This design comes from an exercise in tuning for a short achievable clock period and few clock cycles on the open sky130 flow, not from production work. RTL that was checked went through simulation tests only; none was proved equivalent to the original. The series may have gaps, and a smaller design here may also do less where the tests do not look. No functional check of the RTL was part of runs 2 and 3.

File: flow/config.mk
export PLATFORM = sky130hd
export DESIGN_NAME = SimTop
export DESIGN_NICKNAME = SimTop
export VERILOG_FILES = /design/flow/design.v
export SDC_FILE = /design/flow/constraint.sdc
export NUM_CORES = 8
export LEC_CHECK = 0
export CAP_MARGIN = 20
export CORE_MARGIN = 2
export CORE_UTILIZATION = 35
export SETUP_SLACK_MARGIN = 5
export SLEW_MARGIN = 20
export TNS_END_PERCENT = 0
File: flow/constraint.sdc
create_clock -name core_clock -period 15.5 [get_ports {clock}]
set_input_delay 3.1000 -clock core_clock [delete_from_list [all_inputs] [get_ports {clock}]]
set_output_delay 3.1000 -clock core_clock [all_outputs]
set_load 0.01 [all_outputs]
File: flow/design.v
`timescale 1ns / 1ps
`timescale 1ns / 1ps
module if_stage(
  input wire clk,
  input wire rst,
  input wire[2 : 0] jump,
  input wire zero,
  input wire [63 : 0]imm,
  input wire [63 : 0] r_data1,
  output wire [63 : 0]pc_o
);
reg [63 : 0]pc;
always@( posedge clk ) begin
  if( rst == 1'b1 )
    pc <= 64'h00000000_80000000;
  else if(jump == 3'b001 || ((jump == 3'b010 || jump == 3'b101) && zero) || ((jump == 3'b011) && ~zero))
    pc <= pc + imm;  
  else if(jump == 3'b100)
    pc <= (r_data1 + imm) & ~64'd1;
  else
    pc <= pc + 4;
end
assign pc_o = pc;
endmodule
`timescale 1ns / 1ps
module id_stage(
  input wire rst,
  input wire [31 : 0]inst,
  input wire [63 : 0]rs1_data,
  input wire [63 : 0]rs2_data,
  input wire [63 : 0]  inst_addr,
  input wire [63 : 0]exe_data,
  output wire rs1_r_ena,
  output wire [4 : 0]rs1_r_addr,
  output wire rs2_r_ena,
  output wire [4 : 0]rs2_r_addr,
  output wire rd_w_ena,
  output wire [4 : 0]rd_w_addr,
  output wire [4 : 0]inst_type,
  output reg [7 : 0]inst_opcode,
  output reg [63 : 0]op1,
  output reg [63 : 0]op2,
  output reg [63 : 0]imm,
  output reg [1  : 0]mpc, 
  output reg [2  : 0]jump_o,         
  output reg [3:0] alumem_reg, 
  output reg mem_wen,        
  output reg[63 : 0] mem_wdata,
  output reg[63 : 0] wmask
);
wire [6  : 0]opcode;
wire [4  : 0]rd;
wire [2  : 0]func3;
wire [4  : 0]rs1;
wire [11 : 0]immi;
wire [6  : 0]func7;
wire [4  : 0]rs2;
reg [2  : 0]rs2_im; 
reg [1  : 0]rs1_pc; 
reg [2  : 0]exop; 
assign opcode = inst[6  :  0];
assign rd     = inst[11 :  7];
assign func3  = inst[14 : 12];
assign func7  = inst[31 : 25];
assign rs1    = inst[19 : 15];
assign rs2    = inst[24 : 20];
assign immi   = inst[31 : 20];
assign inst_type[3] = (~opcode[6] & opcode[5] & ~opcode[4] & ~opcode[3] & ~opcode[2] & opcode[1] & opcode[0]) || (opcode[6] & opcode[5] & ~opcode[4] & ~opcode[3] & ~opcode[2] & opcode[1] & opcode[0]);
assign inst_type[4] = ( rst == 1'b1 ) ? 0 : 1;
assign rs1_r_ena  = ( rst == 1'b1 ) ? 0 : inst_type[4];
assign rs1_r_addr = ( rst == 1'b1 ) ? 0 : ( inst_type[4] == 1'b1 ? rs1 : 0 );
assign rs2_r_ena  = ( rst == 1'b1 ) ? 0 : inst_type[4];
assign rs2_r_addr = ( rst == 1'b1 ) ? 0 : ( inst_type[4] == 1'b1 ? rs2 : 0 );
assign rd_w_ena   = ( rst == 1'b1 ) ? 0 : ~inst_type[3];
assign rd_w_addr  = ( rst == 1'b1 ) ? 0 : ( inst_type[4] == 1'b1 ? rd  : 0 );
always@(*) begin
  rs1_pc = 2'b00;
  mpc = 2'b00;
  mem_wen = 0;
  alumem_reg = 4'b0000;
  jump_o = 3'b000;
  inst_opcode = 8'hFF;
  rs2_im = 3'b000;
  imm = 64'd0;
  wmask = 64'd0;
  mem_wdata = 64'd0;
  case(opcode)
    7'b0010011:begin		 
      rs2_im = 3'b000; 
      case(func3)
        3'b000: begin inst_opcode = 8'h00; end    
        3'b111: begin inst_opcode = 8'h01; end    
        3'b110: begin inst_opcode = 8'h02; end    
        3'b001: begin inst_opcode = 8'h06; end    
        3'b010: begin inst_opcode = 8'h07; end    
        3'b011: begin inst_opcode = 8'h08; end    
        3'b100: begin inst_opcode = 8'h04; end    
        3'b101: begin
          imm = { {58{1'b0}}, inst[25 : 20] };
          inst_opcode = inst[30] ? 8'h09 : 8'h05;
          case(inst[30])
            1: begin rs2_im = 3'b100; end    
            0: begin rs2_im = 3'b100; end    
            default   : begin inst_opcode = 8'hFF; end
          endcase				
        end
        default: begin inst_opcode = 8'hFF; end
      endcase
    end
    7'b0011011:begin		 
      rs2_im = 3'b000; 
      case(func3)
        3'b000: begin   
          inst_opcode = 8'h00; 
          alumem_reg = 4'b0010;
        end    
        3'b101: begin        
          case(func7)
            7'b0100000: begin  
              rs1_pc = 2'b10;
              rs2_im = 3'b100;
              alumem_reg = 4'b0010;
              imm = { {58{inst[25]}}, inst[25 : 20] };
              inst_opcode = 8'h09; 
            end   
            7'b0000000: begin  
              rs1_pc = 2'b11;
              rs2_im = 3'b100;
              alumem_reg = 4'b0010;
              imm = { {58{inst[25]}}, inst[25 : 20] };
              inst_opcode = 8'h05; 
            end   
            default   : begin inst_opcode = 8'hFF; end
          endcase				
        end
        3'b001: begin   
          inst_opcode = 8'h06;
          alumem_reg = 4'b0010;
        end      		  
        default: begin inst_opcode = 8'hFF; end
      endcase
    end
	 7'b0000011:begin    
	   rs1_pc = 2'b00;
	   rs2_im = 3'b100;
	   inst_opcode = 8'h00;
	   imm = {{52{inst[31]}} , inst[31:20]};	   
	   case(func3)
		  3'b000: begin alumem_reg = 4'b0100; end    
		  3'b100: begin alumem_reg = 4'b0101; end    
		  3'b011: begin alumem_reg = 4'b0011; end    
		  3'b001: begin alumem_reg = 4'b0110; end    
		  3'b101: begin alumem_reg = 4'b0111; end    
		  3'b010: begin alumem_reg = 4'b0001; end    
		  3'b110: begin alumem_reg = 4'b1000; end    
		  default: begin inst_opcode = 8'hFF; end
		endcase
	 end
	 7'b0110011:begin    
	   rs2_im = 3'b001;
	   case(func7)
		  7'b0000000:begin
		    case(func3)
		      3'b000: begin inst_opcode = 8'h00; end    
		      3'b111: begin inst_opcode = 8'h01; end    
		      3'b110: begin inst_opcode = 8'h02; end    
		      3'b100: begin inst_opcode = 8'h04; end    
		      3'b101: begin inst_opcode = 8'h05; end    
		      3'b001: begin inst_opcode = 8'h06; end    
		      3'b010: begin inst_opcode = 8'h07; end    
		      3'b011: begin inst_opcode = 8'h08; end    
		      default: begin inst_opcode = 8'hFF; end
		    endcase
		  end		
		  7'b0100000:begin
		    case(func3)
			   3'b000: begin inst_opcode = 8'h03; end    
				3'b101: begin inst_opcode = 8'h09; end    
				default   : begin inst_opcode = 8'hFF; end
		    endcase
		  end	 
		  default   : begin inst_opcode = 8'hFF; end
	   endcase
	 end
	 7'b0111011:begin    
	   rs1_pc = 2'b00;
	   rs2_im = 3'b001;
	   case(func7)
		  7'b0000000:begin
		    case(func3)
		      3'b000: begin  
		        inst_opcode = 8'h00;
		        alumem_reg = 4'b0010;		        
		      end
		      3'b001: begin  
		        inst_opcode = 8'h06;
		        alumem_reg = 4'b0010;		        
		      end
		      3'b101: begin  
		        rs1_pc = 2'b11;
		        inst_opcode = 8'h09;
		        alumem_reg = 4'b0010;		        
		      end
		      default   : begin inst_opcode = 8'hFF; end 		      
		    endcase
		  end
		  7'b0100000:begin
		    case(func3)
		      3'b000: begin  
		        inst_opcode = 8'h03;
		        alumem_reg = 4'b0010;		        
		      end
		      3'b101: begin  
		        rs1_pc = 2'b10;
		        inst_opcode = 8'h09;
		        alumem_reg = 4'b0010;		        
		      end
		      default   : begin inst_opcode = 8'hFF; end		      
		    endcase
		  end
		  default   : begin inst_opcode = 8'hFF; end 		  
	   endcase
	 end
	 7'b1100011:begin    
	   rs1_pc = 2'b00;
	   rs2_im = 3'b001;
	   imm = {{52{inst[31]}}, inst[7], inst[30:25], inst[11:8], 1'b0};	   
	   case(func3)
	     3'b000: begin  
	       inst_opcode = 8'h03;
	       jump_o = 3'b011;
	     end   
	     3'b101: begin  
	       inst_opcode = 8'h0a;
	       jump_o = 3'b101;
	     end   
	     3'b111: begin  
	       inst_opcode = 8'h0c;
	       jump_o = 3'b101;
	     end   
	     3'b100: begin 
	       inst_opcode = 8'h07;
	       jump_o = 3'b101;
	     end    
	     3'b110: begin   
	       inst_opcode = 8'h08; 
	       jump_o = 3'b101;
	     end  
	     3'b001: begin  
	       inst_opcode = 8'h03;
	       jump_o = 3'b010;
	     end   
	     default   : begin inst_opcode = 8'hFF; end
	   endcase
	 end
	 7'b0100011:begin    
	   mem_wen = 1;
	   rs1_pc = 2'b00;
	   rs2_im = 3'b100;
	   inst_opcode = 8'h00;
	   imm = {{52{inst[31]}}, inst[31:25], inst[11:7]};	   
	   case(func3)    
		  3'b000: begin            
		    case(exe_data[2 : 0])
		      3'b000:begin
		        wmask = 64'h00000000_000000ff;
		        mem_wdata = rs2_data;
		      end
		      3'b001:begin
		        wmask = 64'h00000000_0000ff00;
		        mem_wdata = {48'h00000000_0000, rs2_data[7 : 0], 8'h00};
		      end
		      3'b010:begin
		        wmask = 64'h00000000_00ff0000;
		        mem_wdata = {40'h00000000_00, rs2_data[7 : 0], 16'h0000};
		      end
		      3'b011:begin
		        wmask = 64'h00000000_ff000000;
		        mem_wdata = {32'h00000000, rs2_data[7 : 0], 24'h000000};
		      end
		      3'b100:begin
		        wmask = 64'h000000ff_00000000;
		        mem_wdata = {24'h000000, rs2_data[7 : 0], 32'h00000000};
		      end
		      3'b101:begin
		        wmask = 64'h0000ff00_00000000;
		        mem_wdata = {16'h0000, rs2_data[7 : 0], 40'h00_00000000};
		      end
		      3'b110:begin
		        wmask = 64'h00ff0000_00000000;
		        mem_wdata = {8'h00, rs2_data[7 : 0], 48'h0000_00000000};
		      end
		      3'b111:begin
		        wmask = 64'hff000000_00000000;
		        mem_wdata = {rs2_data[7 : 0], 56'h000000_00000000};
		      end
		    endcase	
		  end   
		  3'b011: begin  
		    wmask = 64'hffffffff_ffffffff;	
		    mem_wdata = rs2_data;	    
		  end   
		  3'b001: begin   
		    case(exe_data[2 : 1])
		      2'b00:begin
		        wmask = 64'h00000000_0000ffff;
		        mem_wdata = rs2_data;
		      end
		      2'b01:begin
		        wmask = 64'h00000000_ffff0000;
		        mem_wdata = {32'h00000000, rs2_data[15 : 0], 16'h0000};
		      end
		      2'b10:begin
		        wmask = 64'h0000ffff_00000000;
		        mem_wdata = {16'h0000, rs2_data[15 : 0], 32'h00000000};
		      end
		      2'b11:begin
		        wmask = 64'hffff0000_00000000;
		        mem_wdata = {rs2_data[15 : 0], 48'h0000_00000000};
		      end
		    endcase
		  end  
		  3'b010: begin   
		    case(exe_data[2])
		      0:begin
		        wmask = 64'h00000000_ffffffff;
		        mem_wdata = rs2_data;
		      end
		      1:begin
		        wmask = 64'hffffffff_00000000;
		        mem_wdata = {rs2_data, 32'h00000000};
		      end
		    endcase		    
		  end  
		  default: begin inst_opcode = 8'hFF; end
		endcase
	 end
	 7'b0010111:begin    
	   rs1_pc = 2'b01;
	   rs2_im = 3'b010;
	   inst_opcode = 8'h00;
	 end
	 7'b0110111:begin    
	   imm = {{32{inst[31]}}, inst[31:12], 12'b0};
	   rs2_im = 3'b100;
	   inst_opcode = 8'h0b;
	 end
	 7'b1101111:begin    
	   jump_o = 3'b001;
	   rs1_pc = 2'b01;
	   rs2_im = 3'b011;
	   imm = {{44{inst[31]}}, inst[19:12], inst[20], inst[30:21], 1'b0};
	   inst_opcode = 8'h00;
	 end
	 7'b1100111:begin    
	   case(func3)
	     3'b000:begin 
	       jump_o = 3'b100;
	       rs1_pc = 2'b01;
	       rs2_im = 3'b011;
	       imm = {{52{inst[31]}} , inst[31:20]};
	       inst_opcode = 8'h00;
	     end
	     default   : begin inst_opcode = 8'hFF; end
	   endcase
	 end
	 default   : begin inst_opcode = 8'hFF; end
  endcase
end
always@(*) begin
  if(rst == 1'b1) begin
    op2 = 0;
    op1 = 0; 
  end
  else begin
    case(rs2_im)
      3'b000:       begin op2 = { {52{immi[11]}}, immi }; end   	
      3'b001:       begin op2 = rs2_data;               end
      3'b010:       begin op2 = {{32{inst[31]}}, inst[31:12], 12'b0}; end
      3'b011:       begin op2 = 4; end
      3'b100:       begin op2 = imm; end
      default: begin op2 = 64'h00000000_00000000;             end	 	
    endcase
    case(rs1_pc)
      2'b00:       begin op1 = rs1_data;               end   	
      2'b01:       begin op1 = inst_addr;              end
      2'b10:       begin op1 = {{32{rs1_data[31]}}, rs1_data[31 : 0] };               end
      2'b11:       begin op1 = {{32{1'b0}}, rs1_data[31 : 0] };               end 
      default: begin op1 = 64'h00000000_00000000;             end
	 endcase	
  end
end
endmodule
`timescale 1ns / 1ps
module exe_stage(
  input wire rst,
  input wire [4 : 0]inst_type_i,
  input wire [7 : 0]inst_opcode,
  input wire [63 : 0]op1,
  input wire [63 : 0]op2,
  input wire [3:0] alumem_reg,
  input wire [63 : 0]memr_data,
  input wire [31 : 0]inst,
  output wire [4 : 0]inst_type_o,
  output reg  [63 : 0]exe_data,
  output reg  [63 : 0]rd_data,
  output reg  zero
);
wire [63 : 0] memr_data2;
wire [5 : 0] shamt;
reg sign;
assign inst_type_o = inst_type_i;
assign shamt = (alumem_reg == 4'b0010) ? {1'b0, op2[4 : 0]} : op2[5 : 0];
always@(*)begin
  if( rst == 1'b1 ) begin
    exe_data = 64'h00000000_00000000;
  end
  else begin
    case(inst_opcode)
      8'h00:  begin exe_data = op1 + op2;   end
      8'h01:  begin exe_data = op1 & op2;   end
      8'h02 :  begin exe_data = op1 | op2;   end
      8'h03:  begin exe_data = op1 - op2;   end
      8'h04:  begin exe_data = op1 ^ op2;   end
      8'h05:  begin exe_data = op1 >> shamt;  end
      8'h06:  begin exe_data = op1 << shamt;  end
      8'h08: begin exe_data = (op1 < op2); end
      8'h09    :  begin exe_data = $signed(op1) >>> shamt;  end
      8'h0b    :  begin exe_data = op2;  end
      8'h0c    :  begin exe_data = (op1 >= op2);  end
      default:    begin exe_data = 64'h00000000_00000000;  end
    endcase
  end
  if (inst_opcode == 8'h0a)  begin 
    if(op1[63] == 0 && op2[63] == 1)
      exe_data = 1;
    else if(op1[63] == 1 && op2[63] == 0)
      exe_data = 0;
    else
      exe_data = (op1 >= op2);
  end
  if (inst_opcode == 8'h07)  begin 
    if(op1[63] == 0 && op2[63] == 1)
      exe_data = 0;
    else if(op1[63] == 1 && op2[63] == 0)
      exe_data = 1;
    else
      exe_data = (op1 < op2);
  end
  if(exe_data == 0)
    zero = 0; 
  else zero = 1;
end
assign memr_data2 = exe_data[2] ? memr_data[63 : 32] : memr_data[31 : 0];
always@(*) begin
    case(alumem_reg)
	   4'b0000:  begin rd_data = exe_data;  end
	   4'b0001:  begin rd_data = {{32{memr_data2[31]}}, memr_data2[31 : 0]}; end  	
	   4'b0010:  begin rd_data = {{32{exe_data[31]}}, exe_data[31 : 0]};  end
	   4'b0011:  begin rd_data = memr_data;  end
	   4'b0100:  begin
	     case(exe_data[2 : 0])
	       3'b000: begin rd_data = {{56{memr_data[7]}}, memr_data[7 : 0]}; end
	       3'b001: begin rd_data = {{56{memr_data[15]}}, memr_data[15 : 8]}; end
	       3'b010: begin rd_data = {{56{memr_data[23]}}, memr_data[23 : 16]}; end
	       3'b011: begin rd_data = {{56{memr_data[31]}}, memr_data[31 : 24]}; end
	       3'b100: begin rd_data = {{56{memr_data[39]}}, memr_data[39 : 32]}; end
	       3'b101: begin rd_data = {{56{memr_data[47]}}, memr_data[47 : 40]}; end
	       3'b110: begin rd_data = {{56{memr_data[55]}}, memr_data[55 : 48]}; end
	       3'b111: begin rd_data = {{56{memr_data[63]}}, memr_data[63 : 56]}; end
	     endcase
	   end
	   4'b0101:  begin
	     case(exe_data[2 : 0])
	       3'b000: begin rd_data = {{56{1'b0}}, memr_data[7 : 0]}; end
	       3'b001: begin rd_data = {{56{1'b0}}, memr_data[15 : 8]}; end
	       3'b010: begin rd_data = {{56{1'b0}}, memr_data[23 : 16]}; end
	       3'b011: begin rd_data = {{56{1'b0}}, memr_data[31 : 24]}; end
	       3'b100: begin rd_data = {{56{1'b0}}, memr_data[39 : 32]}; end
	       3'b101: begin rd_data = {{56{1'b0}}, memr_data[47 : 40]}; end
	       3'b110: begin rd_data = {{56{1'b0}}, memr_data[55 : 48]}; end
	       3'b111: begin rd_data = {{56{1'b0}}, memr_data[63 : 56]}; end
	     endcase
	   end
	   4'b0110:  begin
	     case(exe_data[2 : 1])
	       2'b00: begin rd_data = {{48{memr_data[15]}}, memr_data[15 : 0]}; end
	       2'b01: begin rd_data = {{48{memr_data[31]}}, memr_data[31 : 16]}; end
	       2'b10: begin rd_data = {{48{memr_data[47]}}, memr_data[47 : 32]}; end
	       2'b11: begin rd_data = {{48{memr_data[63]}}, memr_data[63 : 48]}; end
	     endcase
	   end
	   4'b0111:  begin
	     case(exe_data[2 : 1])
	       2'b00: begin rd_data = {{48{1'b0}}, memr_data[15 : 0]}; end
	       2'b01: begin rd_data = {{48{1'b0}}, memr_data[31 : 16]}; end
	       2'b10: begin rd_data = {{48{1'b0}}, memr_data[47 : 32]}; end
	       2'b11: begin rd_data = {{48{1'b0}}, memr_data[63 : 48]}; end
	     endcase
	   end
	   4'b1000:  begin rd_data = {{32{1'b0}}, memr_data2[31 : 0]}; end
	   default: begin rd_data = exe_data;  end	 	
    endcase
end
endmodule
`timescale 1ns / 1ps
module regfile(
    input  wire clk,
	input  wire rst,
	input  wire  [4  : 0] w_addr,
	input  wire  [63 : 0] w_data,
	input  wire 		  w_ena,
	input  wire  [4  : 0] r_addr1,
	output reg   [63 : 0] r_data1,
	input  wire 		  r_ena1,
	input  wire  [4  : 0] r_addr2,
	output reg   [63 : 0] r_data2,
	input  wire 		  r_ena2
    );
	reg [63 : 0] 	regs[0 : 31];
	always @(posedge clk) 
	begin
		if ( rst == 1'b1 ) 
		begin
			regs[ 0] <= 64'h00000000_00000000;
			regs[ 1] <= 64'h00000000_00000000;
			regs[ 2] <= 64'h00000000_00000000;
			regs[ 3] <= 64'h00000000_00000000;
			regs[ 4] <= 64'h00000000_00000000;
			regs[ 5] <= 64'h00000000_00000000;
			regs[ 6] <= 64'h00000000_00000000;
			regs[ 7] <= 64'h00000000_00000000;
			regs[ 8] <= 64'h00000000_00000000;
			regs[ 9] <= 64'h00000000_00000000;
			regs[10] <= 64'h00000000_00000000;
			regs[11] <= 64'h00000000_00000000;
			regs[12] <= 64'h00000000_00000000;
			regs[13] <= 64'h00000000_00000000;
			regs[14] <= 64'h00000000_00000000;
			regs[15] <= 64'h00000000_00000000;
			regs[16] <= 64'h00000000_00000000;
			regs[17] <= 64'h00000000_00000000;
			regs[18] <= 64'h00000000_00000000;
			regs[19] <= 64'h00000000_00000000;
			regs[20] <= 64'h00000000_00000000;
			regs[21] <= 64'h00000000_00000000;
			regs[22] <= 64'h00000000_00000000;
			regs[23] <= 64'h00000000_00000000;
			regs[24] <= 64'h00000000_00000000;
			regs[25] <= 64'h00000000_00000000;
			regs[26] <= 64'h00000000_00000000;
			regs[27] <= 64'h00000000_00000000;
			regs[28] <= 64'h00000000_00000000;
			regs[29] <= 64'h00000000_00000000;
			regs[30] <= 64'h00000000_00000000;
			regs[31] <= 64'h00000000_00000000;
		end
		else 
		begin
			if ((w_ena == 1'b1) && (w_addr != 5'h00))	
				regs[w_addr] <= w_data;
		end
	end
	always @(*) begin
		if (rst == 1'b1)
			r_data1 = 64'h00000000_00000000;
		else if (r_ena1 == 1'b1)
			r_data1 = regs[r_addr1];
		else
			r_data1 = 64'h00000000_00000000;
	end
	always @(*) begin
		if (rst == 1'b1)
			r_data2 = 64'h00000000_00000000;
		else if (r_ena2 == 1'b1)
			r_data2 = regs[r_addr2];
		else
			r_data2 = 64'h00000000_00000000;
	end
endmodule
`timescale 1ns / 1ps
module SimTop(
    input         clock,
    input         reset,
    output [63:0] imem_addr,
    input  [63:0] imem_rdata,
    output [63:0] dmem_addr,
    input  [63:0] dmem_rdata,
    output        dmem_wen,
    output [63:0] dmem_wdata,
    output [63:0] dmem_wmask,
    output        commit_valid,
    output [63:0] commit_pc,
    output [31:0] commit_inst,
    output        commit_wen,
    output [4:0]  commit_wdest,
    output [63:0] commit_wdata
);
wire [63 : 0] pc;
wire [31 : 0] inst;
wire inst_ena;
wire rs1_r_ena;
wire [4 : 0]rs1_r_addr;
wire rs2_r_ena;
wire [4 : 0]rs2_r_addr;
wire rd_w_ena;
wire [4 : 0]rd_w_addr;
wire [4 : 0]inst_type;
wire [7 : 0]inst_opcode;
wire [63 : 0]op1;
wire [63 : 0]op2;
wire [3:0] alumem_reg;
wire [1  : 0]mpc;
wire [63 : 0]imm;
wire [2  : 0]jump;
wire wen;
wire[63 : 0] wdata;
wire[63 : 0] wmask;
wire [63 : 0] r_data1;
wire [63 : 0] r_data2;
wire [4 : 0]inst_type_o;
wire [63 : 0]memr_data;
wire [63 : 0]exe_data;
wire zero;
wire [63 : 0]rd_data;
wire [63:0] rdata;
assign imem_addr = pc;
assign rdata     = imem_rdata;
assign inst = pc[2] ? rdata[63 : 32] : rdata[31 : 0];
assign dmem_addr  = exe_data;
assign dmem_wen   = wen & ~reset;
assign dmem_wdata = wdata;
assign dmem_wmask = wmask;
assign memr_data  = dmem_rdata;
if_stage If_stage(
  .clk(clock),
  .rst(reset),
  .imm(imm),
  .jump(jump),
  .pc_o(pc),
  .zero(zero),
  .r_data1         (r_data1)
);
id_stage Id_stage(
  .rst              (reset),
  .inst             (inst),
  .rs1_data         (r_data1),
  .rs2_data         (r_data2),
  .inst_addr        (pc),
  .exe_data(exe_data),
  .rs1_r_ena        (rs1_r_ena),
  .rs1_r_addr       (rs1_r_addr),
  .rs2_r_ena        (rs2_r_ena),
  .rs2_r_addr       (rs2_r_addr),
  .rd_w_ena         (rd_w_ena),
  .rd_w_addr        (rd_w_addr),
  .inst_type        (inst_type),
  .inst_opcode      (inst_opcode),
  .op1              (op1),
  .op2              (op2),
  .mpc              (mpc),
  .imm              (imm),
  .jump_o           (jump),
  .alumem_reg(alumem_reg),
  .mem_wen(wen),        
  .mem_wdata(wdata),
  .wmask            (wmask)
);
exe_stage Exe_stage(
  .rst              (reset),
  .inst_type_i      (inst_type),
  .inst_opcode      (inst_opcode),
  .op1              (op1),
  .op2              (op2),
  .inst             (inst),
  .alumem_reg(alumem_reg),
  .memr_data(memr_data),
  .exe_data(exe_data),
  .inst_type_o      (inst_type_o),
  .rd_data          (rd_data),
  .zero(zero)
);
regfile Regfile(
  .clk              (clock),
  .rst              (reset),
  .w_addr           (rd_w_addr),
  .w_data           (rd_data),
  .w_ena            (rd_w_ena),
  .r_addr1          (rs1_r_addr),
  .r_data1          (r_data1),
  .r_ena1           (rs1_r_ena),
  .r_addr2          (rs2_r_addr),
  .r_data2          (r_data2),
  .r_ena2           (rs2_r_ena)
);
reg cmt_wen;
reg [4:0]cmt_wdest;
reg [63 : 0] cmt_wdata;
reg [63 : 0] cmt_pc;
reg [31:0]cmt_inst;
reg vaild;
always @(posedge clock) begin
  if (reset) begin
    {cmt_wen, cmt_wdest, cmt_wdata, cmt_pc, cmt_inst, vaild} <= 0;
  end
  else begin
    cmt_wen <= rd_w_ena;
    cmt_wdest <= rd_w_addr;
    cmt_wdata <= rd_data;
    cmt_pc <= pc;
    cmt_inst <= inst;
    vaild <= 1'd1;
  end
end
assign commit_valid = vaild;
assign commit_pc    = cmt_pc;
assign commit_inst  = cmt_inst;
assign commit_wen   = cmt_wen;
assign commit_wdest = cmt_wdest;
assign commit_wdata = cmt_wdata;
endmodule
File: flow/run.sh
#!/bin/bash
# synth_recipe.tcl (not shown) runs the flow's synth.tcl, then flattens the netlist and writes it again
# the make line also repeats each setting of config.mk as NAME=value (left out here)
make -C /OpenROAD-flow-scripts/flow DESIGN_CONFIG=/design/flow/config.mk WORK_HOME=/design/flow/orfs CLKGATE_MAP_FILE= SYNTH_SCRIPT=/design/flow/synth_recipe.tcl finish
Fig. 1: run 1, placement by cell class
Scale: 1 px per um.
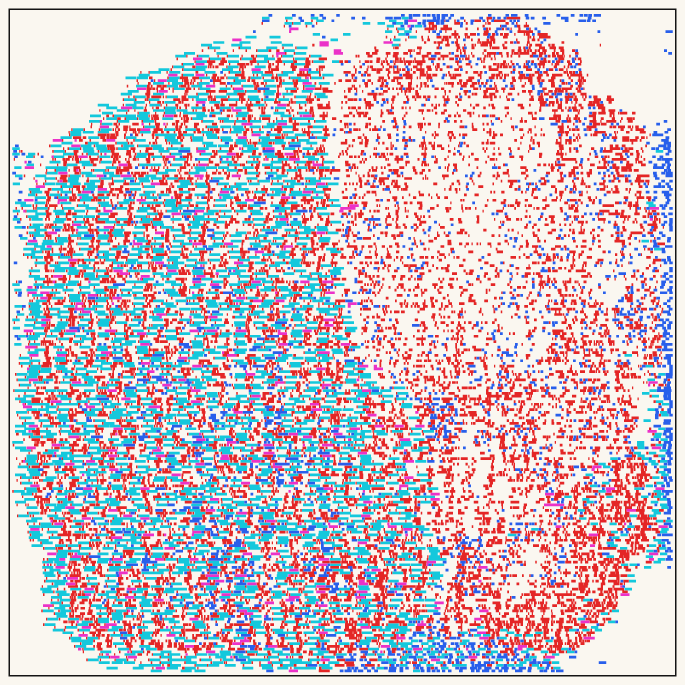
- cyan: flops (cells 2279; share of their area 37%)
- magenta: clock drivers and dummy loads (cells 484; share of their area 4.9%)
- red: combinational and other logic (cells 13366; share of their area 46%)
- blue: other buffers and delay cells (cells 2350; share of their area 12%)

Fig. 2: run 1, clock wires, drivers and flops
Scale: 1 px per um.
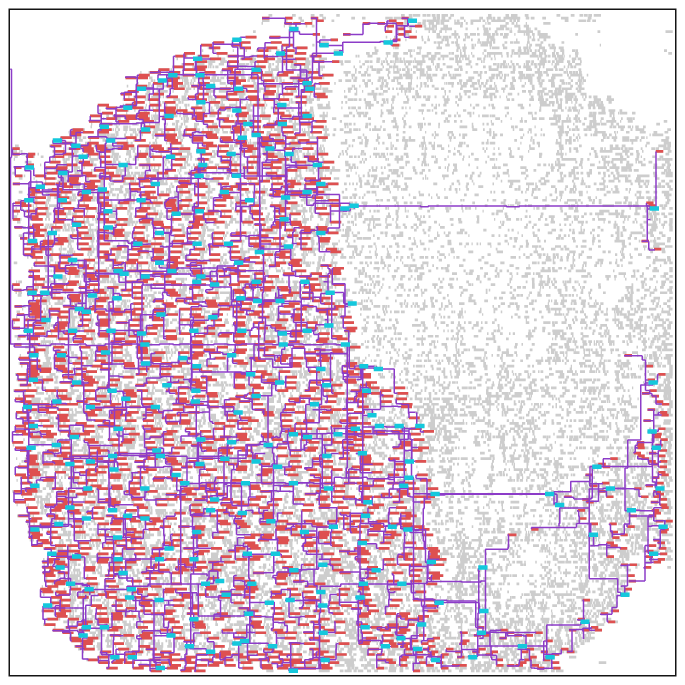
- cyan: clock drivers (count 277)
- purple: clock wires (length 34.3 mm)
- red: flip-flops (count 2279)
- routed clock nets: 278

==> results.toml, run 1 <==
[run_status]
status = "finished clean"

[grt]
grt_pass1_vias = 156251
met1_usage_pct = 57.0
gr-usage-met3_pct = 22.6
grt.met2_usage_pct = 66.0
overflow = 0
track_usage_pct = 48.3

[logic_synthesis]
yosysUniqueCellTypes = 121
ys.warnings.count = 5
yosysMostFrequentCell = "nor2_1"
yosysTopAreaCellShare_pct = 40.2
yosysSeqAreaShare_pct = 43.3
synth_flop_cell = "edfxtp_1"
synthesis.area_sq_mm = 0.153
async_reset_ff_share_pct = 0
syn_inst = 17307

[routing]
postRouteAntennaNets = 0
highest_layer = "met5"
drt-initial-drc-count = 32597

[setup_path]
slowest_stage = "or4_1"
path_max_fanout = 12
critPathKind = "primary input to output pin"

[timing]
fin_crit_sh_pct = 95.3
slew_headroom_pct = 5.74
setup_tns_ns = 0
period_minus_slack_ns = 14.77
finalSetupViolations = 0
tightest_slew_ns = 1.40
slew_viol_final = 0

[cells_and_area]
dominant-cell-class = "multi-input combinational cells"
clk_share_pct = 4.70
fin_area_sq_mm = 0.189
nNonClkBuffers = 2350
fill_cells = 42526
final_cell_mix = "2840 x nor2_1, 2048 x edfxtp_1, 1785 x nand2_1, 1523 x buf_4, 923 x nand3_1"
clkbuf_count = 340
seq_area_share_pct = 35.0
final_util_pct = 43.4
seq_area_sq_mm = 0.0661
inverters_excl_clock = 271
multiInputGateArea_sq_mm = 0.0825
n_sequential_cell = 2279
drive_gt1_share_pct = 17.0

[clocking]
numCtsBuffers = 277
postCtsHoldBufs = 0
cts_setup_buffers = 127
cts_sinks = 2279
cts_tree = "yes"
htreeDepth = 5
clk_latency_ns = 1.04

[worst_hold_path]
hold_path_class = "flip-flop to flip-flop"

[flow_run]
cap_viol_max_count = 0

[place]
gp_congestion = 1.09
dp_slack_ns = -0.436
placed_area_sq_mm = 0.175

[floorplanning]
initial_core_util_pct = 35.2
die_y_um = 665
die_area_sq_mm = 0.442
placementRows = 242
Testbench counts for the RTL of run 1, summed over its fixed seeds: cycles 42,608.
Fig. 3: run 1, wiring by layer
Scale: 1 px per um.
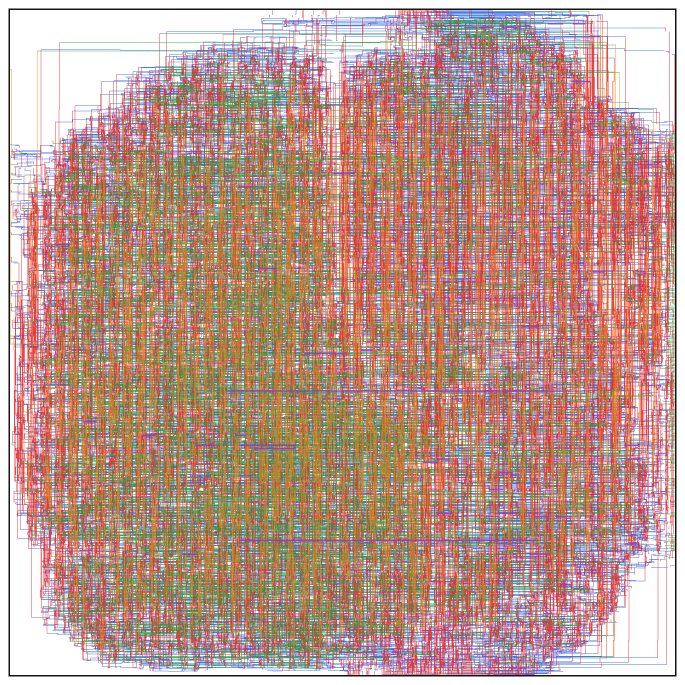
- green: metal 3 (wire length 178 mm)
- purple: metal 5 (wire length 1260 um)
- blue: metal 1 (wire length 387 mm)
- orange: metal 4 (wire length 118 mm)
- red: metal 2 (wire length 435 mm)

Fig. 4: run 1, supply network
Pins as bars on the die edge. Tap cells in gray.
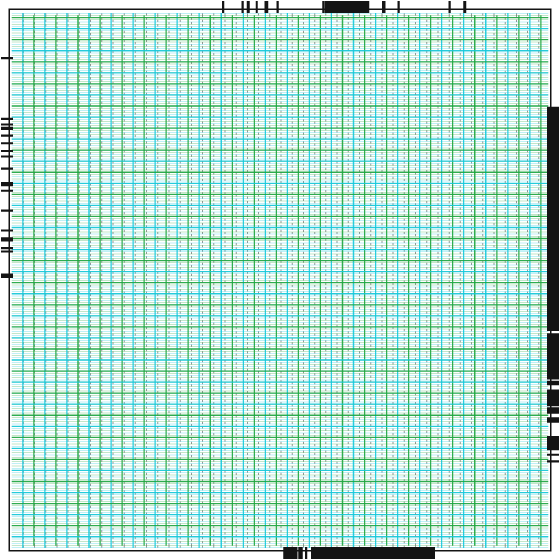
- green: VDD
- cyan: VSS
- signal pins: 554
- rows: 242
- met4 straps: 48
- met5 straps: 48
- tap cells: 5734

-- run 1: worst paths after layout --
kind                                    from                   endpoint  slack (ns)  cells after the start
setup / recovery              imem_rdata[47]             dmem_wdata[38]        0.73                     35
hold / removal    If_stage.pc[39]$_SDFF_PP0_      cmt_pc[39]$_SDFF_PP0_        0.49                      1
setup reg to reg   If_stage.pc[2]$_SDFF_PP0_  If_stage.pc[3]$_SDFF_PP0_        2.67                     36
hold reg to reg   If_stage.pc[39]$_SDFF_PP0_      cmt_pc[39]$_SDFF_PP0_        0.49                      1
-- run 1: cells by family (layout without fill, tap and decap cells) --
group | count (synthesis) | in the layout | synth area share [%]
compound gates | 4627 | 4627 | 21.0
xor+xnor | 209 | 209 | 1.20
fa+ha+maj | 329 | 329 | 2.71
buf+inv | 1998 | 3105 | 5.53
flops | 2279 | 2279 | 43.3
mux | 832 | 833 | 6.30
other cells | 1 | 203 | 0.00245
simple gates | 7032 | 7033 | 20.0
-- run 1: critical path, delay by kind of cell --
family	cells	cell delay (ns)
buffers and inverters	17	4.16
multiplexers	2	0.33
AO/OA/AOI/OAI	8	2.31
AND/OR/NAND/NOR	8	1.67
## Run 2: files that changed since run 1, shown whole
==> flow/design.v <==
`timescale 1ns / 1ps
 `timescale 1ns / 1ps
module if_stage(
  input  wire [63 : 0] fp,
  input  wire [63 : 0] rdata,
  output wire [31 : 0] inst,
  output wire          pred,
  output wire [15 : 0] tgt
);
  wire [31 : 0] lo = rdata[31 : 0];
  wire [31 : 0] hi = rdata[63 : 32];
  function [15 : 0] joff(input [31 : 0] i);
    joff = {i[15 : 12], i[20], i[30 : 21], 1'b0};
  endfunction
  function [15 : 0] boff(input [31 : 0] i);
    boff = {{4{i[31]}}, i[7], i[30 : 25], i[11 : 8], 1'b0};
  endfunction
  wire [15 : 0] tj_lo = fp[15 : 0] + joff(lo);
  wire [15 : 0] tb_lo = fp[15 : 0] + boff(lo);
  wire [15 : 0] tj_hi = fp[15 : 0] + joff(hi);
  wire [15 : 0] tb_hi = fp[15 : 0] + boff(hi);
  wire pj_lo = (lo[6 : 0] == 7'b1101111);
  wire pb_lo = (lo[6 : 0] == 7'b1100011) & lo[31];
  wire pj_hi = (hi[6 : 0] == 7'b1101111);
  wire pb_hi = (hi[6 : 0] == 7'b1100011) & hi[31];
  assign inst = fp[2] ? hi : lo;
  assign pred = fp[2] ? (pj_hi | pb_hi) : (pj_lo | pb_lo);
  assign tgt  = fp[2] ? (hi[3] ? tj_hi : tb_hi) : (lo[3] ? tj_lo : tb_lo);
endmodule
 `timescale 1ns / 1ps
module id_stage(
  input  wire [31 : 0] inst,
  output wire [4 : 0]  rs1,
  output wire [4 : 0]  rs2,
  output wire [4 : 0]  rd,
  output wire          uses_rs1,
  output wire          uses_rs2,
  output wire          b_is_rs2,    
  output wire [63 : 0] imm,         
  output wire [63 : 0] pcimm,       
  output wire          is_lui,
  output wire          is_auipc,
  output wire          is_jal,
  output wire          is_jalr,
  output wire          is_branch,
  output wire          is_load,
  output wire          is_store,
  output wire          wen,         
  output wire          sub,
  output wire          sel_add,
  output wire          sel_slt,
  output wire          sel_sltu,
  output wire          sel_and,
  output wire          sel_or,
  output wire          sel_xor,
  output wire          sel_sll,
  output wire          sel_sr,
  output wire          sra,
  output wire          word,
  output wire          sel_early
);
  wire [6 : 0] op = inst[6 : 0];
  wire [2 : 0] f3 = inst[14 : 12];
  assign rs1 = inst[19 : 15];
  assign rs2 = inst[24 : 20];
  assign rd  = inst[11 : 7];
  assign is_lui    = (op == 7'b0110111);
  assign is_auipc  = (op == 7'b0010111);
  assign is_jal    = (op == 7'b1101111);
  assign is_jalr   = (op == 7'b1100111);
  assign is_branch = (op == 7'b1100011);
  assign is_load   = (op == 7'b0000011);
  assign is_store  = (op == 7'b0100011);
  wire is_opimm    = (op == 7'b0010011);
  wire is_opimm32  = (op == 7'b0011011);
  wire is_op       = (op == 7'b0110011);
  wire is_op32     = (op == 7'b0111011);
  wire alu_r = is_op | is_op32;
  wire alu_i = is_opimm | is_opimm32;
  wire alu   = alu_r | alu_i;
  assign uses_rs1 = ~(is_lui | is_auipc | is_jal);
  assign uses_rs2 = alu_r | is_branch | is_store;
  assign b_is_rs2 = alu_r | is_branch;
  assign wen      = ~(is_branch | is_store);
  wire [63 : 0] imm_i = {{52{inst[31]}}, inst[31 : 20]};
  wire [63 : 0] imm_s = {{52{inst[31]}}, inst[31 : 25], inst[11 : 7]};
  wire [63 : 0] imm_b = {{52{inst[31]}}, inst[7], inst[30 : 25], inst[11 : 8], 1'b0};
  wire [63 : 0] imm_j = {{44{inst[31]}}, inst[19 : 12], inst[20], inst[30 : 21], 1'b0};
  wire [63 : 0] imm_u = {{32{inst[31]}}, inst[31 : 12], 12'b0};
  assign imm   = is_store ? imm_s : imm_i;
  assign pcimm = is_branch ? imm_b : is_jal ? imm_j : imm_u;
  assign word      = is_op32 | is_opimm32;
  assign sub       = is_op & inst[30] & (f3 == 3'b000) | is_op32 & inst[30] & (f3 == 3'b000);
  assign sel_add   = (alu & (f3 == 3'b000)) | is_load | is_store;
  assign sel_slt   = alu & (f3 == 3'b010);
  assign sel_sltu  = alu & (f3 == 3'b011);
  assign sel_xor   = alu & (f3 == 3'b100);
  assign sel_or    = alu & (f3 == 3'b110);
  assign sel_and   = alu & (f3 == 3'b111);
  assign sel_sll   = alu & (f3 == 3'b001);
  assign sel_sr    = alu & (f3 == 3'b101);
  assign sra       = inst[30];
  assign sel_early = is_lui | is_auipc | is_jal | is_jalr;
endmodule
 `timescale 1ns / 1ps
module exe_stage(
  input  wire [63 : 0] a,           
  input  wire [63 : 0] b,           
  input  wire            sub,         
  input  wire            sel_add,
  input  wire            sel_slt,
  input  wire            sel_sltu,
  input  wire            sel_and,
  input  wire            sel_or,
  input  wire            sel_xor,
  input  wire            sel_sll,
  input  wire            sel_sr,
  input  wire            sra,         
  input  wire            word,        
  input  wire            sel_early,   
  input  wire [63 : 0] early,
  input  wire [2 : 0]    f3,          
  output wire [63 : 0] sum,         
  output wire [63 : 0] result,
  output wire            taken
);
  wire [63 : 0] addsub = sub ? (a - b) : (a + b);
  assign sum = a + b;
  wire eq  = (a == b);
  wire ltu = (a < b);
  wire lt  = ($signed(a) < $signed(b));
  wire [5 : 0]    shamt = word ? {1'b0, b[4 : 0]} : b[5 : 0];
  wire [63 : 0] sa    = word ? {{32{sra & a[31]}}, a[31 : 0]} : a;
  wire [64 : 0]   sr65  = $signed({sra & sa[63], sa}) >>> shamt;
  wire [63 : 0] srv   = sr65[63 : 0];
  wire [63 : 0] slv   = a << shamt;
  wire [63 : 0] r =
      ({64{sel_add}}   & addsub)
    | ({64{sel_slt}}   & {63'd0, lt})
    | ({64{sel_sltu}}  & {63'd0, ltu})
    | ({64{sel_and}}   & (a & b))
    | ({64{sel_or}}    & (a | b))
    | ({64{sel_xor}}   & (a ^ b))
    | ({64{sel_sll}}   & slv)
    | ({64{sel_sr}}    & srv)
    | ({64{sel_early}} & early);
  assign result = word ? {{32{r[31]}}, r[31 : 0]} : r;
  reg t;
  always @(*) begin
    case (f3)
      3'b000:  t = eq;
      3'b001:  t = ~eq;
      3'b100:  t = lt;
      3'b101:  t = ~lt;
      3'b110:  t = ltu;
      3'b111:  t = ~ltu;
      default: t = 1'b0;
    endcase
  end
  assign taken = t;
endmodule
 `timescale 1ns / 1ps
module regfile(
  input  wire            clk,
  input  wire            rst,
  input  wire [4 : 0]    w_addr,
  input  wire [63 : 0] w_data,
  input  wire            w_ena,
  input  wire [4 : 0]    r_addr1,
  output wire [63 : 0] r_data1,
  input  wire [4 : 0]    r_addr2,
  output wire [63 : 0] r_data2
);
  reg [63 : 0] regs [0 : 31];
  integer i;
  always @(posedge clk) begin
    if (rst) begin
      for (i = 0; i < 32; i = i + 1) regs[i] <= 64'h00000000_00000000;
    end else if (w_ena && (w_addr != 5'd0)) begin
      regs[w_addr] <= w_data;
    end
  end
  assign r_data1 = (r_addr1 == 5'd0) ? 64'h00000000_00000000 : regs[r_addr1];
  assign r_data2 = (r_addr2 == 5'd0) ? 64'h00000000_00000000 : regs[r_addr2];
endmodule
 `timescale 1ns / 1ps
module SimTop(
    input         clock,
    input         reset,
    output [63:0] imem_addr,
    input  [63:0] imem_rdata,
    output [63:0] dmem_addr,
    input  [63:0] dmem_rdata,
    output        dmem_wen,
    output [63:0] dmem_wdata,
    output [63:0] dmem_wmask,
    output        commit_valid,
    output [63:0] commit_pc,
    output [31:0] commit_inst,
    output        commit_wen,
    output [4:0]  commit_wdest,
    output [63:0] commit_wdata
);
reg  [63:0] fp;                        
reg         d_valid;
reg  [31:0] d_ir;
reg         d_pred;
reg  [63:0] d_pc;                      
reg         x_valid;
reg  [63:0] x_pc;
reg  [31:0] x_ir;
reg  [4:0]  x_rd;
reg         x_wen, x_rfw;
reg         x_load, x_store, x_branch, x_jalr, x_pred;
reg  [2:0]  x_f3;
reg  [63:0] x_a, x_b, x_sd;
reg         x_fa_m, x_fa_w, x_fb_m, x_fb_w, x_fs_m, x_fs_w;
reg         x_sub, x_sel_add, x_sel_slt, x_sel_sltu, x_sel_and, x_sel_or, x_sel_xor;
reg         x_sel_sll, x_sel_sr, x_sra, x_word, x_sel_early;
reg  [63:0] x_early;
reg  [63:0] x_tgt;                     
reg  [63:0] x_pc4;                     
reg         m_valid;
reg  [63:0] m_pc;
reg  [31:0] m_ir;
reg  [4:0]  m_rd;
reg         m_wen, m_rfw, m_load;
reg  [2:0]  m_f3;
reg  [63:0] m_res;
reg         m_dwen;
reg  [63:0] m_wdata;
reg  [7:0]  m_bmask;
reg         w_valid;
reg  [63:0] w_pc;
reg  [31:0] w_ir;
reg  [4:0]  w_rd;
reg         w_wen, w_rfw;
reg  [63:0] w_data;
wire [31:0] f_inst;
wire        f_pred;
wire [15:0] f_tgt;
if_stage If_stage(
  .fp    (fp),
  .rdata (imem_rdata),
  .inst  (f_inst),
  .pred  (f_pred),
  .tgt   (f_tgt)
);
assign imem_addr = fp;
wire [4:0]  d_rs1, d_rs2, d_rd;
wire        d_uses_rs1, d_uses_rs2, d_b_is_rs2;
wire [63:0] d_imm, d_pcimm;
wire        d_is_lui, d_is_auipc, d_is_jal, d_is_jalr, d_is_branch, d_is_load, d_is_store, d_wen;
wire        d_sub, d_sel_add, d_sel_slt, d_sel_sltu, d_sel_and, d_sel_or, d_sel_xor;
wire        d_sel_sll, d_sel_sr, d_sra, d_word, d_sel_early;
id_stage Id_stage(
  .inst      (d_ir),
  .rs1       (d_rs1),
  .rs2       (d_rs2),
  .rd        (d_rd),
  .uses_rs1  (d_uses_rs1),
  .uses_rs2  (d_uses_rs2),
  .b_is_rs2  (d_b_is_rs2),
  .imm       (d_imm),
  .pcimm     (d_pcimm),
  .is_lui    (d_is_lui),
  .is_auipc  (d_is_auipc),
  .is_jal    (d_is_jal),
  .is_jalr   (d_is_jalr),
  .is_branch (d_is_branch),
  .is_load   (d_is_load),
  .is_store  (d_is_store),
  .wen       (d_wen),
  .sub       (d_sub),
  .sel_add   (d_sel_add),
  .sel_slt   (d_sel_slt),
  .sel_sltu  (d_sel_sltu),
  .sel_and   (d_sel_and),
  .sel_or    (d_sel_or),
  .sel_xor   (d_sel_xor),
  .sel_sll   (d_sel_sll),
  .sel_sr    (d_sel_sr),
  .sra       (d_sra),
  .word      (d_word),
  .sel_early (d_sel_early)
);
wire [63:0] rf_r1, rf_r2;
regfile Regfile(
  .clk     (clock),
  .rst     (reset),
  .w_addr  (w_rd),
  .w_data  (w_data),
  .w_ena   (w_valid & w_rfw),
  .r_addr1 (d_rs1),
  .r_data1 (rf_r1),
  .r_addr2 (d_rs2),
  .r_data2 (rf_r2)
);
wire w_hit1 = w_valid & w_rfw & (w_rd == d_rs1);
wire w_hit2 = w_valid & w_rfw & (w_rd == d_rs2);
wire [63:0] d_r1 = w_hit1 ? w_data : rf_r1;
wire [63:0] d_r2 = w_hit2 ? w_data : rf_r2;
wire x_hit1 = x_valid & x_rfw & (x_rd == d_rs1);
wire x_hit2 = x_valid & x_rfw & (x_rd == d_rs2);
wire m_hit1 = m_valid & m_rfw & (m_rd == d_rs1);
wire m_hit2 = m_valid & m_rfw & (m_rd == d_rs2);
wire stall = d_valid & x_valid & x_load &
             ((d_uses_rs1 & x_hit1) | (d_uses_rs2 & x_hit2));
wire [63:0] d_pcadd = d_pc + d_pcimm;
wire [63:0] d_pc4   = d_pc + 64'd4;
wire [63:0] d_npc   = d_pred ? d_pcadd : d_pc4;
wire [63:0] d_early = d_is_lui ? d_pcimm : d_is_auipc ? d_pcadd : d_pc4;
wire [63:0] x_av = x_fa_m ? m_res : x_fa_w ? w_data : x_a;
wire [63:0] x_bv = x_fb_m ? m_res : x_fb_w ? w_data : x_b;
wire [63:0] x_sv = x_fs_m ? m_res : x_fs_w ? w_data : x_sd;
wire [63:0] x_sum, x_result;
wire        x_taken;
exe_stage Exe_stage(
  .a         (x_av),
  .b         (x_bv),
  .sub       (x_sub),
  .sel_add   (x_sel_add),
  .sel_slt   (x_sel_slt),
  .sel_sltu  (x_sel_sltu),
  .sel_and   (x_sel_and),
  .sel_or    (x_sel_or),
  .sel_xor   (x_sel_xor),
  .sel_sll   (x_sel_sll),
  .sel_sr    (x_sel_sr),
  .sra       (x_sra),
  .word      (x_word),
  .sel_early (x_sel_early),
  .early     (x_early),
  .f3        (x_f3),
  .sum       (x_sum),
  .result    (x_result),
  .taken     (x_taken)
);
wire x_redirect = x_valid & (x_jalr | (x_branch & (x_taken != x_pred)));
wire [63:0] x_target = x_jalr ? {x_sum[63:1], 1'b0} : (x_taken ? x_tgt : x_pc4);
reg [63:0] x_wdata;
reg [7:0]  x_bmask;
always @(*) begin
  case (x_f3[1:0])
    2'b00:   begin x_wdata = {8{x_sv[7:0]}};  x_bmask = 8'b0000_0001 << x_sum[2:0]; end
    2'b01:   begin x_wdata = {4{x_sv[15:0]}}; x_bmask = 8'b0000_0011 << x_sum[2:0]; end
    2'b10:   begin x_wdata = {2{x_sv[31:0]}}; x_bmask = 8'b0000_1111 << x_sum[2:0]; end
    default: begin x_wdata = x_sv;            x_bmask = 8'b1111_1111; end
  endcase
end
assign dmem_addr  = m_res;
assign dmem_wen   = m_dwen;
assign dmem_wdata = m_wdata;
assign dmem_wmask = {{8{m_bmask[7]}}, {8{m_bmask[6]}}, {8{m_bmask[5]}}, {8{m_bmask[4]}},
                     {8{m_bmask[3]}}, {8{m_bmask[2]}}, {8{m_bmask[1]}}, {8{m_bmask[0]}}};
wire [63:0] m_sh = dmem_rdata >> {m_res[2:0], 3'b000};
reg  [63:0] m_ld;
always @(*) begin
  case (m_f3)
    3'b000:  m_ld = {{56{m_sh[7]}},  m_sh[7:0]};
    3'b001:  m_ld = {{48{m_sh[15]}}, m_sh[15:0]};
    3'b010:  m_ld = {{32{m_sh[31]}}, m_sh[31:0]};
    3'b100:  m_ld = {56'd0, m_sh[7:0]};
    3'b101:  m_ld = {48'd0, m_sh[15:0]};
    3'b110:  m_ld = {32'd0, m_sh[31:0]};
    default: m_ld = dmem_rdata;
  endcase
end
wire [63:0] m_data = m_load ? m_ld : m_res;
assign commit_valid = w_valid;
assign commit_pc    = w_pc;
assign commit_inst  = w_ir;
assign commit_wen   = w_wen;
assign commit_wdest = w_rd;
assign commit_wdata = w_data;
always @(posedge clock) begin
  if (reset) begin
    fp      <= 64'h00000000_80000000;
    d_valid <= 1'b0;
    d_pc    <= 64'h00000000_80000000;
    x_valid <= 1'b0;
    m_valid <= 1'b0;
    m_dwen  <= 1'b0;
    w_valid <= 1'b0;
  end else begin
    if (x_redirect)
      fp <= x_target;
    else if (!stall) begin
      if (f_pred) fp[15:0] <= f_tgt;
      else        fp <= fp + 64'd4;
    end
    if (x_redirect) begin
      d_valid <= 1'b0;
      d_pc    <= x_target;
    end else if (!stall) begin
      d_valid <= 1'b1;
      if (d_valid) d_pc <= d_npc;
    end
    x_valid <= d_valid & ~stall & ~x_redirect;
    m_valid <= x_valid;
    m_dwen  <= x_valid & x_store;
    w_valid <= m_valid;
  end
  if (!stall && !x_redirect) begin
    d_ir   <= f_inst;
    d_pred <= f_pred;
  end
  x_pc        <= d_pc;
  x_ir        <= d_ir;
  x_rd        <= d_rd;
  x_wen       <= d_wen;
  x_rfw       <= d_wen & (d_rd != 5'd0);
  x_load      <= d_is_load;
  x_store     <= d_is_store;
  x_branch    <= d_is_branch;
  x_jalr      <= d_is_jalr;
  x_pred      <= d_pred;
  x_f3        <= d_ir[14:12];
  x_a         <= d_r1;
  x_b         <= d_b_is_rs2 ? d_r2 : d_imm;
  x_sd        <= d_r2;
  x_fa_m      <= x_hit1;
  x_fa_w      <= m_hit1;
  x_fb_m      <= d_b_is_rs2 & x_hit2;
  x_fb_w      <= d_b_is_rs2 & m_hit2;
  x_fs_m      <= x_hit2;
  x_fs_w      <= m_hit2;
  x_sub       <= d_sub;
  x_sel_add   <= d_sel_add;
  x_sel_slt   <= d_sel_slt;
  x_sel_sltu  <= d_sel_sltu;
  x_sel_and   <= d_sel_and;
  x_sel_or    <= d_sel_or;
  x_sel_xor   <= d_sel_xor;
  x_sel_sll   <= d_sel_sll;
  x_sel_sr    <= d_sel_sr;
  x_sra       <= d_sra;
  x_word      <= d_word;
  x_sel_early <= d_sel_early;
  x_early     <= d_early;
  x_tgt       <= d_pcadd;
  x_pc4       <= d_pc4;
  m_pc    <= x_pc;
  m_ir    <= x_ir;
  m_rd    <= x_rd;
  m_wen   <= x_wen;
  m_rfw   <= x_rfw;
  m_load  <= x_load;
  m_f3    <= x_f3;
  m_res   <= x_result;
  m_wdata <= x_wdata;
  m_bmask <= x_bmask;
  w_pc   <= m_pc;
  w_ir   <= m_ir;
  w_rd   <= m_rd;
  w_wen  <= m_wen;
  w_rfw  <= m_rfw;
  w_data <= m_data;
end
endmodule
Fig. 5: run 2, clock wires, drivers and flops
Scale: 1 px per um.
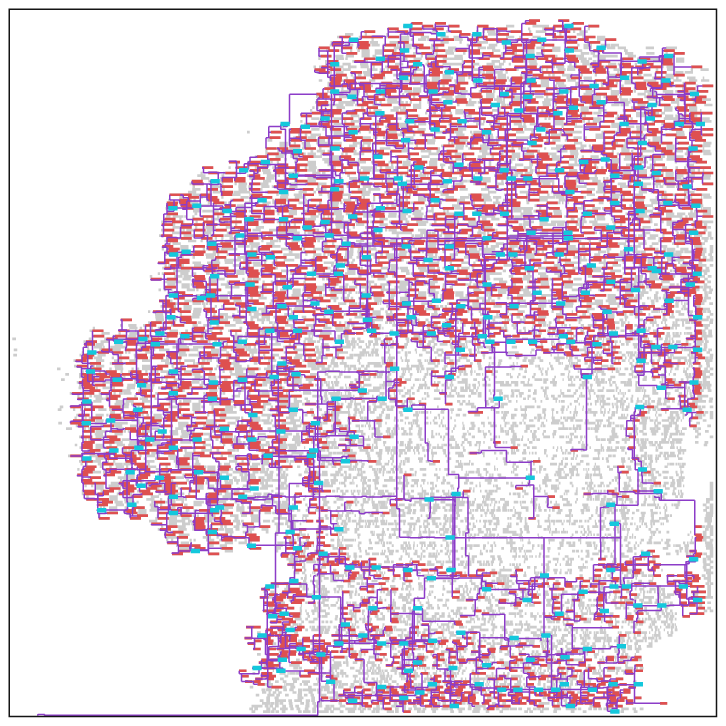
- red: flip-flops (count 3122)
- cyan: clock drivers (count 344)
- purple: clock wires (length 42.7 mm)
- routed clock nets: 345

Fig. 6: run 2, placement by cell class
Scale: 1 px per um.
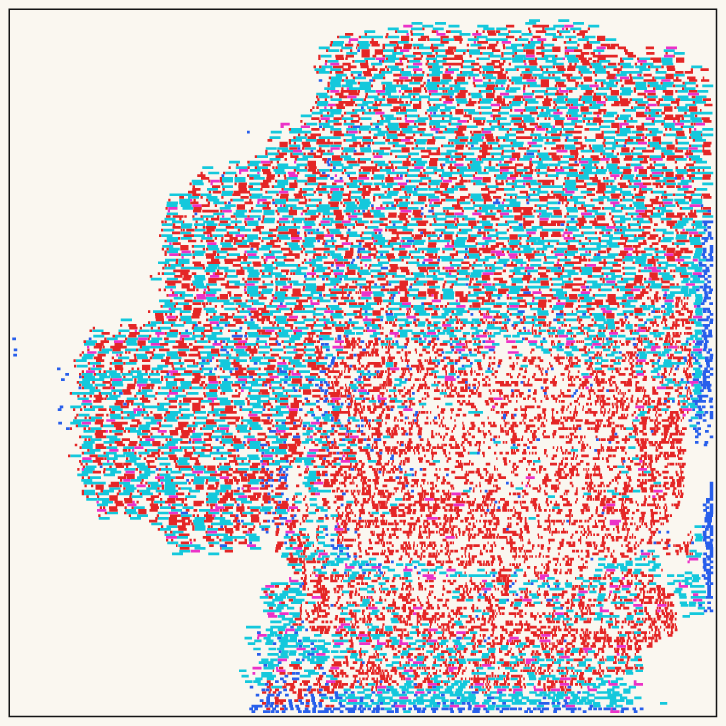
- magenta: clock drivers and dummy loads (cells 626; share of their area 5.9%)
- cyan: flops (cells 3122; share of their area 44%)
- red: combinational and other logic (cells 9864; share of their area 45%)
- blue: other buffers and delay cells (cells 976; share of their area 4.8%)

==> run 2 against run 1 <==
  * Core utilization is 3.4 points lower
  * Synthesized cell count down 17%
  * Via count is 24% lower
  * Die area increased by 13%
  * Critical path type is now flip-flop to flip-flop
  * Critical path depth decreased by 18
  * Global-route usage decreased by 18 points
  * Critical endpoint is now d_pc[4]$_SDFFE_PP0P_
==> results.toml, run 2 <==
[run_status]
status = "finished clean"

[floorplanning]
die_area_sq_mm = 0.498
die_w_um = 706
placementRows = 257
core-area_sq_mm = 0.490
initial_core_util_pct = 35.2
die_y_um = 706

[setup_path]
slowest_stage = "dfxtp_4"
crit_top_cell = "buf_4"
critPathLaunchType = "flip-flop"
cp.depth = 17
cp-startpoint = "x_fa_w$_DFF_P_"
path_max_fanout = 75
worstRegToRegCells = 17
arrival_ns = 9.11
cp-end-kind = "flip-flop"
r2r_slack_ns = 7.23
cpPeakStageDelay_ns = 0.74
critPathTopFamily = "simple AND/OR/NAND/NOR gates"
r2r_start = "x_fa_w$_DFF_P_"
critPathKind = "flip-flop to flip-flop"
crit_path_end = "d_pc[4]$_SDFFE_PP0P_"
timing.rr.end = "d_pc[4]$_SDFFE_PP0P_"
cp.buffers_inverters = 2

[routing]
postRouteAntennaNets = 0
viasPerCell = 6.24
wl_per_cell_um = 37.0
wl_mm = 781
drt-initial-drc-count = 20791

[logic_synthesis]
synthMuxAreaShare_pct = 21.8
synth-seq-cells = 3122
yosysUniqueCellTypes = 104
synth_fa_ha_area_share_pct = 2.06
synth_common_cells = "2081 x edfxtp_1, 2016 x and2_1, 1298 x mux4_2"
synth_top_family_by_area = "multiplexers"
yosys.area_share.simple_pct = 12.9
yosysSeqAreaShare_pct = 48.4
synthesis.area_sq_mm = 0.172
yosysMostFrequentCell = "edfxtp_1"
synth-compound-area-share_pct = 9.44
ys.warnings.count = 4
synth_flop_cell = "edfxtp_1"
syn_inst = 14310
synth_area_leaders = "edfxtp_1 36%, mux4_2 17%, dfxtp_1 12%"
async_reset_ff_share_pct = 0
synthXorXnorAreaFrac_pct = 1.57
synth_top_area_cell = "edfxtp_1"
yosysTopAreaCellShare_pct = 36.3

[place]
gp_congestion = 1.04
dp_slack_ns = 7.45
place_inst = 20437
placed_area_sq_mm = 0.185

[grt]
overflow = 0
gr-usage-met3_pct = 11.5
grt_pass1_vias = 125289
track_usage_pct = 30.3
grt.met2_usage_pct = 44.0
grt_pass1_wl_mm = 1060
antenna_found_initial = 114
met1_usage_pct = 39.0
grt_max_degree = 112

[worst_hold_path]
hold_path_class = "flip-flop to flip-flop"
hp-start = "m_ir[3]$_DFF_P_"
min_path_cells = 0
whs_endpoint = "w_ir[3]$_DFF_P_"

[timing]
setup_tns_ns = 0
hold_viol_final = 0
fin_crit_sh_pct = 53.4
finalSetupViolations = 0
slew_viol_final = 0
tightest_slew_ns = 1.32
period_minus_slack_ns = 8.27
slew_headroom_pct = 11.4
hold_slack_ns = 0.275
max_freq_ghz = 0.121
rsz0062_at_grt = "false"

[cells_and_area]
final_util_pct = 40.0
fin_area_sq_mm = 0.196
num-nets-final = 14719
layout_commonest_cell = "edfxtp_1"
top_register = "Regfile.regs"
instances_no_fill = 21133
final_cell_mix = "2081 x edfxtp_1, 2015 x and2_1, 1298 x mux4_2, 1008 x dfxtp_1, 958 x nand2_1"
fill_cells = 46200
drive_gt1_share_pct = 17.6

[clocking]
numCtsBuffers = 344
cts_setup_buffers = 0
root_buffer = "clkbuf_16"
postCtsHoldBufs = 0
cts_tree = "yes"
cts.path.max_buffers = 4
htreeDepth = 5
clk_latency_ns = 1.06
cts_sinks = 3122

[flow_run]
cap_viol_max_count = 0
Fig. 7: run 2, supply network
Scale: 0.5 px per um. Pins as bars on the die edge. Tap cells in gray.
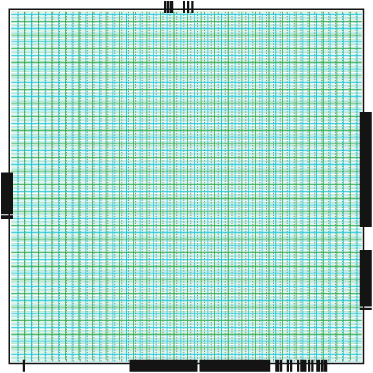
- cyan: VSS
- green: VDD
- signal pins: 554
- tap cells: 6475

## run 2: changes by cell type after synthesis, sizes merged, moves of 810 or more
| cell | previous run | this run |
|---|---|---|
| and2 | 47 | 2017 |
| nor2 | 2906 | 689 |
| mux4 | 77 | 1298 |
| nand2 | 1874 | 961 |
| nand3 | 935 | 122 |
| dfxtp | 231 | 1041 |
## run 2: cells by family after synthesis
| family | Yosys count |
|---|---|
| AO/OA/AOI/OAI | 2566 |
| other | 1 |
| AND/OR/NAND/NOR | 4238 |
| buffers and inverters | 1689 |
| flip-flops | 3122 |
| XOR/XNOR | 308 |
| adder cells (fa/ha/maj) | 281 |
| multiplexers | 2105 |
## run 2: cell type report
type / count / area [sq um] / share of cell area [%]
clock inverter: 178 / 1660 / 0.845
clock buffer: 448 / 9340 / 4.76
tap: 6475 / 8100 / 4.13
sequential: 3122 / 83400 / 42.5
inverter: 302 / 1140 / 0.583
multi-input combinational: 9562 / 83300 / 42.5
timing repair buffer: 976 / 8950 / 4.56
antenna: 70 / 175 / 0.0893
## run 2: per-layer routing
layer,vias to the layer above,share of wire (%)
li1,53208,-
met3,1860,14
met5,-,0.073
met2,9744,42
met1,66943,37
met4,82,6.5
Fig. 8: run 2, wiring by layer
Scale: 1 px per um.
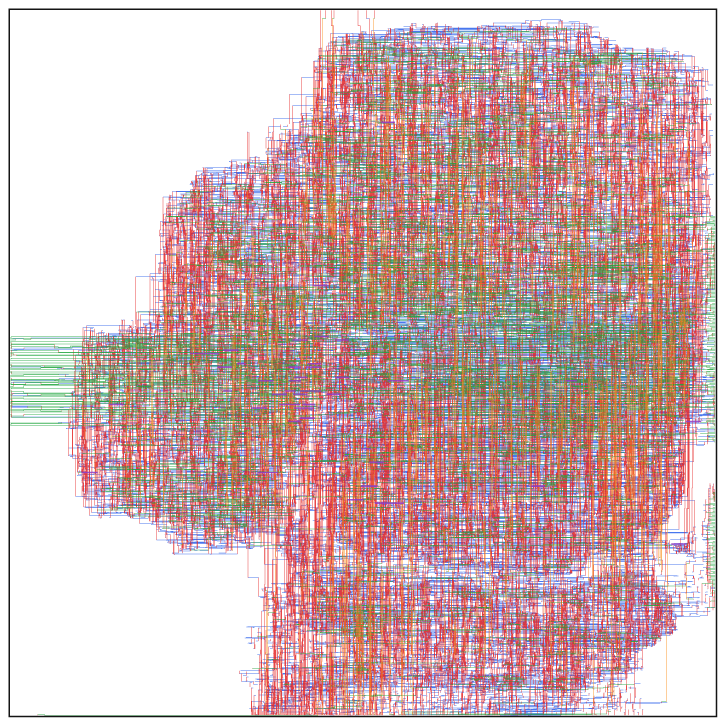

## Run 3: files that changed since run 2, shown whole
removed: flow/run.sh
==> flow/design.v <==
`timescale 1ns / 1ps
 `timescale 1ns / 1ps
module if_stage(
  input  wire          clk,
  input  wire          rst,
  input  wire [15 : 0] fp,
  input  wire [63 : 0] rdata,
  input  wire          upd,
  input  wire [15 : 0] upd_pc,
  input  wire          upd_taken,
  output wire [31 : 0] inst,
  output wire          pred,
  output wire [15 : 0] tgt
);
  reg  [31 : 0] bt_valid;
  reg  [31 : 0] bt_bit;
  reg  [3 : 0]  bt_tag [0 : 31];
  always @(posedge clk) begin
    if (rst) begin
      bt_valid <= 32'd0;
    end else if (upd) begin
      bt_valid[upd_pc[6 : 2]] <= 1'b1;
    end
    if (upd) begin
      bt_bit[upd_pc[6 : 2]] <= upd_taken;
      bt_tag[upd_pc[6 : 2]] <= upd_pc[10 : 7];
    end
  end
  wire bt_hit   = bt_valid[fp[6 : 2]] & (bt_tag[fp[6 : 2]] == fp[10 : 7]);
  wire bt_taken = bt_bit[fp[6 : 2]];
  wire [31 : 0] lo = rdata[31 : 0];
  wire [31 : 0] hi = rdata[63 : 32];
  function [15 : 0] joff(input [31 : 0] i);
    joff = {i[15 : 12], i[20], i[30 : 21], 1'b0};
  endfunction
  function [15 : 0] boff(input [31 : 0] i);
    boff = {{4{i[31]}}, i[7], i[30 : 25], i[11 : 8], 1'b0};
  endfunction
  function bpred(input [31 : 0] i, input hit, input taken);
    bpred = hit ? taken : (i[31] | (i[14 : 12] == 3'b001) | (i[14 : 12] == 3'b111));
  endfunction
  wire [15 : 0] tj_lo = fp + joff(lo);
  wire [15 : 0] tb_lo = fp + boff(lo);
  wire [15 : 0] tj_hi = fp + joff(hi);
  wire [15 : 0] tb_hi = fp + boff(hi);
  wire pj_lo = (lo[6 : 0] == 7'b1101111);
  wire pb_lo = (lo[6 : 0] == 7'b1100011) & bpred(lo, bt_hit, bt_taken);
  wire pj_hi = (hi[6 : 0] == 7'b1101111);
  wire pb_hi = (hi[6 : 0] == 7'b1100011) & bpred(hi, bt_hit, bt_taken);
  assign inst = fp[2] ? hi : lo;
  assign pred = fp[2] ? (pj_hi | pb_hi) : (pj_lo | pb_lo);
  assign tgt  = fp[2] ? (hi[3] ? tj_hi : tb_hi) : (lo[3] ? tj_lo : tb_lo);
endmodule
 `timescale 1ns / 1ps
module id_stage(
  input  wire [31 : 0] inst,
  output wire [4 : 0]  rs1,
  output wire [4 : 0]  rs2,
  output wire [4 : 0]  rd,
  output wire          uses_rs1,
  output wire          uses_rs2,
  output wire          b_is_rs2,    
  output wire [63 : 0] imm,         
  output wire [63 : 0] pcimm,       
  output wire          is_lui,
  output wire          is_auipc,
  output wire          is_jal,
  output wire          is_jalr,
  output wire          is_branch,
  output wire          is_load,
  output wire          is_store,
  output wire          wen,         
  output wire          sub,
  output wire          sel_add,
  output wire          sel_slt,
  output wire          sel_sltu,
  output wire          sel_and,
  output wire          sel_or,
  output wire          sel_xor,
  output wire          sel_sll,
  output wire          sel_sr,
  output wire          sra,
  output wire          word,
  output wire          sel_early
);
  wire [6 : 0] op = inst[6 : 0];
  wire [2 : 0] f3 = inst[14 : 12];
  assign rs1 = inst[19 : 15];
  assign rs2 = inst[24 : 20];
  assign rd  = inst[11 : 7];
  assign is_lui    = (op == 7'b0110111);
  assign is_auipc  = (op == 7'b0010111);
  assign is_jal    = (op == 7'b1101111);
  assign is_jalr   = (op == 7'b1100111);
  assign is_branch = (op == 7'b1100011);
  assign is_load   = (op == 7'b0000011);
  assign is_store  = (op == 7'b0100011);
  wire is_opimm    = (op == 7'b0010011);
  wire is_opimm32  = (op == 7'b0011011);
  wire is_op       = (op == 7'b0110011);
  wire is_op32     = (op == 7'b0111011);
  wire alu_r = is_op | is_op32;
  wire alu_i = is_opimm | is_opimm32;
  wire alu   = alu_r | alu_i;
  assign uses_rs1 = ~(is_lui | is_auipc | is_jal);
  assign uses_rs2 = alu_r | is_branch | is_store;
  assign b_is_rs2 = alu_r | is_branch;
  assign wen      = ~(is_branch | is_store);
  wire [63 : 0] imm_i = {{52{inst[31]}}, inst[31 : 20]};
  wire [63 : 0] imm_s = {{52{inst[31]}}, inst[31 : 25], inst[11 : 7]};
  wire [63 : 0] imm_b = {{52{inst[31]}}, inst[7], inst[30 : 25], inst[11 : 8], 1'b0};
  wire [63 : 0] imm_j = {{44{inst[31]}}, inst[19 : 12], inst[20], inst[30 : 21], 1'b0};
  wire [63 : 0] imm_u = {{32{inst[31]}}, inst[31 : 12], 12'b0};
  assign imm   = is_store ? imm_s : imm_i;
  assign pcimm = is_branch ? imm_b : is_jal ? imm_j : imm_u;
  assign word      = is_op32 | is_opimm32;
  assign sub       = is_op & inst[30] & (f3 == 3'b000) | is_op32 & inst[30] & (f3 == 3'b000);
  assign sel_add   = (alu & (f3 == 3'b000)) | is_load | is_store;
  assign sel_slt   = alu & (f3 == 3'b010);
  assign sel_sltu  = alu & (f3 == 3'b011);
  assign sel_xor   = alu & (f3 == 3'b100);
  assign sel_or    = alu & (f3 == 3'b110);
  assign sel_and   = alu & (f3 == 3'b111);
  assign sel_sll   = alu & (f3 == 3'b001);
  assign sel_sr    = alu & (f3 == 3'b101);
  assign sra       = inst[30];
  assign sel_early = is_lui | is_auipc | is_jal | is_jalr;
endmodule
 `timescale 1ns / 1ps
module exe_stage(
  input  wire [63 : 0] a,           
  input  wire [63 : 0] b,           
  input  wire            sub,         
  input  wire            sel_add,
  input  wire            sel_slt,
  input  wire            sel_sltu,
  input  wire            sel_and,
  input  wire            sel_or,
  input  wire            sel_xor,
  input  wire            sel_sll,
  input  wire            sel_sr,
  input  wire            sra,         
  input  wire            word,        
  input  wire            sel_early,   
  input  wire [63 : 0] early,
  input  wire [2 : 0]    f3,          
  output wire [63 : 0] sum,         
  output wire [63 : 0] result,
  output wire            taken
);
  wire [63 : 0] addsub = sub ? (a - b) : (a + b);
  assign sum = a + b;
  wire eq  = (a == b);
  wire ltu = (a < b);
  wire lt  = ($signed(a) < $signed(b));
  wire [5 : 0]    shamt = word ? {1'b0, b[4 : 0]} : b[5 : 0];
  wire [63 : 0] sa    = word ? {{32{sra & a[31]}}, a[31 : 0]} : a;
  wire [64 : 0]   sr65  = $signed({sra & sa[63], sa}) >>> shamt;
  wire [63 : 0] srv   = sr65[63 : 0];
  wire [63 : 0] slv   = a << shamt;
  wire [63 : 0] r =
      ({64{sel_add}}   & addsub)
    | ({64{sel_slt}}   & {63'd0, lt})
    | ({64{sel_sltu}}  & {63'd0, ltu})
    | ({64{sel_and}}   & (a & b))
    | ({64{sel_or}}    & (a | b))
    | ({64{sel_xor}}   & (a ^ b))
    | ({64{sel_sll}}   & slv)
    | ({64{sel_sr}}    & srv)
    | ({64{sel_early}} & early);
  assign result = word ? {{32{r[31]}}, r[31 : 0]} : r;
  reg t;
  always @(*) begin
    case (f3)
      3'b000:  t = eq;
      3'b001:  t = ~eq;
      3'b100:  t = lt;
      3'b101:  t = ~lt;
      3'b110:  t = ltu;
      3'b111:  t = ~ltu;
      default: t = 1'b0;
    endcase
  end
  assign taken = t;
endmodule
 `timescale 1ns / 1ps
module regfile(
  input  wire            clk,
  input  wire            rst,
  input  wire [4 : 0]    w_addr,
  input  wire [63 : 0] w_data,
  input  wire            w_ena,
  input  wire [31 : 0]   r_sel1,      
  output reg  [63 : 0] r_data1,
  input  wire [31 : 0]   r_sel2,
  output reg  [63 : 0] r_data2
);
  reg [64 * 32 - 1 : 0] regs;         
  integer k;
  always @(posedge clk) begin
    for (k = 1; k < 32; k = k + 1) begin
      if (rst)
        regs[k * 64 +: 64] <= 64'h00000000_00000000;
      else if (w_ena && (w_addr == k))
        regs[k * 64 +: 64] <= w_data;
    end
  end
  always @(*) begin
    r_data1 = 64'h00000000_00000000;
    r_data2 = 64'h00000000_00000000;
    for (k = 1; k < 32; k = k + 1) begin
      r_data1 = r_data1 | ({64{r_sel1[k]}} & regs[k * 64 +: 64]);
      r_data2 = r_data2 | ({64{r_sel2[k]}} & regs[k * 64 +: 64]);
    end
  end
endmodule
 `timescale 1ns / 1ps
module SimTop(
    input         clock,
    input         reset,
    output [63:0] imem_addr,
    input  [63:0] imem_rdata,
    output [63:0] dmem_addr,
    input  [63:0] dmem_rdata,
    output        dmem_wen,
    output [63:0] dmem_wdata,
    output [63:0] dmem_wmask,
    output        commit_valid,
    output [63:0] commit_pc,
    output [31:0] commit_inst,
    output        commit_wen,
    output [4:0]  commit_wdest,
    output [63:0] commit_wdata
);
reg  [15:0] fp;                        
reg         d_valid;
reg  [31:0] d_ir;
reg         d_pred;
reg  [63:0] d_pc;                      
reg  [63:0] d_imm, d_pcimm;
reg         d_is_lui, d_is_auipc, d_is_jalr, d_is_load, d_is_store, d_is_branch;
reg         d_b_is_rs2, d_wen, d_rfw, d_early, d_brx;
reg         d_sub, d_sel_add, d_sel_slt, d_sel_sltu, d_sel_and, d_sel_or, d_sel_xor;
reg         d_sel_sll, d_sel_sr, d_sra, d_word;
reg  [31:0] d_oh1, d_oh2;              
reg         d_m1x, d_m1m, d_m1w, d_m2x, d_m2m, d_m2w;
reg         d_e1;                      
reg         d_l1m;                     
reg         d_stall;                   
reg         d_rs1z;                    
reg         x_valid;
reg  [63:0] x_pc;
reg  [31:0] x_ir;
reg         x_wen, x_rfw, x_load, x_store, x_brx, x_jalr, x_pred, x_early_sel;
reg  [63:0] x_a, x_b, x_sd;
reg         x_fa_m, x_fa_w, x_fb_m, x_fb_w, x_fs_m, x_fs_w;
reg         x_sub, x_sel_add, x_sel_slt, x_sel_sltu, x_sel_and, x_sel_or, x_sel_xor;
reg         x_sel_sll, x_sel_sr, x_sra, x_word;
reg  [63:0] x_early;
reg  [63:0] x_tgt;                     
reg  [63:0] x_pc4;                     
reg         m_valid;
reg  [63:0] m_pc;
reg  [31:0] m_ir;
reg         m_wen, m_rfw, m_load, m_brx, m_taken;
reg  [63:0] m_res;
reg         m_dwen;
reg  [63:0] m_wdata;
reg  [7:0]  m_bmask;
reg         w_valid;
reg  [63:0] w_pc;
reg  [31:0] w_ir;
reg         w_wen, w_rfw;
reg  [63:0] w_data;
reg         p_x, p_d;
reg         px_jalr, px_taken;
reg  [63:0] px_sum, px_tgt, px_pc4;
reg  [63:0] pd_base, pd_imm;
wire [4:0] d_rd = d_ir[11:7];
wire [4:0] x_rd = x_ir[11:7];
wire [4:0] m_rd = m_ir[11:7];
wire [4:0] w_rd = w_ir[11:7];
wire [31:0] f_inst;
wire        f_pred;
wire [15:0] f_tgt;
if_stage If_stage(
  .clk       (clock),
  .rst       (reset),
  .fp        (fp),
  .rdata     (imem_rdata),
  .upd       (m_valid & m_brx),
  .upd_pc    (m_pc[15:0]),
  .upd_taken (m_taken),
  .inst      (f_inst),
  .pred      (f_pred),
  .tgt       (f_tgt)
);
wire [4:0]  f_rs1, f_rs2, f_rd;
wire        f_uses_rs1, f_uses_rs2, f_b_is_rs2;
wire [63:0] f_imm, f_pcimm;
wire        f_is_lui, f_is_auipc, f_is_jal, f_is_jalr, f_is_branch, f_is_load, f_is_store, f_wen;
wire        f_sub, f_sel_add, f_sel_slt, f_sel_sltu, f_sel_and, f_sel_or, f_sel_xor;
wire        f_sel_sll, f_sel_sr, f_sra, f_word, f_sel_early;
id_stage Id_stage(
  .inst      (f_inst),
  .rs1       (f_rs1),
  .rs2       (f_rs2),
  .rd        (f_rd),
  .uses_rs1  (f_uses_rs1),
  .uses_rs2  (f_uses_rs2),
  .b_is_rs2  (f_b_is_rs2),
  .imm       (f_imm),
  .pcimm     (f_pcimm),
  .is_lui    (f_is_lui),
  .is_auipc  (f_is_auipc),
  .is_jal    (f_is_jal),
  .is_jalr   (f_is_jalr),
  .is_branch (f_is_branch),
  .is_load   (f_is_load),
  .is_store  (f_is_store),
  .wen       (f_wen),
  .sub       (f_sub),
  .sel_add   (f_sel_add),
  .sel_slt   (f_sel_slt),
  .sel_sltu  (f_sel_sltu),
  .sel_and   (f_sel_and),
  .sel_or    (f_sel_or),
  .sel_xor   (f_sel_xor),
  .sel_sll   (f_sel_sll),
  .sel_sr    (f_sel_sr),
  .sra       (f_sra),
  .word      (f_word),
  .sel_early (f_sel_early)
);
wire f_m1x = d_valid & d_rfw & (d_rd == f_rs1);
wire f_m1m = x_valid & x_rfw & (x_rd == f_rs1);
wire f_m1w = m_valid & m_rfw & (m_rd == f_rs1);
wire f_m2x = d_valid & d_rfw & (d_rd == f_rs2);
wire f_m2m = x_valid & x_rfw & (x_rd == f_rs2);
wire f_m2w = m_valid & m_rfw & (m_rd == f_rs2);
wire [31:0] f_oh1 = 32'd1 << f_rs1;
wire [31:0] f_oh2 = 32'd1 << f_rs2;
assign imem_addr = {d_pc[63:16], fp};
wire [63:0] rf_r1, rf_r2;
regfile Regfile(
  .clk     (clock),
  .rst     (reset),
  .w_addr  (w_rd),
  .w_data  (w_data),
  .w_ena   (w_valid & w_rfw),
  .r_sel1  (d_oh1),
  .r_data1 (rf_r1),
  .r_sel2  (d_oh2),
  .r_data2 (rf_r2)
);
wire [63:0] d_r1 = d_m1w ? w_data : rf_r1;
wire [63:0] d_r2 = d_m2w ? w_data : rf_r2;
wire stall = d_valid & d_stall;
wire d_j_ok = d_is_jalr & ~(d_m1x & ~d_e1) & ~(~d_m1x & d_m1m & d_l1m);
wire [63:0] d_jbase = d_m1x ? x_early : d_m1m ? m_res : d_r1;
wire [15:0] d_jlo   = d_jbase[15:0] + d_imm[15:0];
wire d_redirect = d_valid & d_j_ok;
wire [63:0] d_pcadd = d_pc + d_pcimm;
wire [63:0] d_pc4   = d_pc + 64'd4;
wire [63:0] d_npc   = d_pred ? d_pcadd : d_pc4;
wire [63:0] d_earlyv = d_is_lui ? d_pcimm : d_is_auipc ? d_pcadd : d_pc4;
wire [63:0] x_av = x_fa_m ? m_res : x_fa_w ? w_data : x_a;
wire [63:0] x_bv = x_fb_m ? m_res : x_fb_w ? w_data : x_b;
wire [63:0] x_sv = x_fs_m ? m_res : x_fs_w ? w_data : x_sd;
wire [63:0] x_sum, x_result;
wire        x_taken;
exe_stage Exe_stage(
  .a         (x_av),
  .b         (x_bv),
  .sub       (x_sub),
  .sel_add   (x_sel_add),
  .sel_slt   (x_sel_slt),
  .sel_sltu  (x_sel_sltu),
  .sel_and   (x_sel_and),
  .sel_or    (x_sel_or),
  .sel_xor   (x_sel_xor),
  .sel_sll   (x_sel_sll),
  .sel_sr    (x_sel_sr),
  .sra       (x_sra),
  .word      (x_word),
  .sel_early (x_early_sel),
  .early     (x_early),
  .f3        (x_ir[14:12]),
  .sum       (x_sum),
  .result    (x_result),
  .taken     (x_taken)
);
wire x_redirect = x_valid & (x_jalr | (x_brx & (x_taken != x_pred)));
wire [15:0] x_tlo = x_jalr ? {x_sum[15:1], 1'b0} : (x_taken ? x_tgt[15:0] : x_pc4[15:0]);
reg [63:0] x_wdata;
reg [7:0]  x_bmask;
always @(*) begin
  case (x_ir[13:12])
    2'b00:   begin x_wdata = {8{x_sv[7:0]}};  x_bmask = 8'b0000_0001 << x_sum[2:0]; end
    2'b01:   begin x_wdata = {4{x_sv[15:0]}}; x_bmask = 8'b0000_0011 << x_sum[2:0]; end
    2'b10:   begin x_wdata = {2{x_sv[31:0]}}; x_bmask = 8'b0000_1111 << x_sum[2:0]; end
    default: begin x_wdata = x_sv;            x_bmask = 8'b1111_1111; end
  endcase
end
assign dmem_addr  = m_res;
assign dmem_wen   = m_dwen;
assign dmem_wdata = m_wdata;
assign dmem_wmask = {{8{m_bmask[7]}}, {8{m_bmask[6]}}, {8{m_bmask[5]}}, {8{m_bmask[4]}},
                     {8{m_bmask[3]}}, {8{m_bmask[2]}}, {8{m_bmask[1]}}, {8{m_bmask[0]}}};
wire [63:0] m_sh = dmem_rdata >> {m_res[2:0], 3'b000};
reg  [63:0] m_ld;
always @(*) begin
  case (m_ir[14:12])
    3'b000:  m_ld = {{56{m_sh[7]}},  m_sh[7:0]};
    3'b001:  m_ld = {{48{m_sh[15]}}, m_sh[15:0]};
    3'b010:  m_ld = {{32{m_sh[31]}}, m_sh[31:0]};
    3'b100:  m_ld = {56'd0, m_sh[7:0]};
    3'b101:  m_ld = {48'd0, m_sh[15:0]};
    3'b110:  m_ld = {32'd0, m_sh[31:0]};
    default: m_ld = dmem_rdata;
  endcase
end
wire [63:0] m_data = m_load ? m_ld : m_res;
assign commit_valid = w_valid;
assign commit_pc    = w_pc;
assign commit_inst  = w_ir;
assign commit_wen   = w_wen;
assign commit_wdest = w_rd;
assign commit_wdata = w_data;
always @(posedge clock) begin
  if (reset) begin
    fp      <= 16'h0000;               
    d_valid <= 1'b0;
    d_pc    <= 64'h00000000_80000000;
    x_valid <= 1'b0;
    m_valid <= 1'b0;
    m_dwen  <= 1'b0;
    w_valid <= 1'b0;
    p_x     <= 1'b0;
    p_d     <= 1'b0;
  end else begin
    if (x_redirect)
      fp <= x_tlo;
    else if (d_redirect)
      fp <= {d_jlo[15:1], 1'b0};
    else if (!stall)
      fp <= f_pred ? f_tgt : fp + 16'd4;
    if (x_redirect | d_redirect)
      d_valid <= 1'b0;
    else if (!stall)
      d_valid <= 1'b1;
    p_x <= x_redirect;
    p_d <= d_redirect & ~x_redirect;
    if (p_x)
      d_pc <= px_jalr ? {px_sum[63:1], 1'b0} : (px_taken ? px_tgt : px_pc4);
    else if (p_d)
      d_pc <= (pd_base + pd_imm) & ~64'd1;
    else if (d_valid & ~stall & ~d_redirect)
      d_pc <= d_npc;
    x_valid <= d_valid & ~stall & ~x_redirect;
    m_valid <= x_valid;
    m_dwen  <= x_valid & x_store;
    w_valid <= m_valid;
  end
  if (!stall) begin
    d_ir        <= f_inst;
    d_pred      <= f_pred;
    d_imm       <= f_imm;
    d_pcimm     <= f_pcimm;
    d_is_lui    <= f_is_lui;
    d_is_auipc  <= f_is_auipc;
    d_is_jalr   <= f_is_jalr;
    d_is_load   <= f_is_load;
    d_is_store  <= f_is_store;
    d_is_branch <= f_is_branch;
    d_b_is_rs2  <= f_b_is_rs2;
    d_wen       <= f_wen;
    d_rfw       <= f_wen & (f_rd != 5'd0);
    d_early     <= f_sel_early;
    d_brx       <= f_is_branch & (f_pcimm != 64'd4);
    d_sub       <= f_sub;
    d_sel_add   <= f_sel_add;
    d_sel_slt   <= f_sel_slt;
    d_sel_sltu  <= f_sel_sltu;
    d_sel_and   <= f_sel_and;
    d_sel_or    <= f_sel_or;
    d_sel_xor   <= f_sel_xor;
    d_sel_sll   <= f_sel_sll;
    d_sel_sr    <= f_sel_sr;
    d_sra       <= f_sra;
    d_word      <= f_word;
    d_oh1       <= f_oh1;
    d_oh2       <= f_oh2;
    d_m1x       <= f_m1x;
    d_m1m       <= f_m1m;
    d_m1w       <= f_m1w;
    d_m2x       <= f_m2x;
    d_m2m       <= f_m2m;
    d_m2w       <= f_m2w;
    d_e1        <= f_m1x & d_early;
    d_l1m       <= f_m1m & x_load;
    d_stall     <= (f_uses_rs1 & f_m1x & d_is_load) | (f_uses_rs2 & f_m2x & d_is_load);
    d_rs1z      <= (f_rs1 == 5'd0);
  end else begin
    d_m1x   <= 1'b0;
    d_m1m   <= d_m1x;
    d_m1w   <= d_m1m;
    d_m2x   <= 1'b0;
    d_m2m   <= d_m2x;
    d_m2w   <= d_m2m;
    d_e1    <= 1'b0;
    d_l1m   <= d_m1x;                  
    d_stall <= 1'b0;
  end
  x_pc        <= d_pc;
  x_ir        <= d_ir;
  x_wen       <= d_wen;
  x_rfw       <= d_rfw;
  x_load      <= d_is_load;
  x_store     <= d_is_store;
  x_brx       <= d_brx;
  x_jalr      <= d_is_jalr & ~d_j_ok;
  x_pred      <= d_pred;
  x_early_sel <= d_early;
  x_a         <= d_r1;
  x_b         <= d_b_is_rs2 ? d_r2 : d_imm;
  x_sd        <= d_r2;
  x_fa_m      <= d_m1x;
  x_fa_w      <= ~d_m1x & d_m1m;
  x_fb_m      <= d_b_is_rs2 & d_m2x;
  x_fb_w      <= d_b_is_rs2 & ~d_m2x & d_m2m;
  x_fs_m      <= d_m2x;
  x_fs_w      <= ~d_m2x & d_m2m;
  x_sub       <= d_sub;
  x_sel_add   <= d_sel_add;
  x_sel_slt   <= d_sel_slt;
  x_sel_sltu  <= d_sel_sltu;
  x_sel_and   <= d_sel_and;
  x_sel_or    <= d_sel_or;
  x_sel_xor   <= d_sel_xor;
  x_sel_sll   <= d_sel_sll;
  x_sel_sr    <= d_sel_sr;
  x_sra       <= d_sra;
  x_word      <= d_word;
  x_early     <= d_earlyv;
  x_tgt       <= d_pcadd;
  x_pc4       <= d_pc4;
  pd_base <= d_jbase;
  pd_imm  <= d_imm;
  px_jalr  <= x_jalr;
  px_taken <= x_taken;
  px_sum   <= x_sum;
  px_tgt   <= x_tgt;
  px_pc4   <= x_pc4;
  m_pc    <= x_pc;
  m_ir    <= x_ir;
  m_wen   <= x_wen;
  m_rfw   <= x_rfw;
  m_load  <= x_load;
  m_brx   <= x_brx;
  m_taken <= x_taken;
  m_res   <= x_result;
  m_wdata <= x_wdata;
  m_bmask <= x_bmask;
  w_pc   <= m_pc;
  w_ir   <= m_ir;
  w_wen  <= m_wen;
  w_rfw  <= m_rfw;
  w_data <= m_data;
end
endmodule
==> flow/flow/run.sh <==
#!/bin/bash
set -euo pipefail
MARGIN=$(cat flow/margin.txt)
sed "s|CLKGATE_MAP_FILE= |CLKGATE_MAP_FILE= SETUP_SLACK_MARGIN=${MARGIN} |" standard.sh > standard_margin.sh
bash standard_margin.sh finish > flow_make.log 2>&1
==> flow/flow/margin.txt <==
11
==> flow/standard.sh <==
#!/bin/bash
# synth_recipe.tcl (not shown) runs the flow's synth.tcl, then flattens the netlist and writes it again
# the make line also repeats each setting of config.mk as NAME=value (left out here)
make -C /OpenROAD-flow-scripts/flow DESIGN_CONFIG=/design/flow/config.mk WORK_HOME=/design/flow/orfs CLKGATE_MAP_FILE= SYNTH_SCRIPT=/design/flow/synth_recipe.tcl "${@:-finish}"
==> flow/config.mk <==
export PLATFORM = sky130hd
export DESIGN_NAME = SimTop
export DESIGN_NICKNAME = SimTop
export VERILOG_FILES = /design/flow/design.v
export SDC_FILE = /design/flow/constraint.sdc
export NUM_CORES = 8
export LEC_CHECK = 0
export CAP_MARGIN = 20
export CORE_MARGIN = 2
export CORE_UTILIZATION = 35
export SLEW_MARGIN = 20
export TNS_END_PERCENT = 100
Fig. 9: run 3, wiring by layer
Scale: 1 px per um.
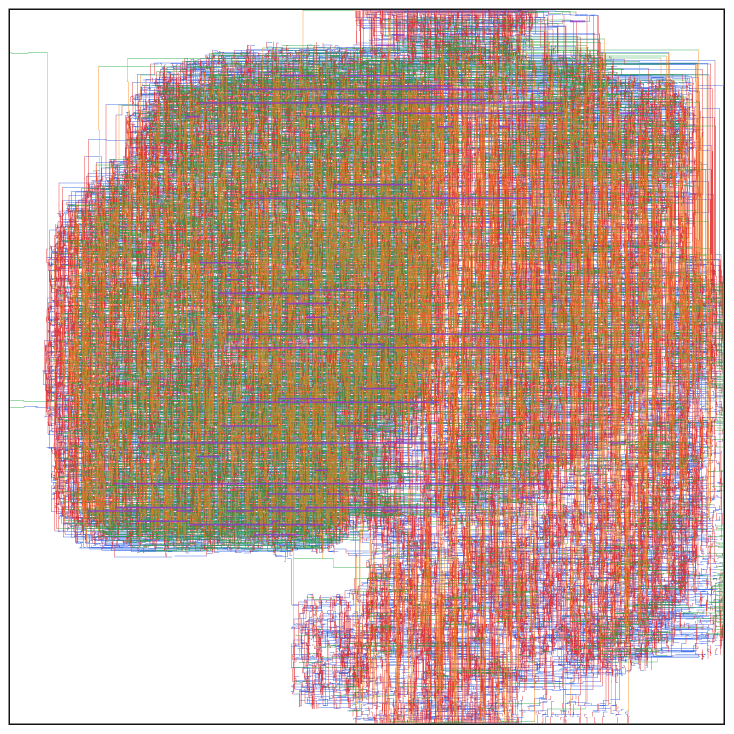
- orange: metal 4 (wire length 153 mm)
- purple: metal 5 (wire length 4630 um)
- green: metal 3 (wire length 203 mm)
- red: metal 2 (wire length 446 mm)
- blue: metal 1 (wire length 398 mm)

Fig. 10: run 3, supply network
Scale: 0.5 px per um. Pins as bars on the die edge. Tap cells in gray.
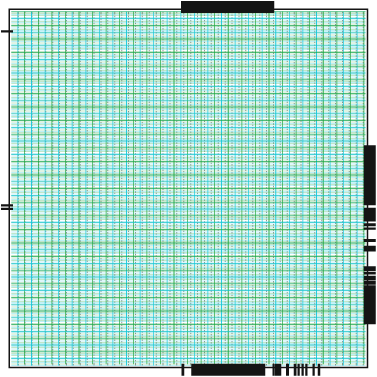
- green: VDD
- cyan: VSS
- tap cells: 6681
- rows: 260
- signal pins: 554
- met1 rails: 261
- met5 straps: 52

Fig. 11: run 3, clock wires, drivers and flops
Scale: 1 px per um.
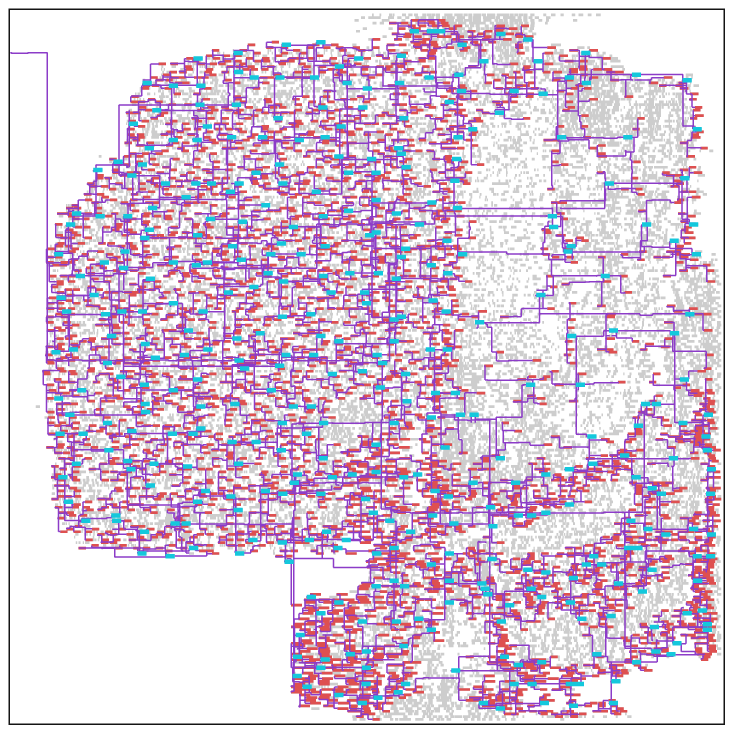
- cyan: clock drivers (count 395)
- red: flip-flops (count 3585)
- purple: clock wires (length 50.2 mm)
- routed clock nets: 396

==> run 3 against run 2 <==
  * Die area up 2.2%
  * Highest routed layer unchanged
  * Largest cell class is now multi-input combinational cells
  * Sequential share of layout area down 7.6 points
  * Design area up 11%
  * Worst hold slack better by 0.035 ns
  * The layout now fails its checks (antenna violations, max-capacitance violations)
  * Clock skew up 0.022 ns
  * Non-clock buffer count up 900
  * Flip-flop and latch count up 463
==> results.toml, run 3 <==
[timing]
rsz0062_at_grt = "true"
max_freq_ghz = 0.183
slew_headroom_pct = 0.661
hold_slack_ns = 0.310
slew_viol_final = 0

[routing]
wl_per_cell_um = 41.2
postRouteAntennaNets = 1
viasPerCell = 6.98
drt-initial-drc-count = 43632
wl_mm = 1200

[cells_and_area]
drive_gt1_share_pct = 16.4
num-nets-final = 22411
layout_commonest_cell = "nand2_1"
instances_no_fill = 29226
top_register = "Regfile.regs"

[logic_synthesis]
syn_inst = 21690
synth-seq-cells = 3585
yosysTopAreaCellShare_pct = 37.2
yosysSeqAreaShare_pct = 42.5
async_reset_ff_share_pct = 0
ys.warnings.count = 4
synth-compound-area-share_pct = 25.4
synthesis.area_sq_mm = 0.176
synth_common_cells = "4924 x nand2_1, 3275 x dfxtp_1, 2968 x a21oi_1"
yosysMostFrequentCell = "nand2_1"
synth_area_leaders = "dfxtp_1 37%, nand2_1 10%, a21oi_1 8.4%"
yosysUniqueCellTypes = 91
synth_fa_ha_area_share_pct = 2.60
yosys.area_share.simple_pct = 16.5
synth_top_area_cell = "dfxtp_1"

[floorplanning]
die_w_um = 714
core-area_sq_mm = 0.501
placementRows = 260
die_y_um = 714

[setup_path]
cp-startpoint = "d_oh1[14]$_SDFFCE_PP0N_"
r2r_slack_ns = 10.03
slowest_stage = "buf_8"
r2r_start = "d_oh1[14]$_SDFFCE_PP0N_"
critPathLaunchType = "flip-flop"
crit_path_end = "fp[15]$_SDFFE_PP0N_"
cp.buffers_inverters = 3
crit_top_cell = "o31ai_1"
critPathTopFamily = "compound AO/OA/AOI/OAI gates"
cp-end-kind = "flip-flop"
timing.rr.end = "fp[15]$_SDFFE_PP0N_"
worstRegToRegCells = 19

[place]
place_inst = 27474
placed_area_sq_mm = 0.188
dp_slack_ns = 8.03

[clocking]
root_buffer = "clkbuf_16"
htreeDepth = 5
cts_sinks = 3585
cts_tree = "yes"
cts_setup_buffers = 522
clk_latency_ns = 1.18

[grt]
track_usage_pct = 44.6
grt_pass1_vias = 178337
overflow = 0

[worst_hold_path]
hold_path_class = "flip-flop to flip-flop"
hp-start = "x_rfw$_DFF_P_"

[run_status]
status = "finished with violations"
violations = "antenna violations, max-capacitance violations"

[flow_run]
cap_viol_max_count = 1

[power_and_ir_drop]
run 3: worst min path at each step:
stage	endpoint	slack (ns)
4_1_cts	m_rfw$_DFF_P_	0.30
2_1_floorplan	m_ir[0]$_DFF_P_	0.31
6_report	m_rfw$_DFF_P_	0.31
3_5_place_dp	m_pc[54]$_DFF_P_	0.31
5_1_grt	m_rfw$_DFF_P_	0.32
3_3_place_gp	px_pc4[20]$_DFF_P_	0.31
run 3: layout make-up:
cell class / instances / area (sq um)
Clock inverter: 178 / 2310
Tap cell: 6681 / 8360
Sequential cell: 3585 / 75800
Multi-Input combinational cell: 15592 / 96000
Antenna cell: 305 / 763
Timing Repair inverter: 2 / 17.5
Timing Repair Buffer: 1876 / 20600
Clock buffer: 541 / 11300
Fill cell: 49239 / 284000
Inverter: 466 / 1810
run 3: layer usage:
layer	part of all wire, %	GRT usage, %
met5	0.38	8.40
met2	37	58.4
met3	17	24.6
met4	13	42.1
met1	33	49.8
Fig. 12: run 3, placement by cell class
Scale: 1 px per um.
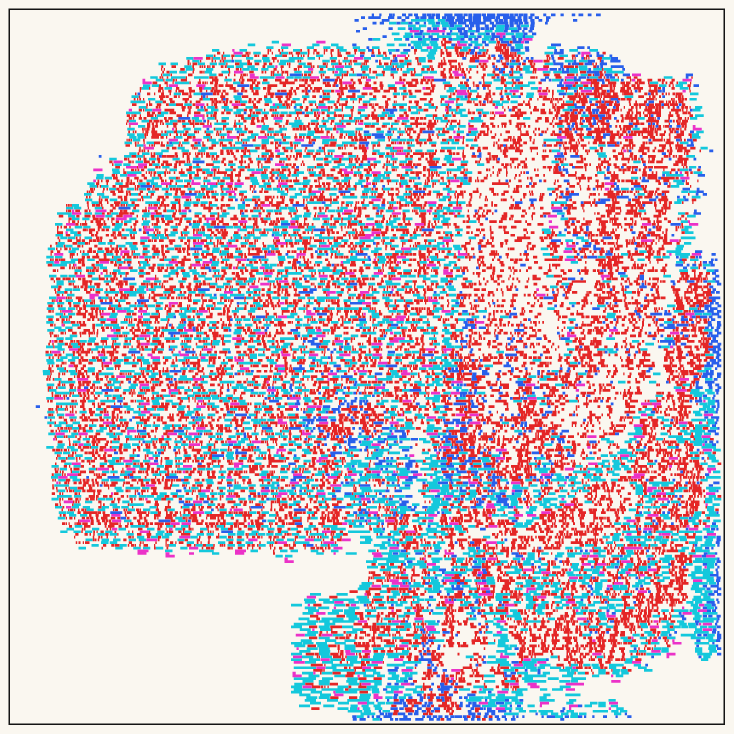

==> run 4: too many edits to list; what changed since run 3 <==
flow/design.v: 571 -> 682 lines; modules unchanged: 2
  if_stage: edited, 51 -> 74 lines
  regfile: edited, 30 -> 23 lines
  SimTop: edited, 354 -> 449 lines
==> module if_stage as of run 4 <==
module if_stage(
  input  wire          clk,
  input  wire          rst,
  input  wire [15 : 0] fp,
  input  wire [63 : 0] rdata,
  input  wire          upd,
  input  wire [15 : 0] upd_pc,
  input  wire          upd_taken,
  output wire [31 : 0] inst,
  output wire          pred,        
  output wire [15 : 0] tgt,
  output wire          far,         
  output wire          near         
);
  reg  [31 : 0] bt_valid;
  reg  [31 : 0] bt_bit;
  reg  [3 : 0]  bt_tag [0 : 31];
  always @(posedge clk) begin
    if (rst) begin
      bt_valid <= 32'd0;
    end else if (upd) begin
      bt_valid[upd_pc[6 : 2]] <= 1'b1;
    end
    if (upd) begin
      bt_bit[upd_pc[6 : 2]] <= upd_taken;
      bt_tag[upd_pc[6 : 2]] <= upd_pc[10 : 7];
    end
  end
  wire bt_hit   = bt_valid[fp[6 : 2]] & (bt_tag[fp[6 : 2]] == fp[10 : 7]);
  wire bt_taken = bt_bit[fp[6 : 2]];
  wire [31 : 0] lo = rdata[31 : 0];
  wire [31 : 0] hi = rdata[63 : 32];
  wire [7 : 0] up = fp[15 : 8] + 8'd1;
  wire [7 : 0] dn = fp[15 : 8] - 8'd1;
  function [8 : 0] jlow(input [15 : 0] f, input [31 : 0] i);
    jlow = {1'b0, f[7 : 0]} + {1'b0, i[27 : 21], 1'b0};
  endfunction
  function [8 : 0] blow(input [15 : 0] f, input [31 : 0] i);
    blow = {1'b0, f[7 : 0]} + {1'b0, i[27 : 25], i[11 : 8], 1'b0};
  endfunction
  function jnear(input [31 : 0] i);
    jnear = (i[31] ? (&i[19 : 12]) & i[20] & (&i[30 : 28])
                   : ~((|i[19 : 12]) | i[20] | (|i[30 : 28])));
  endfunction
  function bnear(input [31 : 0] i);
    bnear = (i[31] ? i[7] & (&i[30 : 28]) : ~(i[7] | (|i[30 : 28])));
  endfunction
  function bpred(input [31 : 0] i, input hit, input taken);
    bpred = hit ? taken : (i[31] | (i[14 : 12] == 3'b001) | (i[14 : 12] == 3'b111));
  endfunction
  function [15 : 0] target(input [8 : 0] low, input neg, input [15 : 0] f,
                           input [7 : 0] u, input [7 : 0] d);
    target = {(low[8] & ~neg) ? u : (~low[8] & neg) ? d : f[15 : 8], low[7 : 0]};
  endfunction
  wire [8 : 0] jl_lo = jlow(fp, lo), bl_lo = blow(fp, lo);
  wire [8 : 0] jl_hi = jlow(fp, hi), bl_hi = blow(fp, hi);
  wire is_j_lo = (lo[6 : 0] == 7'b1101111);
  wire is_b_lo = (lo[6 : 0] == 7'b1100011);
  wire is_j_hi = (hi[6 : 0] == 7'b1101111);
  wire is_b_hi = (hi[6 : 0] == 7'b1100011);
  wire bp_lo = bpred(lo, bt_hit, bt_taken);
  wire bp_hi = bpred(hi, bt_hit, bt_taken);
  wire pred_lo = is_j_lo & jnear(lo) | is_b_lo & bp_lo & bnear(lo);
  wire pred_hi = is_j_hi & jnear(hi) | is_b_hi & bp_hi & bnear(hi);
  wire far_lo  = is_j_lo & ~jnear(lo) | is_b_lo & bp_lo & ~bnear(lo);
  wire far_hi  = is_j_hi & ~jnear(hi) | is_b_hi & bp_hi & ~bnear(hi);
  wire [15 : 0] t_lo = lo[3] ? target(jl_lo, lo[31], fp, up, dn) : target(bl_lo, lo[31], fp, up, dn);
  wire [15 : 0] t_hi = hi[3] ? target(jl_hi, hi[31], fp, up, dn) : target(bl_hi, hi[31], fp, up, dn);
  assign inst = fp[2] ? hi : lo;
  assign pred = fp[2] ? pred_hi : pred_lo;
  assign far  = fp[2] ? far_hi : far_lo;
  assign tgt  = fp[2] ? t_hi : t_lo;
  assign near = fp[2] ? bnear(hi) : bnear(lo);
endmodule
==> module regfile as of run 4 <==
module regfile(
  input  wire            clk,
  input  wire            rst,
  input  wire [4 : 0]    w_addr,
  input  wire [63 : 0] w_data,
  input  wire            w_ena,
  input  wire [4 : 0]    r_addr1,
  output wire [63 : 0] r_data1,
  input  wire [4 : 0]    r_addr2,
  output wire [63 : 0] r_data2
);
  reg [63 : 0] regs [0 : 31];
  integer i;
  always @(posedge clk) begin
    if (rst) begin
      for (i = 0; i < 32; i = i + 1) regs[i] <= 64'h00000000_00000000;
    end else if (w_ena && (w_addr != 5'd0)) begin
      regs[w_addr] <= w_data;
    end
  end
  assign r_data1 = (r_addr1 == 5'd0) ? 64'h00000000_00000000 : regs[r_addr1];
  assign r_data2 = (r_addr2 == 5'd0) ? 64'h00000000_00000000 : regs[r_addr2];
endmodule
--- a/flow/config.mk
+++ b/flow/config.mk
@@ -8,5 +8,5 @@
 export CAP_MARGIN = 20
 export CORE_MARGIN = 2
-export CORE_UTILIZATION = 35
+export CORE_UTILIZATION = 55
 export SLEW_MARGIN = 20
 export TNS_END_PERCENT = 100
Fig. 13: run 4, placement by cell class
Scale: 1 px per um.
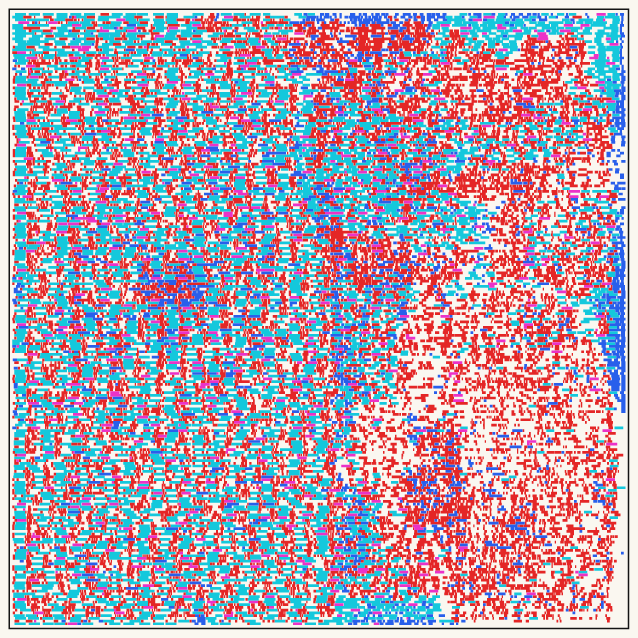
- magenta: clock drivers and dummy loads (cells 728; share of their area 5.5%)
- red: combinational and other logic (cells 18005; share of their area 46%)
- blue: other buffers and delay cells (cells 2137; share of their area 10%)
- cyan: flops (cells 3616; share of their area 39%)

Fig. 14: run 4, wiring by layer
Scale: 1 px per um.
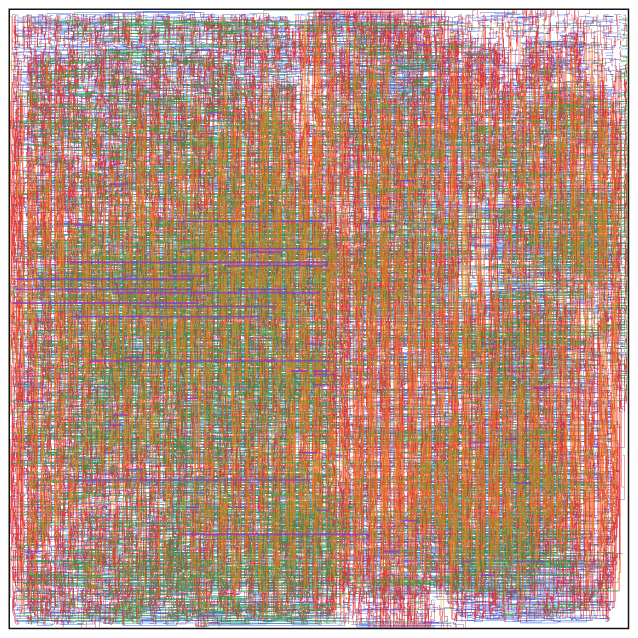
- green: metal 3 (wire length 192 mm)
- red: metal 2 (wire length 429 mm)
- orange: metal 4 (wire length 137 mm)
- blue: metal 1 (wire length 350 mm)
- purple: metal 5 (wire length 3070 um)

==> run 4 against run 3 <==
  * The run now finishes clean
  * Fmax increased by 3.2%
  * Clock skew decreased by 0.069 ns
  * Via count increased by 2.9%
  * Worst hold slack got worse by 0.0022 ns
  * Design area increased by 18%
  * Synthesized cell count increased by 9.0%
  * Global-route usage increased by 11 points
  * Core utilization increased by 25 points
  * Register-to-register slack improved by 0.34 ns
  * Non-clock buffer count increased by 261
  * Critical path type is now primary input to flip-flop
==> results.toml, run 4 <==
[logic_synthesis]
synth_top_area_cell = "edfxtp_1"
synth-seq-cells = 3616
ys.warnings.count = 4
yosysUniqueCellTypes = 97
syn_inst = 23648
async_reset_ff_share_pct = 0
synthesis.area_sq_mm = 0.207
synth_area_leaders = "edfxtp_1 33%, dfxtp_1 13%, nand2_1 9.4%"
yosysSeqAreaShare_pct = 46.0
synth_common_cells = "5175 x nand2_1, 2297 x edfxtp_1, 2239 x nand3_1"
yosysMostFrequentCell = "nand2_1"
yosysTopAreaCellShare_pct = 33.3

[run_status]
status = "finished clean"

[cells_and_area]
final_util_pct = 68.4
buf_share_pct = 10.0
drive_gt1_share_pct = 19.6
top_register = "Regfile.regs"
nNonClkBuffers = 2137
instances_no_fill = 29700
multiInputGateArea_sq_mm = 0.112
diodes = 220
dominant-cell-class = "multi-input combinational cells"
clk_share_pct = 5.33
layout_commonest_cell = "nand2_1"
seq_area_sq_mm = 0.0963
num-nets-final = 24861
syn_to_final_growth_pct = 23.8
largest_register_ffs = 2048
multi_input_area_share_pct = 43.5
clkbuf_count = 514
n_sequential_cell = 3616
num-multi-input-gates = 17428
seq_area_share_pct = 37.5
fill_cells = 28631
inverters_excl_clock = 577

[grt]
track_usage_pct = 55.3
grt_most_used_layer = "met2"
overflow = 0
grt_pass1_vias = 188269
met1_usage_pct = 62.9
grt.met2_usage_pct = 75.1
gr-usage-met3_pct = 26.7

[floorplanning]
die_area_sq_mm = 0.382
initial_core_util_pct = 55.2
tap_cells = 4994
core-area_sq_mm = 0.375
die_w_um = 618
die_y_um = 618
placementRows = 225

[clocking]
root_buffer = "clkbuf_16"
clk_latency_ns = 1.08
htreeDepth = 5
cts_resized = 4564
cts_setup_buffers = 690
cts_sinks = 3616
cts.clk_slew.worst_paths_ns = 0.06
cts_tree = "yes"

[routing]
m1WireLength_mm = 350
drt-initial-drc-count = 37651
highest_layer = "met5"
met3_length_mm = 192
dr.pass1.iters = 13
drcViolationCount = 0
viasPerCell = 7.06
wl_per_cell_um = 37.4
wl_mm = 1110
postRouteAntennaNets = 0
dr_wl_met2_mm = 429

[timing]
hold_slack_ns = 0.308
rsz0062_at_grt = "true"
slew_headroom_pct = 8.96
slew_viol_final = 0
max_freq_ghz = 0.189
tightest_slew_ns = 1.36
finalSetupViolations = 0
period_minus_slack_ns = 5.30

[setup_path]
arrival_ns = 6.23
path_max_fanout = 4
cp-end-kind = "flip-flop"
critPathLaunchType = "primary input"

[worst_hold_path]
hold_path_class = "flip-flop to flip-flop"

[place]
place_inst = 27582
dp_slack_ns = 7.70
placed_area_sq_mm = 0.217
io_buffers = 553

[flow_run]
cap_viol_max_count = 0
Testbench counts for the RTL of run 4, summed over its fixed seeds: cycles 44,577.
Fig. 15: run 4, clock wires, drivers and flops
Scale: 1 px per um.
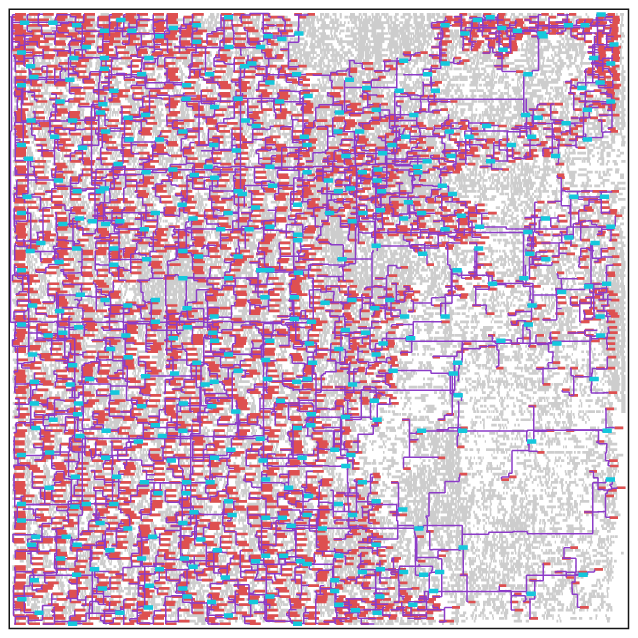
- cyan: clock drivers (count 393)
- purple: clock wires (length 46.6 mm)
- red: flip-flops (count 3616)
- routed clock nets: 394

run 4: worst max-delay path, stage by stage:
cell	delay [ns]
buf_8	0.08
mux2i_4	0.11
inv_2	0.11
nand2_2	0.06
fa_2	0.41
nor2b_4	0.14
o21ai_2	0.07
a21o_1	0.19
a31oi_4	0.27
nand2_2	0.13
or3_1	0.33
mux2i_2	0.21
a21boi_2	0.21
xnor2_1	0.07
a21oi_1	0.19
o211ai_1	0.11
a311o_1	0.35
o21ai_1	0.07
run 4: kinds of logic after synthesis:
kind of cell    share of synthesized area (%)
fa+ha+maj                                3.53
compound gates                           13.3
simple gates                             25.8
buf+inv                                  5.25
flops                                    46.0
xor+xnor                                 1.66
other cells                           0.00181
mux                                      4.40
run 4: final timing paths:
kind                                            end  depth (start not counted)  slack (ns)                  from
worst max-delay path            fp[15]$_SDFFE_PP0N_                         18       10.20        imem_rdata[52]
worst min-delay path               w_ir[29]$_DFF_P_                          0        0.31      m_ir[29]$_DFF_P_
worst max register to register  fp[15]$_SDFFE_PP0N_                         23       10.37  d_use_alt$_SDFF_PP0_
worst min register to register     w_ir[29]$_DFF_P_                          0        0.31      m_ir[29]$_DFF_P_
Fig. 16: run 4, supply network
Pins as bars on the die edge. Tap cells in gray.
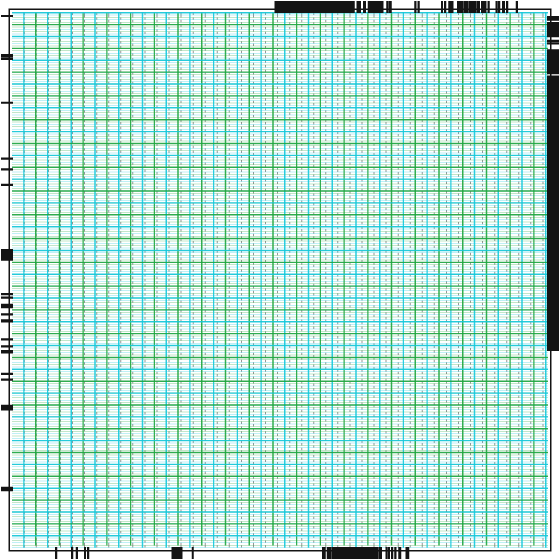

## Run 5: what changed since run 4
--- a/flow/design.v
+++ b/flow/design.v
@@ -297,16 +297,18 @@
 reg  [63:0] m_wdata;
 reg  [7:0]  m_bmask;
 reg         w_valid;
-reg  [63:0] w_pc;
-reg  [31:0] w_ir;
-reg         w_wen, w_rfw;
+reg  [63:0] c_pc, c_data;
+reg  [31:0] c_inst;
+reg         c_wen;
+reg  [2:0]  m_off;                     
+reg  [4:0]  w_rd;
+reg         w_rfw;
 reg  [63:0] w_data;
 reg         p_x;
 reg         px_jalr;
 reg  [63:0] px_sum, px_rtgt;
 wire [4:0] x_rd = x_ir[11:7];
 wire [4:0] m_rd = m_ir[11:7];
-wire [4:0] w_rd = w_ir[11:7];
 wire [185-1:0] e_dec = d_use_alt ? a2_dec : d_dec;
 wire [31:0] e_ir;
 wire [63:0] e_imm, e_pcimm;
@@ -472,7 +474,8 @@
 wire x_misp = x_fa_m ? (x_fb_m ? x_misp_mm : x_misp_mr) : (x_fb_m ? x_misp_rm : x_misp_rr);
 wire x_redirect = x_valid & (x_jalr | x_misp);
 wire x_alt = a_valid & ~x_jalr;
-wire [15:0] x_tlo = x_jalr ? {x_sum[15:1], 1'b0} : x_alt ? a_next : x_rtgt[15:0];
+wire [15:0] x_tlo = x_alt ? a_next : x_rtgt[15:0];
+wire        p_j   = p_x & px_jalr;
 reg [63:0] x_wdata;
 reg [7:0]  x_bmask;
 always @(*) begin
@@ -489,7 +492,7 @@
 assign dmem_wdata = m_wdata;
 assign dmem_wmask = {{8{m_bmask[7]}}, {8{m_bmask[6]}}, {8{m_bmask[5]}}, {8{m_bmask[4]}},
                      {8{m_bmask[3]}}, {8{m_bmask[2]}}, {8{m_bmask[1]}}, {8{m_bmask[0]}}};
-wire [63:0] m_sh = dmem_rdata >> {m_addr[2:0], 3'b000};
+wire [63:0] m_sh = dmem_rdata >> {m_off, 3'b000};
 reg  [63:0] m_ld;
 always @(*) begin
   case (m_ir[14:12])
@@ -552,11 +555,11 @@
                              : {{4{g_inst[31]}}, g_inst[7], g_inst[30:25], g_inst[11:8], 1'b0};
 wire g_take = d_valid & d_altok & e_brx & ~d_use_alt & ~stall & ~x_redirect & ~g_is_jalr;
 assign commit_valid = w_valid;
-assign commit_pc    = w_pc;
-assign commit_inst  = w_ir;
-assign commit_wen   = w_wen;
-assign commit_wdest = w_rd;
-assign commit_wdata = w_data;
+assign commit_pc    = c_pc;
+assign commit_inst  = c_inst;
+assign commit_wen   = c_wen;
+assign commit_wdest = c_inst[11:7];
+assign commit_wdata = c_data;
 wire use_alt_next = x_redirect & x_alt;
 always @(posedge clock) begin
   if (reset) begin
@@ -574,18 +577,20 @@
   end else begin
     if (x_redirect)
       fp <= x_tlo;
+    else if (p_j)
+      fp <= {px_sum[15:1], 1'b0};
     else if (d_redirect)
       fp <= d_pcadd[15:0];
     else if (!stall)
       fp <= f_pred ? f_tgt : f_jpred ? f_jtgt : fp + 16'd4;
     if (x_redirect)
       d_valid <= x_alt;
-    else if (d_redirect)
+    else if (p_j | d_redirect)
       d_valid <= 1'b0;
     else if (!stall)
       d_valid <= 1'b1;
     d_use_alt <= use_alt_next;
-    d_altok   <= ~x_mem & ~stall & ~x_redirect & ~d_redirect & (f_pred | f_far | f_near);
+    d_altok   <= ~x_mem & ~stall & ~x_redirect & ~p_j & ~d_redirect & (f_pred | f_far | f_near);
     a_valid   <= g_take;
     p_x <= x_redirect & ~x_alt;
     if (p_x)
@@ -671,12 +676,17 @@
   m_taken <= x_taken;
   m_res   <= x_result;
   m_addr  <= x_mem ? x_sum : {x_sum[63:16], f_alt};
+  m_off   <= x_sum[2:0];
   m_wdata <= x_wdata;
   m_bmask <= x_bmask;
-  w_pc   <= m_pc;
-  w_ir   <= m_ir;
-  w_wen  <= m_wen;
   w_rfw  <= m_rfw;
-  w_data <= m_data;
+  if (m_valid & m_rfw) begin
+    w_rd   <= m_ir[11:7];
+    w_data <= m_data;
+  end
+  c_pc   <= m_pc;
+  c_inst <= m_ir;
+  c_wen  <= m_wen;
+  c_data <= m_data;
 end
 endmodule
==> flow/flow/run.sh (replaced) <==
#!/bin/bash
# Own layout flow: the standard ORFS flow (standard.sh, unchanged
# synthesis and floorplan), with
#  - after global routing, antenna diodes also where a net comes within
#    30% of its antenna limit (flow/grt_post.tcl), so that detailed routing
#    seldom needs further antenna repair rounds.
# Each ORFS step writes its own log under orfs/logs/; make's output goes to
# flow_make.log.
set -euo pipefail
MARGIN=$(cat flow/margin.txt)
export POST_GLOBAL_ROUTE_TCL=$PWD/flow/grt_post.tcl
sed "s|CLKGATE_MAP_FILE= |CLKGATE_MAP_FILE= SETUP_SLACK_MARGIN=${MARGIN} |" standard.sh > standard_margin.sh
bash standard_margin.sh finish > flow_make.log 2>&1
==> flow/flow/grt_post.tcl (new file) <==
# Run after ORFS's global routing (POST_GLOBAL_ROUTE_TCL): add antenna diodes
# with a 30% ratio margin, then rewrite the route guides for detailed routing.
puts "Repair antennas with margin..."
repair_antennas -ratio_margin 30 -iterations 3
check_placement -verbose
check_antennas
write_guides $::env(RESULTS_DIR)/route.guide
--- a/flow/config.mk
+++ b/flow/config.mk
@@ -5,8 +5,8 @@
 export SDC_FILE = /design/flow/constraint.sdc
 export NUM_CORES = 8
 export LEC_CHECK = 0
-export CAP_MARGIN = 20
+export CAP_MARGIN = 40
 export CORE_MARGIN = 2
 export CORE_UTILIZATION = 55
-export SLEW_MARGIN = 20
+export SLEW_MARGIN = 30
 export TNS_END_PERCENT = 100
Fig. 17: run 5, supply network
Pins as bars on the die edge. Tap cells in gray.
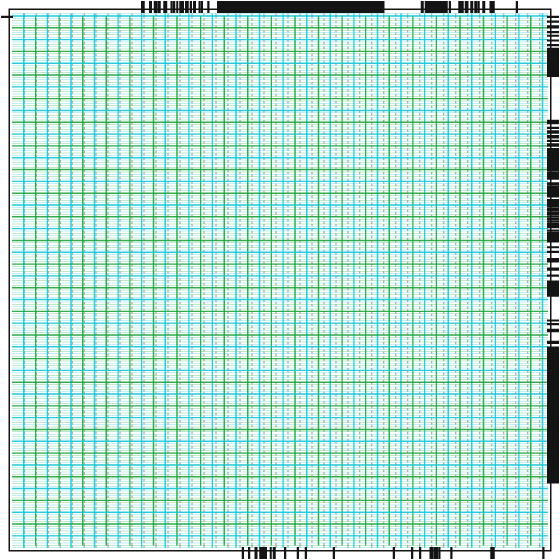
- cyan: VSS
- green: VDD
- rows: 226
- met5 straps: 45

Fig. 18: run 5, clock wires, drivers and flops
Scale: 1 px per um.
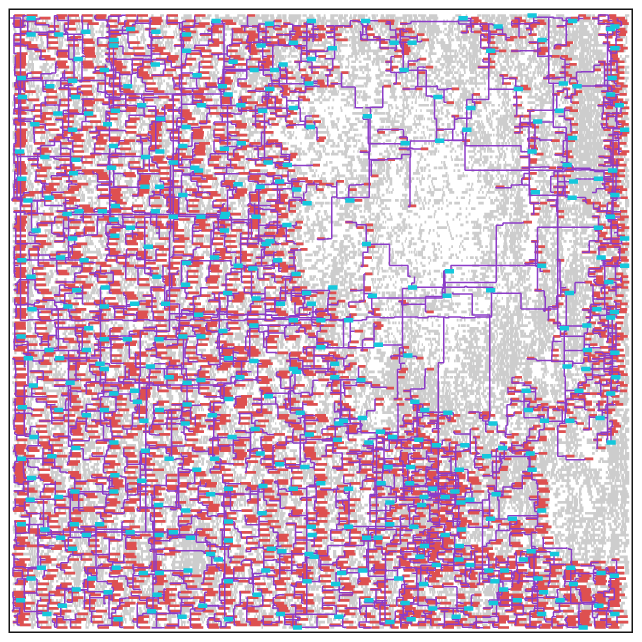
- red: flip-flops (count 3686)
- purple: clock wires (length 47.7 mm)
- cyan: clock drivers (count 399)
- routed clock nets: 400
- flops lie: widely spread

==> run 5 against run 4 <==
  * Fmax decreased by 2.2%
  * Cell count increased by 0.52%
  * Area after synthesis increased by 1.2%
  * Largest cell class unchanged
  * Now fails the layout checks on max-capacitance violations, max-slew violations
  * Core utilization decreased by 0.82 points
  * Critical endpoint is now fp[13]$_SDFFE_PP0N_
  * Critical path depth increased by 1
==> results.toml, run 5 <==
[setup_path]
path_max_fanout = 5
cp-end-kind = "flip-flop"
critPathLaunchType = "primary input"
cp.required_ns = 16.41
timing.rr.end = "fp[13]$_SDFFE_PP0N_"
r2r_start = "d_use_alt$_SDFF_PP0_"
slowest_stage = "o31ai_4"
cp.buffers_inverters = 4
crit_path_end = "fp[13]$_SDFFE_PP0N_"
cp_cell_sequence = "buf_8 > mux2i_4 > inv_2 > ha_4 > nor2b_4 > o21a_1 > o211ai_1 > buf_4 > a31oi_4 > buf_6 > nor2b_4 > nand2_2 > o31ai_4 > nand2_2 > xnor2_2 > a21oi_1 > o211ai_1 > a31o_2 > a221oi_2"
cp.depth = 19
arrival_ns = 6.33
cpPeakStageDelay_ns = 0.33
worstRegToRegCells = 26
critPathTopFamily = "compound AO/OA/AOI/OAI gates"
r2r_slack_ns = 10.10
cp-startpoint = "imem_rdata[22]"

[logic_synthesis]
synth_edf_count = 2366
synthXorXnorAreaFrac_pct = 1.65
synthMuxAreaShare_pct = 4.46
synthesis.area_sq_mm = 0.210
yosysTopAreaCellShare_pct = 33.9
synth_common_cells = "5115 x nand2_1, 2366 x edfxtp_1, 2195 x nand3_1"
syn_avg_cell_area_sq_um = 8.84
yosysUniqueCellTypes = 97
synth_top_family_by_area = "simple AND/OR/NAND/NOR gates"
syn_inst = 23730
synth_top_area_cell = "edfxtp_1"
synth_area_leaders = "edfxtp_1 34%, dfxtp_1 13%, nand2_1 9.2%"
async_reset_ff_share_pct = 0
yosys.area_share.simple_pct = 25.2
synth-compound-area-share_pct = 13.6
synth_fa_ha_area_share_pct = 3.48
yosysMostFrequentCell = "nand2_1"
yosysSeqAreaShare_pct = 46.5
ys.warnings.count = 4
synth-seq-cells = 3686

[grt]
grt_most_used_layer = "met2"
grt_pass1_wl_mm = 1420
grt_pass1_vias = 185657
overflow = 0
gr-usage-met3_pct = 18.1
grt_max_degree = 140
grt.met2_usage_pct = 73.2
track_usage_pct = 51.2
met1_usage_pct = 60.4

[floorplanning]
die_y_um = 622
core-area_sq_mm = 0.379
tap_cells = 5016
initial_core_util_pct = 55.3
die_w_um = 622
io_pins = 554
die_area_sq_mm = 0.386
placementRows = 226

[worst_hold_path]
whs_endpoint = "m_ir[6]$_DFF_P_"
hold_path_class = "flip-flop to flip-flop"
hp-start = "x_ir[6]$_DFF_P_"
min_path_cells = 0

[routing]
drcViolationCount = 0
dr.pass1.iters = 13
highest_layer = "met5"
viasPerCell = 6.87
wl_mm = 1050
m1WireLength_mm = 344
dr_wl_met2_mm = 424
drt-initial-drc-count = 36398
postRouteAntennaNets = 0
met3_length_mm = 157
wl_per_cell_um = 35.0

[cells_and_area]
diodes = 213
inverters_excl_clock = 565
top_register = "Regfile.regs"
layout_commonest_cell = "nand2_1"
syn_to_final_growth_pct = 22.1
dominant-cell-class = "multi-input combinational cells"
largest_register_ffs = 2048
clk_share_pct = 5.04
seq_area_sq_mm = 0.0983
clkbuf_count = 519
nNonClkBuffers = 2190
fill_cells = 29360
seq_area_share_pct = 38.4
num-multi-input-gates = 17450
multiInputGateArea_sq_mm = 0.112
drive_gt1_share_pct = 20.0
buf_share_pct = 9.27
num-nets-final = 25000
multi_input_area_share_pct = 43.7
n_sequential_cell = 3686

[clocking]
numCtsBuffers = 399
cts.clk_slew.worst_paths_ns = 0.06
cts_tree = "yes"
cts_setup_buffers = 643
postCtsHoldBufs = 0
cts.path.max_buffers = 4
root_buffer = "clkbuf_16"
clk_latency_ns = 1.08
htreeDepth = 5
cts_sinks = 3686
cts_resized = 4242

[place]
dp_slack_ns = 8.06
gp_congestion = 1.12
post-dp-hpwl_mm = 659
io_buffers = 553

[timing]
max_freq_ghz = 0.184
tightest_slew_ns = 2.07
hold_viol_final = 0
period_minus_slack_ns = 5.42
fin_crit_sh_pct = 35.0
slew_viol_final = 2
slew_headroom_pct = -37.8
finalSetupViolations = 0
worst_slack_ns = 10.08

[flow_run]
cap_viol_max_count = 1

[run_status]
status = "finished with violations"
violations = "max-capacitance violations, max-slew violations"
Testbench counts for the RTL of run 5, summed over its fixed seeds: cycles 44,577.
Fig. 19: run 5, placement by cell class
Scale: 1 px per um.
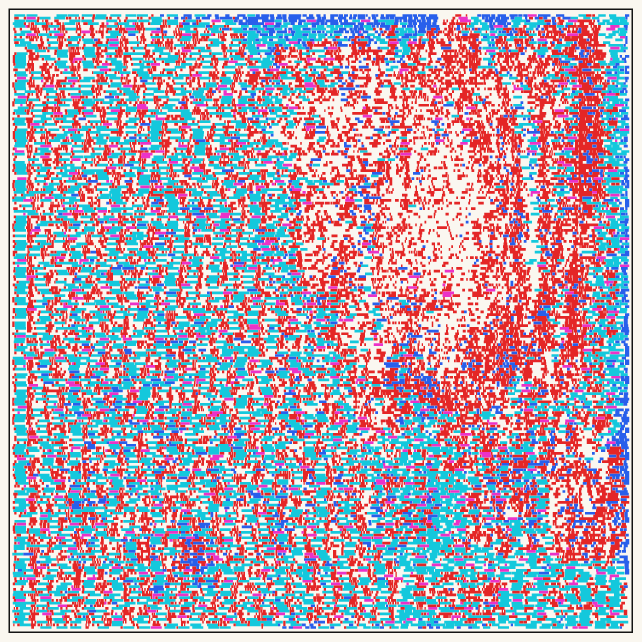
- red: combinational and other logic (cells 18015; share of their area 46%)
- cyan: flops (cells 3686; share of their area 39%)
- magenta: clock drivers and dummy loads (cells 733; share of their area 5.2%)
- blue: other buffers and delay cells (cells 2190; share of their area 9.5%)

## run 5: cell count changes in the layout (fill, tap and decap cells not counted), moves of 68 or more
cell / change
a211oi_1: -68
a21o_1: +134
edfxtp_1: +69
buf_6: +75
bufbuf_16: -73
buf_4: +75
## run 5: stage by stage
| stage | util [%] | cells | hold WS (ns) | area [sq um] |
|---|---|---|---|---|
| after CTS | 65.4 | 29304 | 0.311 | 248000 |
| after detailed placement | 58.3 | 27841 | 0.312 | 221000 |
| final | 67.6 | 29853 | 0.316 | 256000 |
| after floorplan | - | 23793 | 0.310 | 212000 |
| after global placement | 57.9 | 27735 | 0.310 | 220000 |

-- static timing again, ports no longer ideal --
In the flow no input, the clock included, has a driving cell. The finished layouts below were timed again as built, in two steps. Step 1 sets driving cells, clkbuf_16 on the clock port and buf_2 on the other inputs (assumed; they add their load-dependent delay and slew). Step 2 also shifts input and output timing later by t, the mid clock arrival at the registers, as if the neighbouring blocks saw the same clock. Slacks: ideal ports / drivers / drivers and shift; pairs: ideal ports / drivers.
| run | t (ns) | setup slack, ns | clock arrival spread, ns | cell pins on the clock port's net |
|---|---|---|---|---|
| run 1 | 1.101 | 0.726 / 0.693 / 0.676 | 0.125 / 0.126 | 1 |
| run 2 | 1.118 | 7.228 / 7.228 / 7.228 | 0.139 / 0.139 | 1 |
| run 3 | 1.236 | 10.027 / 10.027 / 9.123 | 0.166 / 0.166 | 1 |
| run 4 | 1.176 | 10.199 / 10.205 / 9.101 | 0.089 / 0.090 | 1 |
| run 5 | 1.158 | 10.078 / 10.080 / 9.005 | 0.117 / 0.118 | 1 |
For run 4, which loses most, drivers alone change the setup slack by +0.006 ns; drivers and shift together by -1.098 ns.
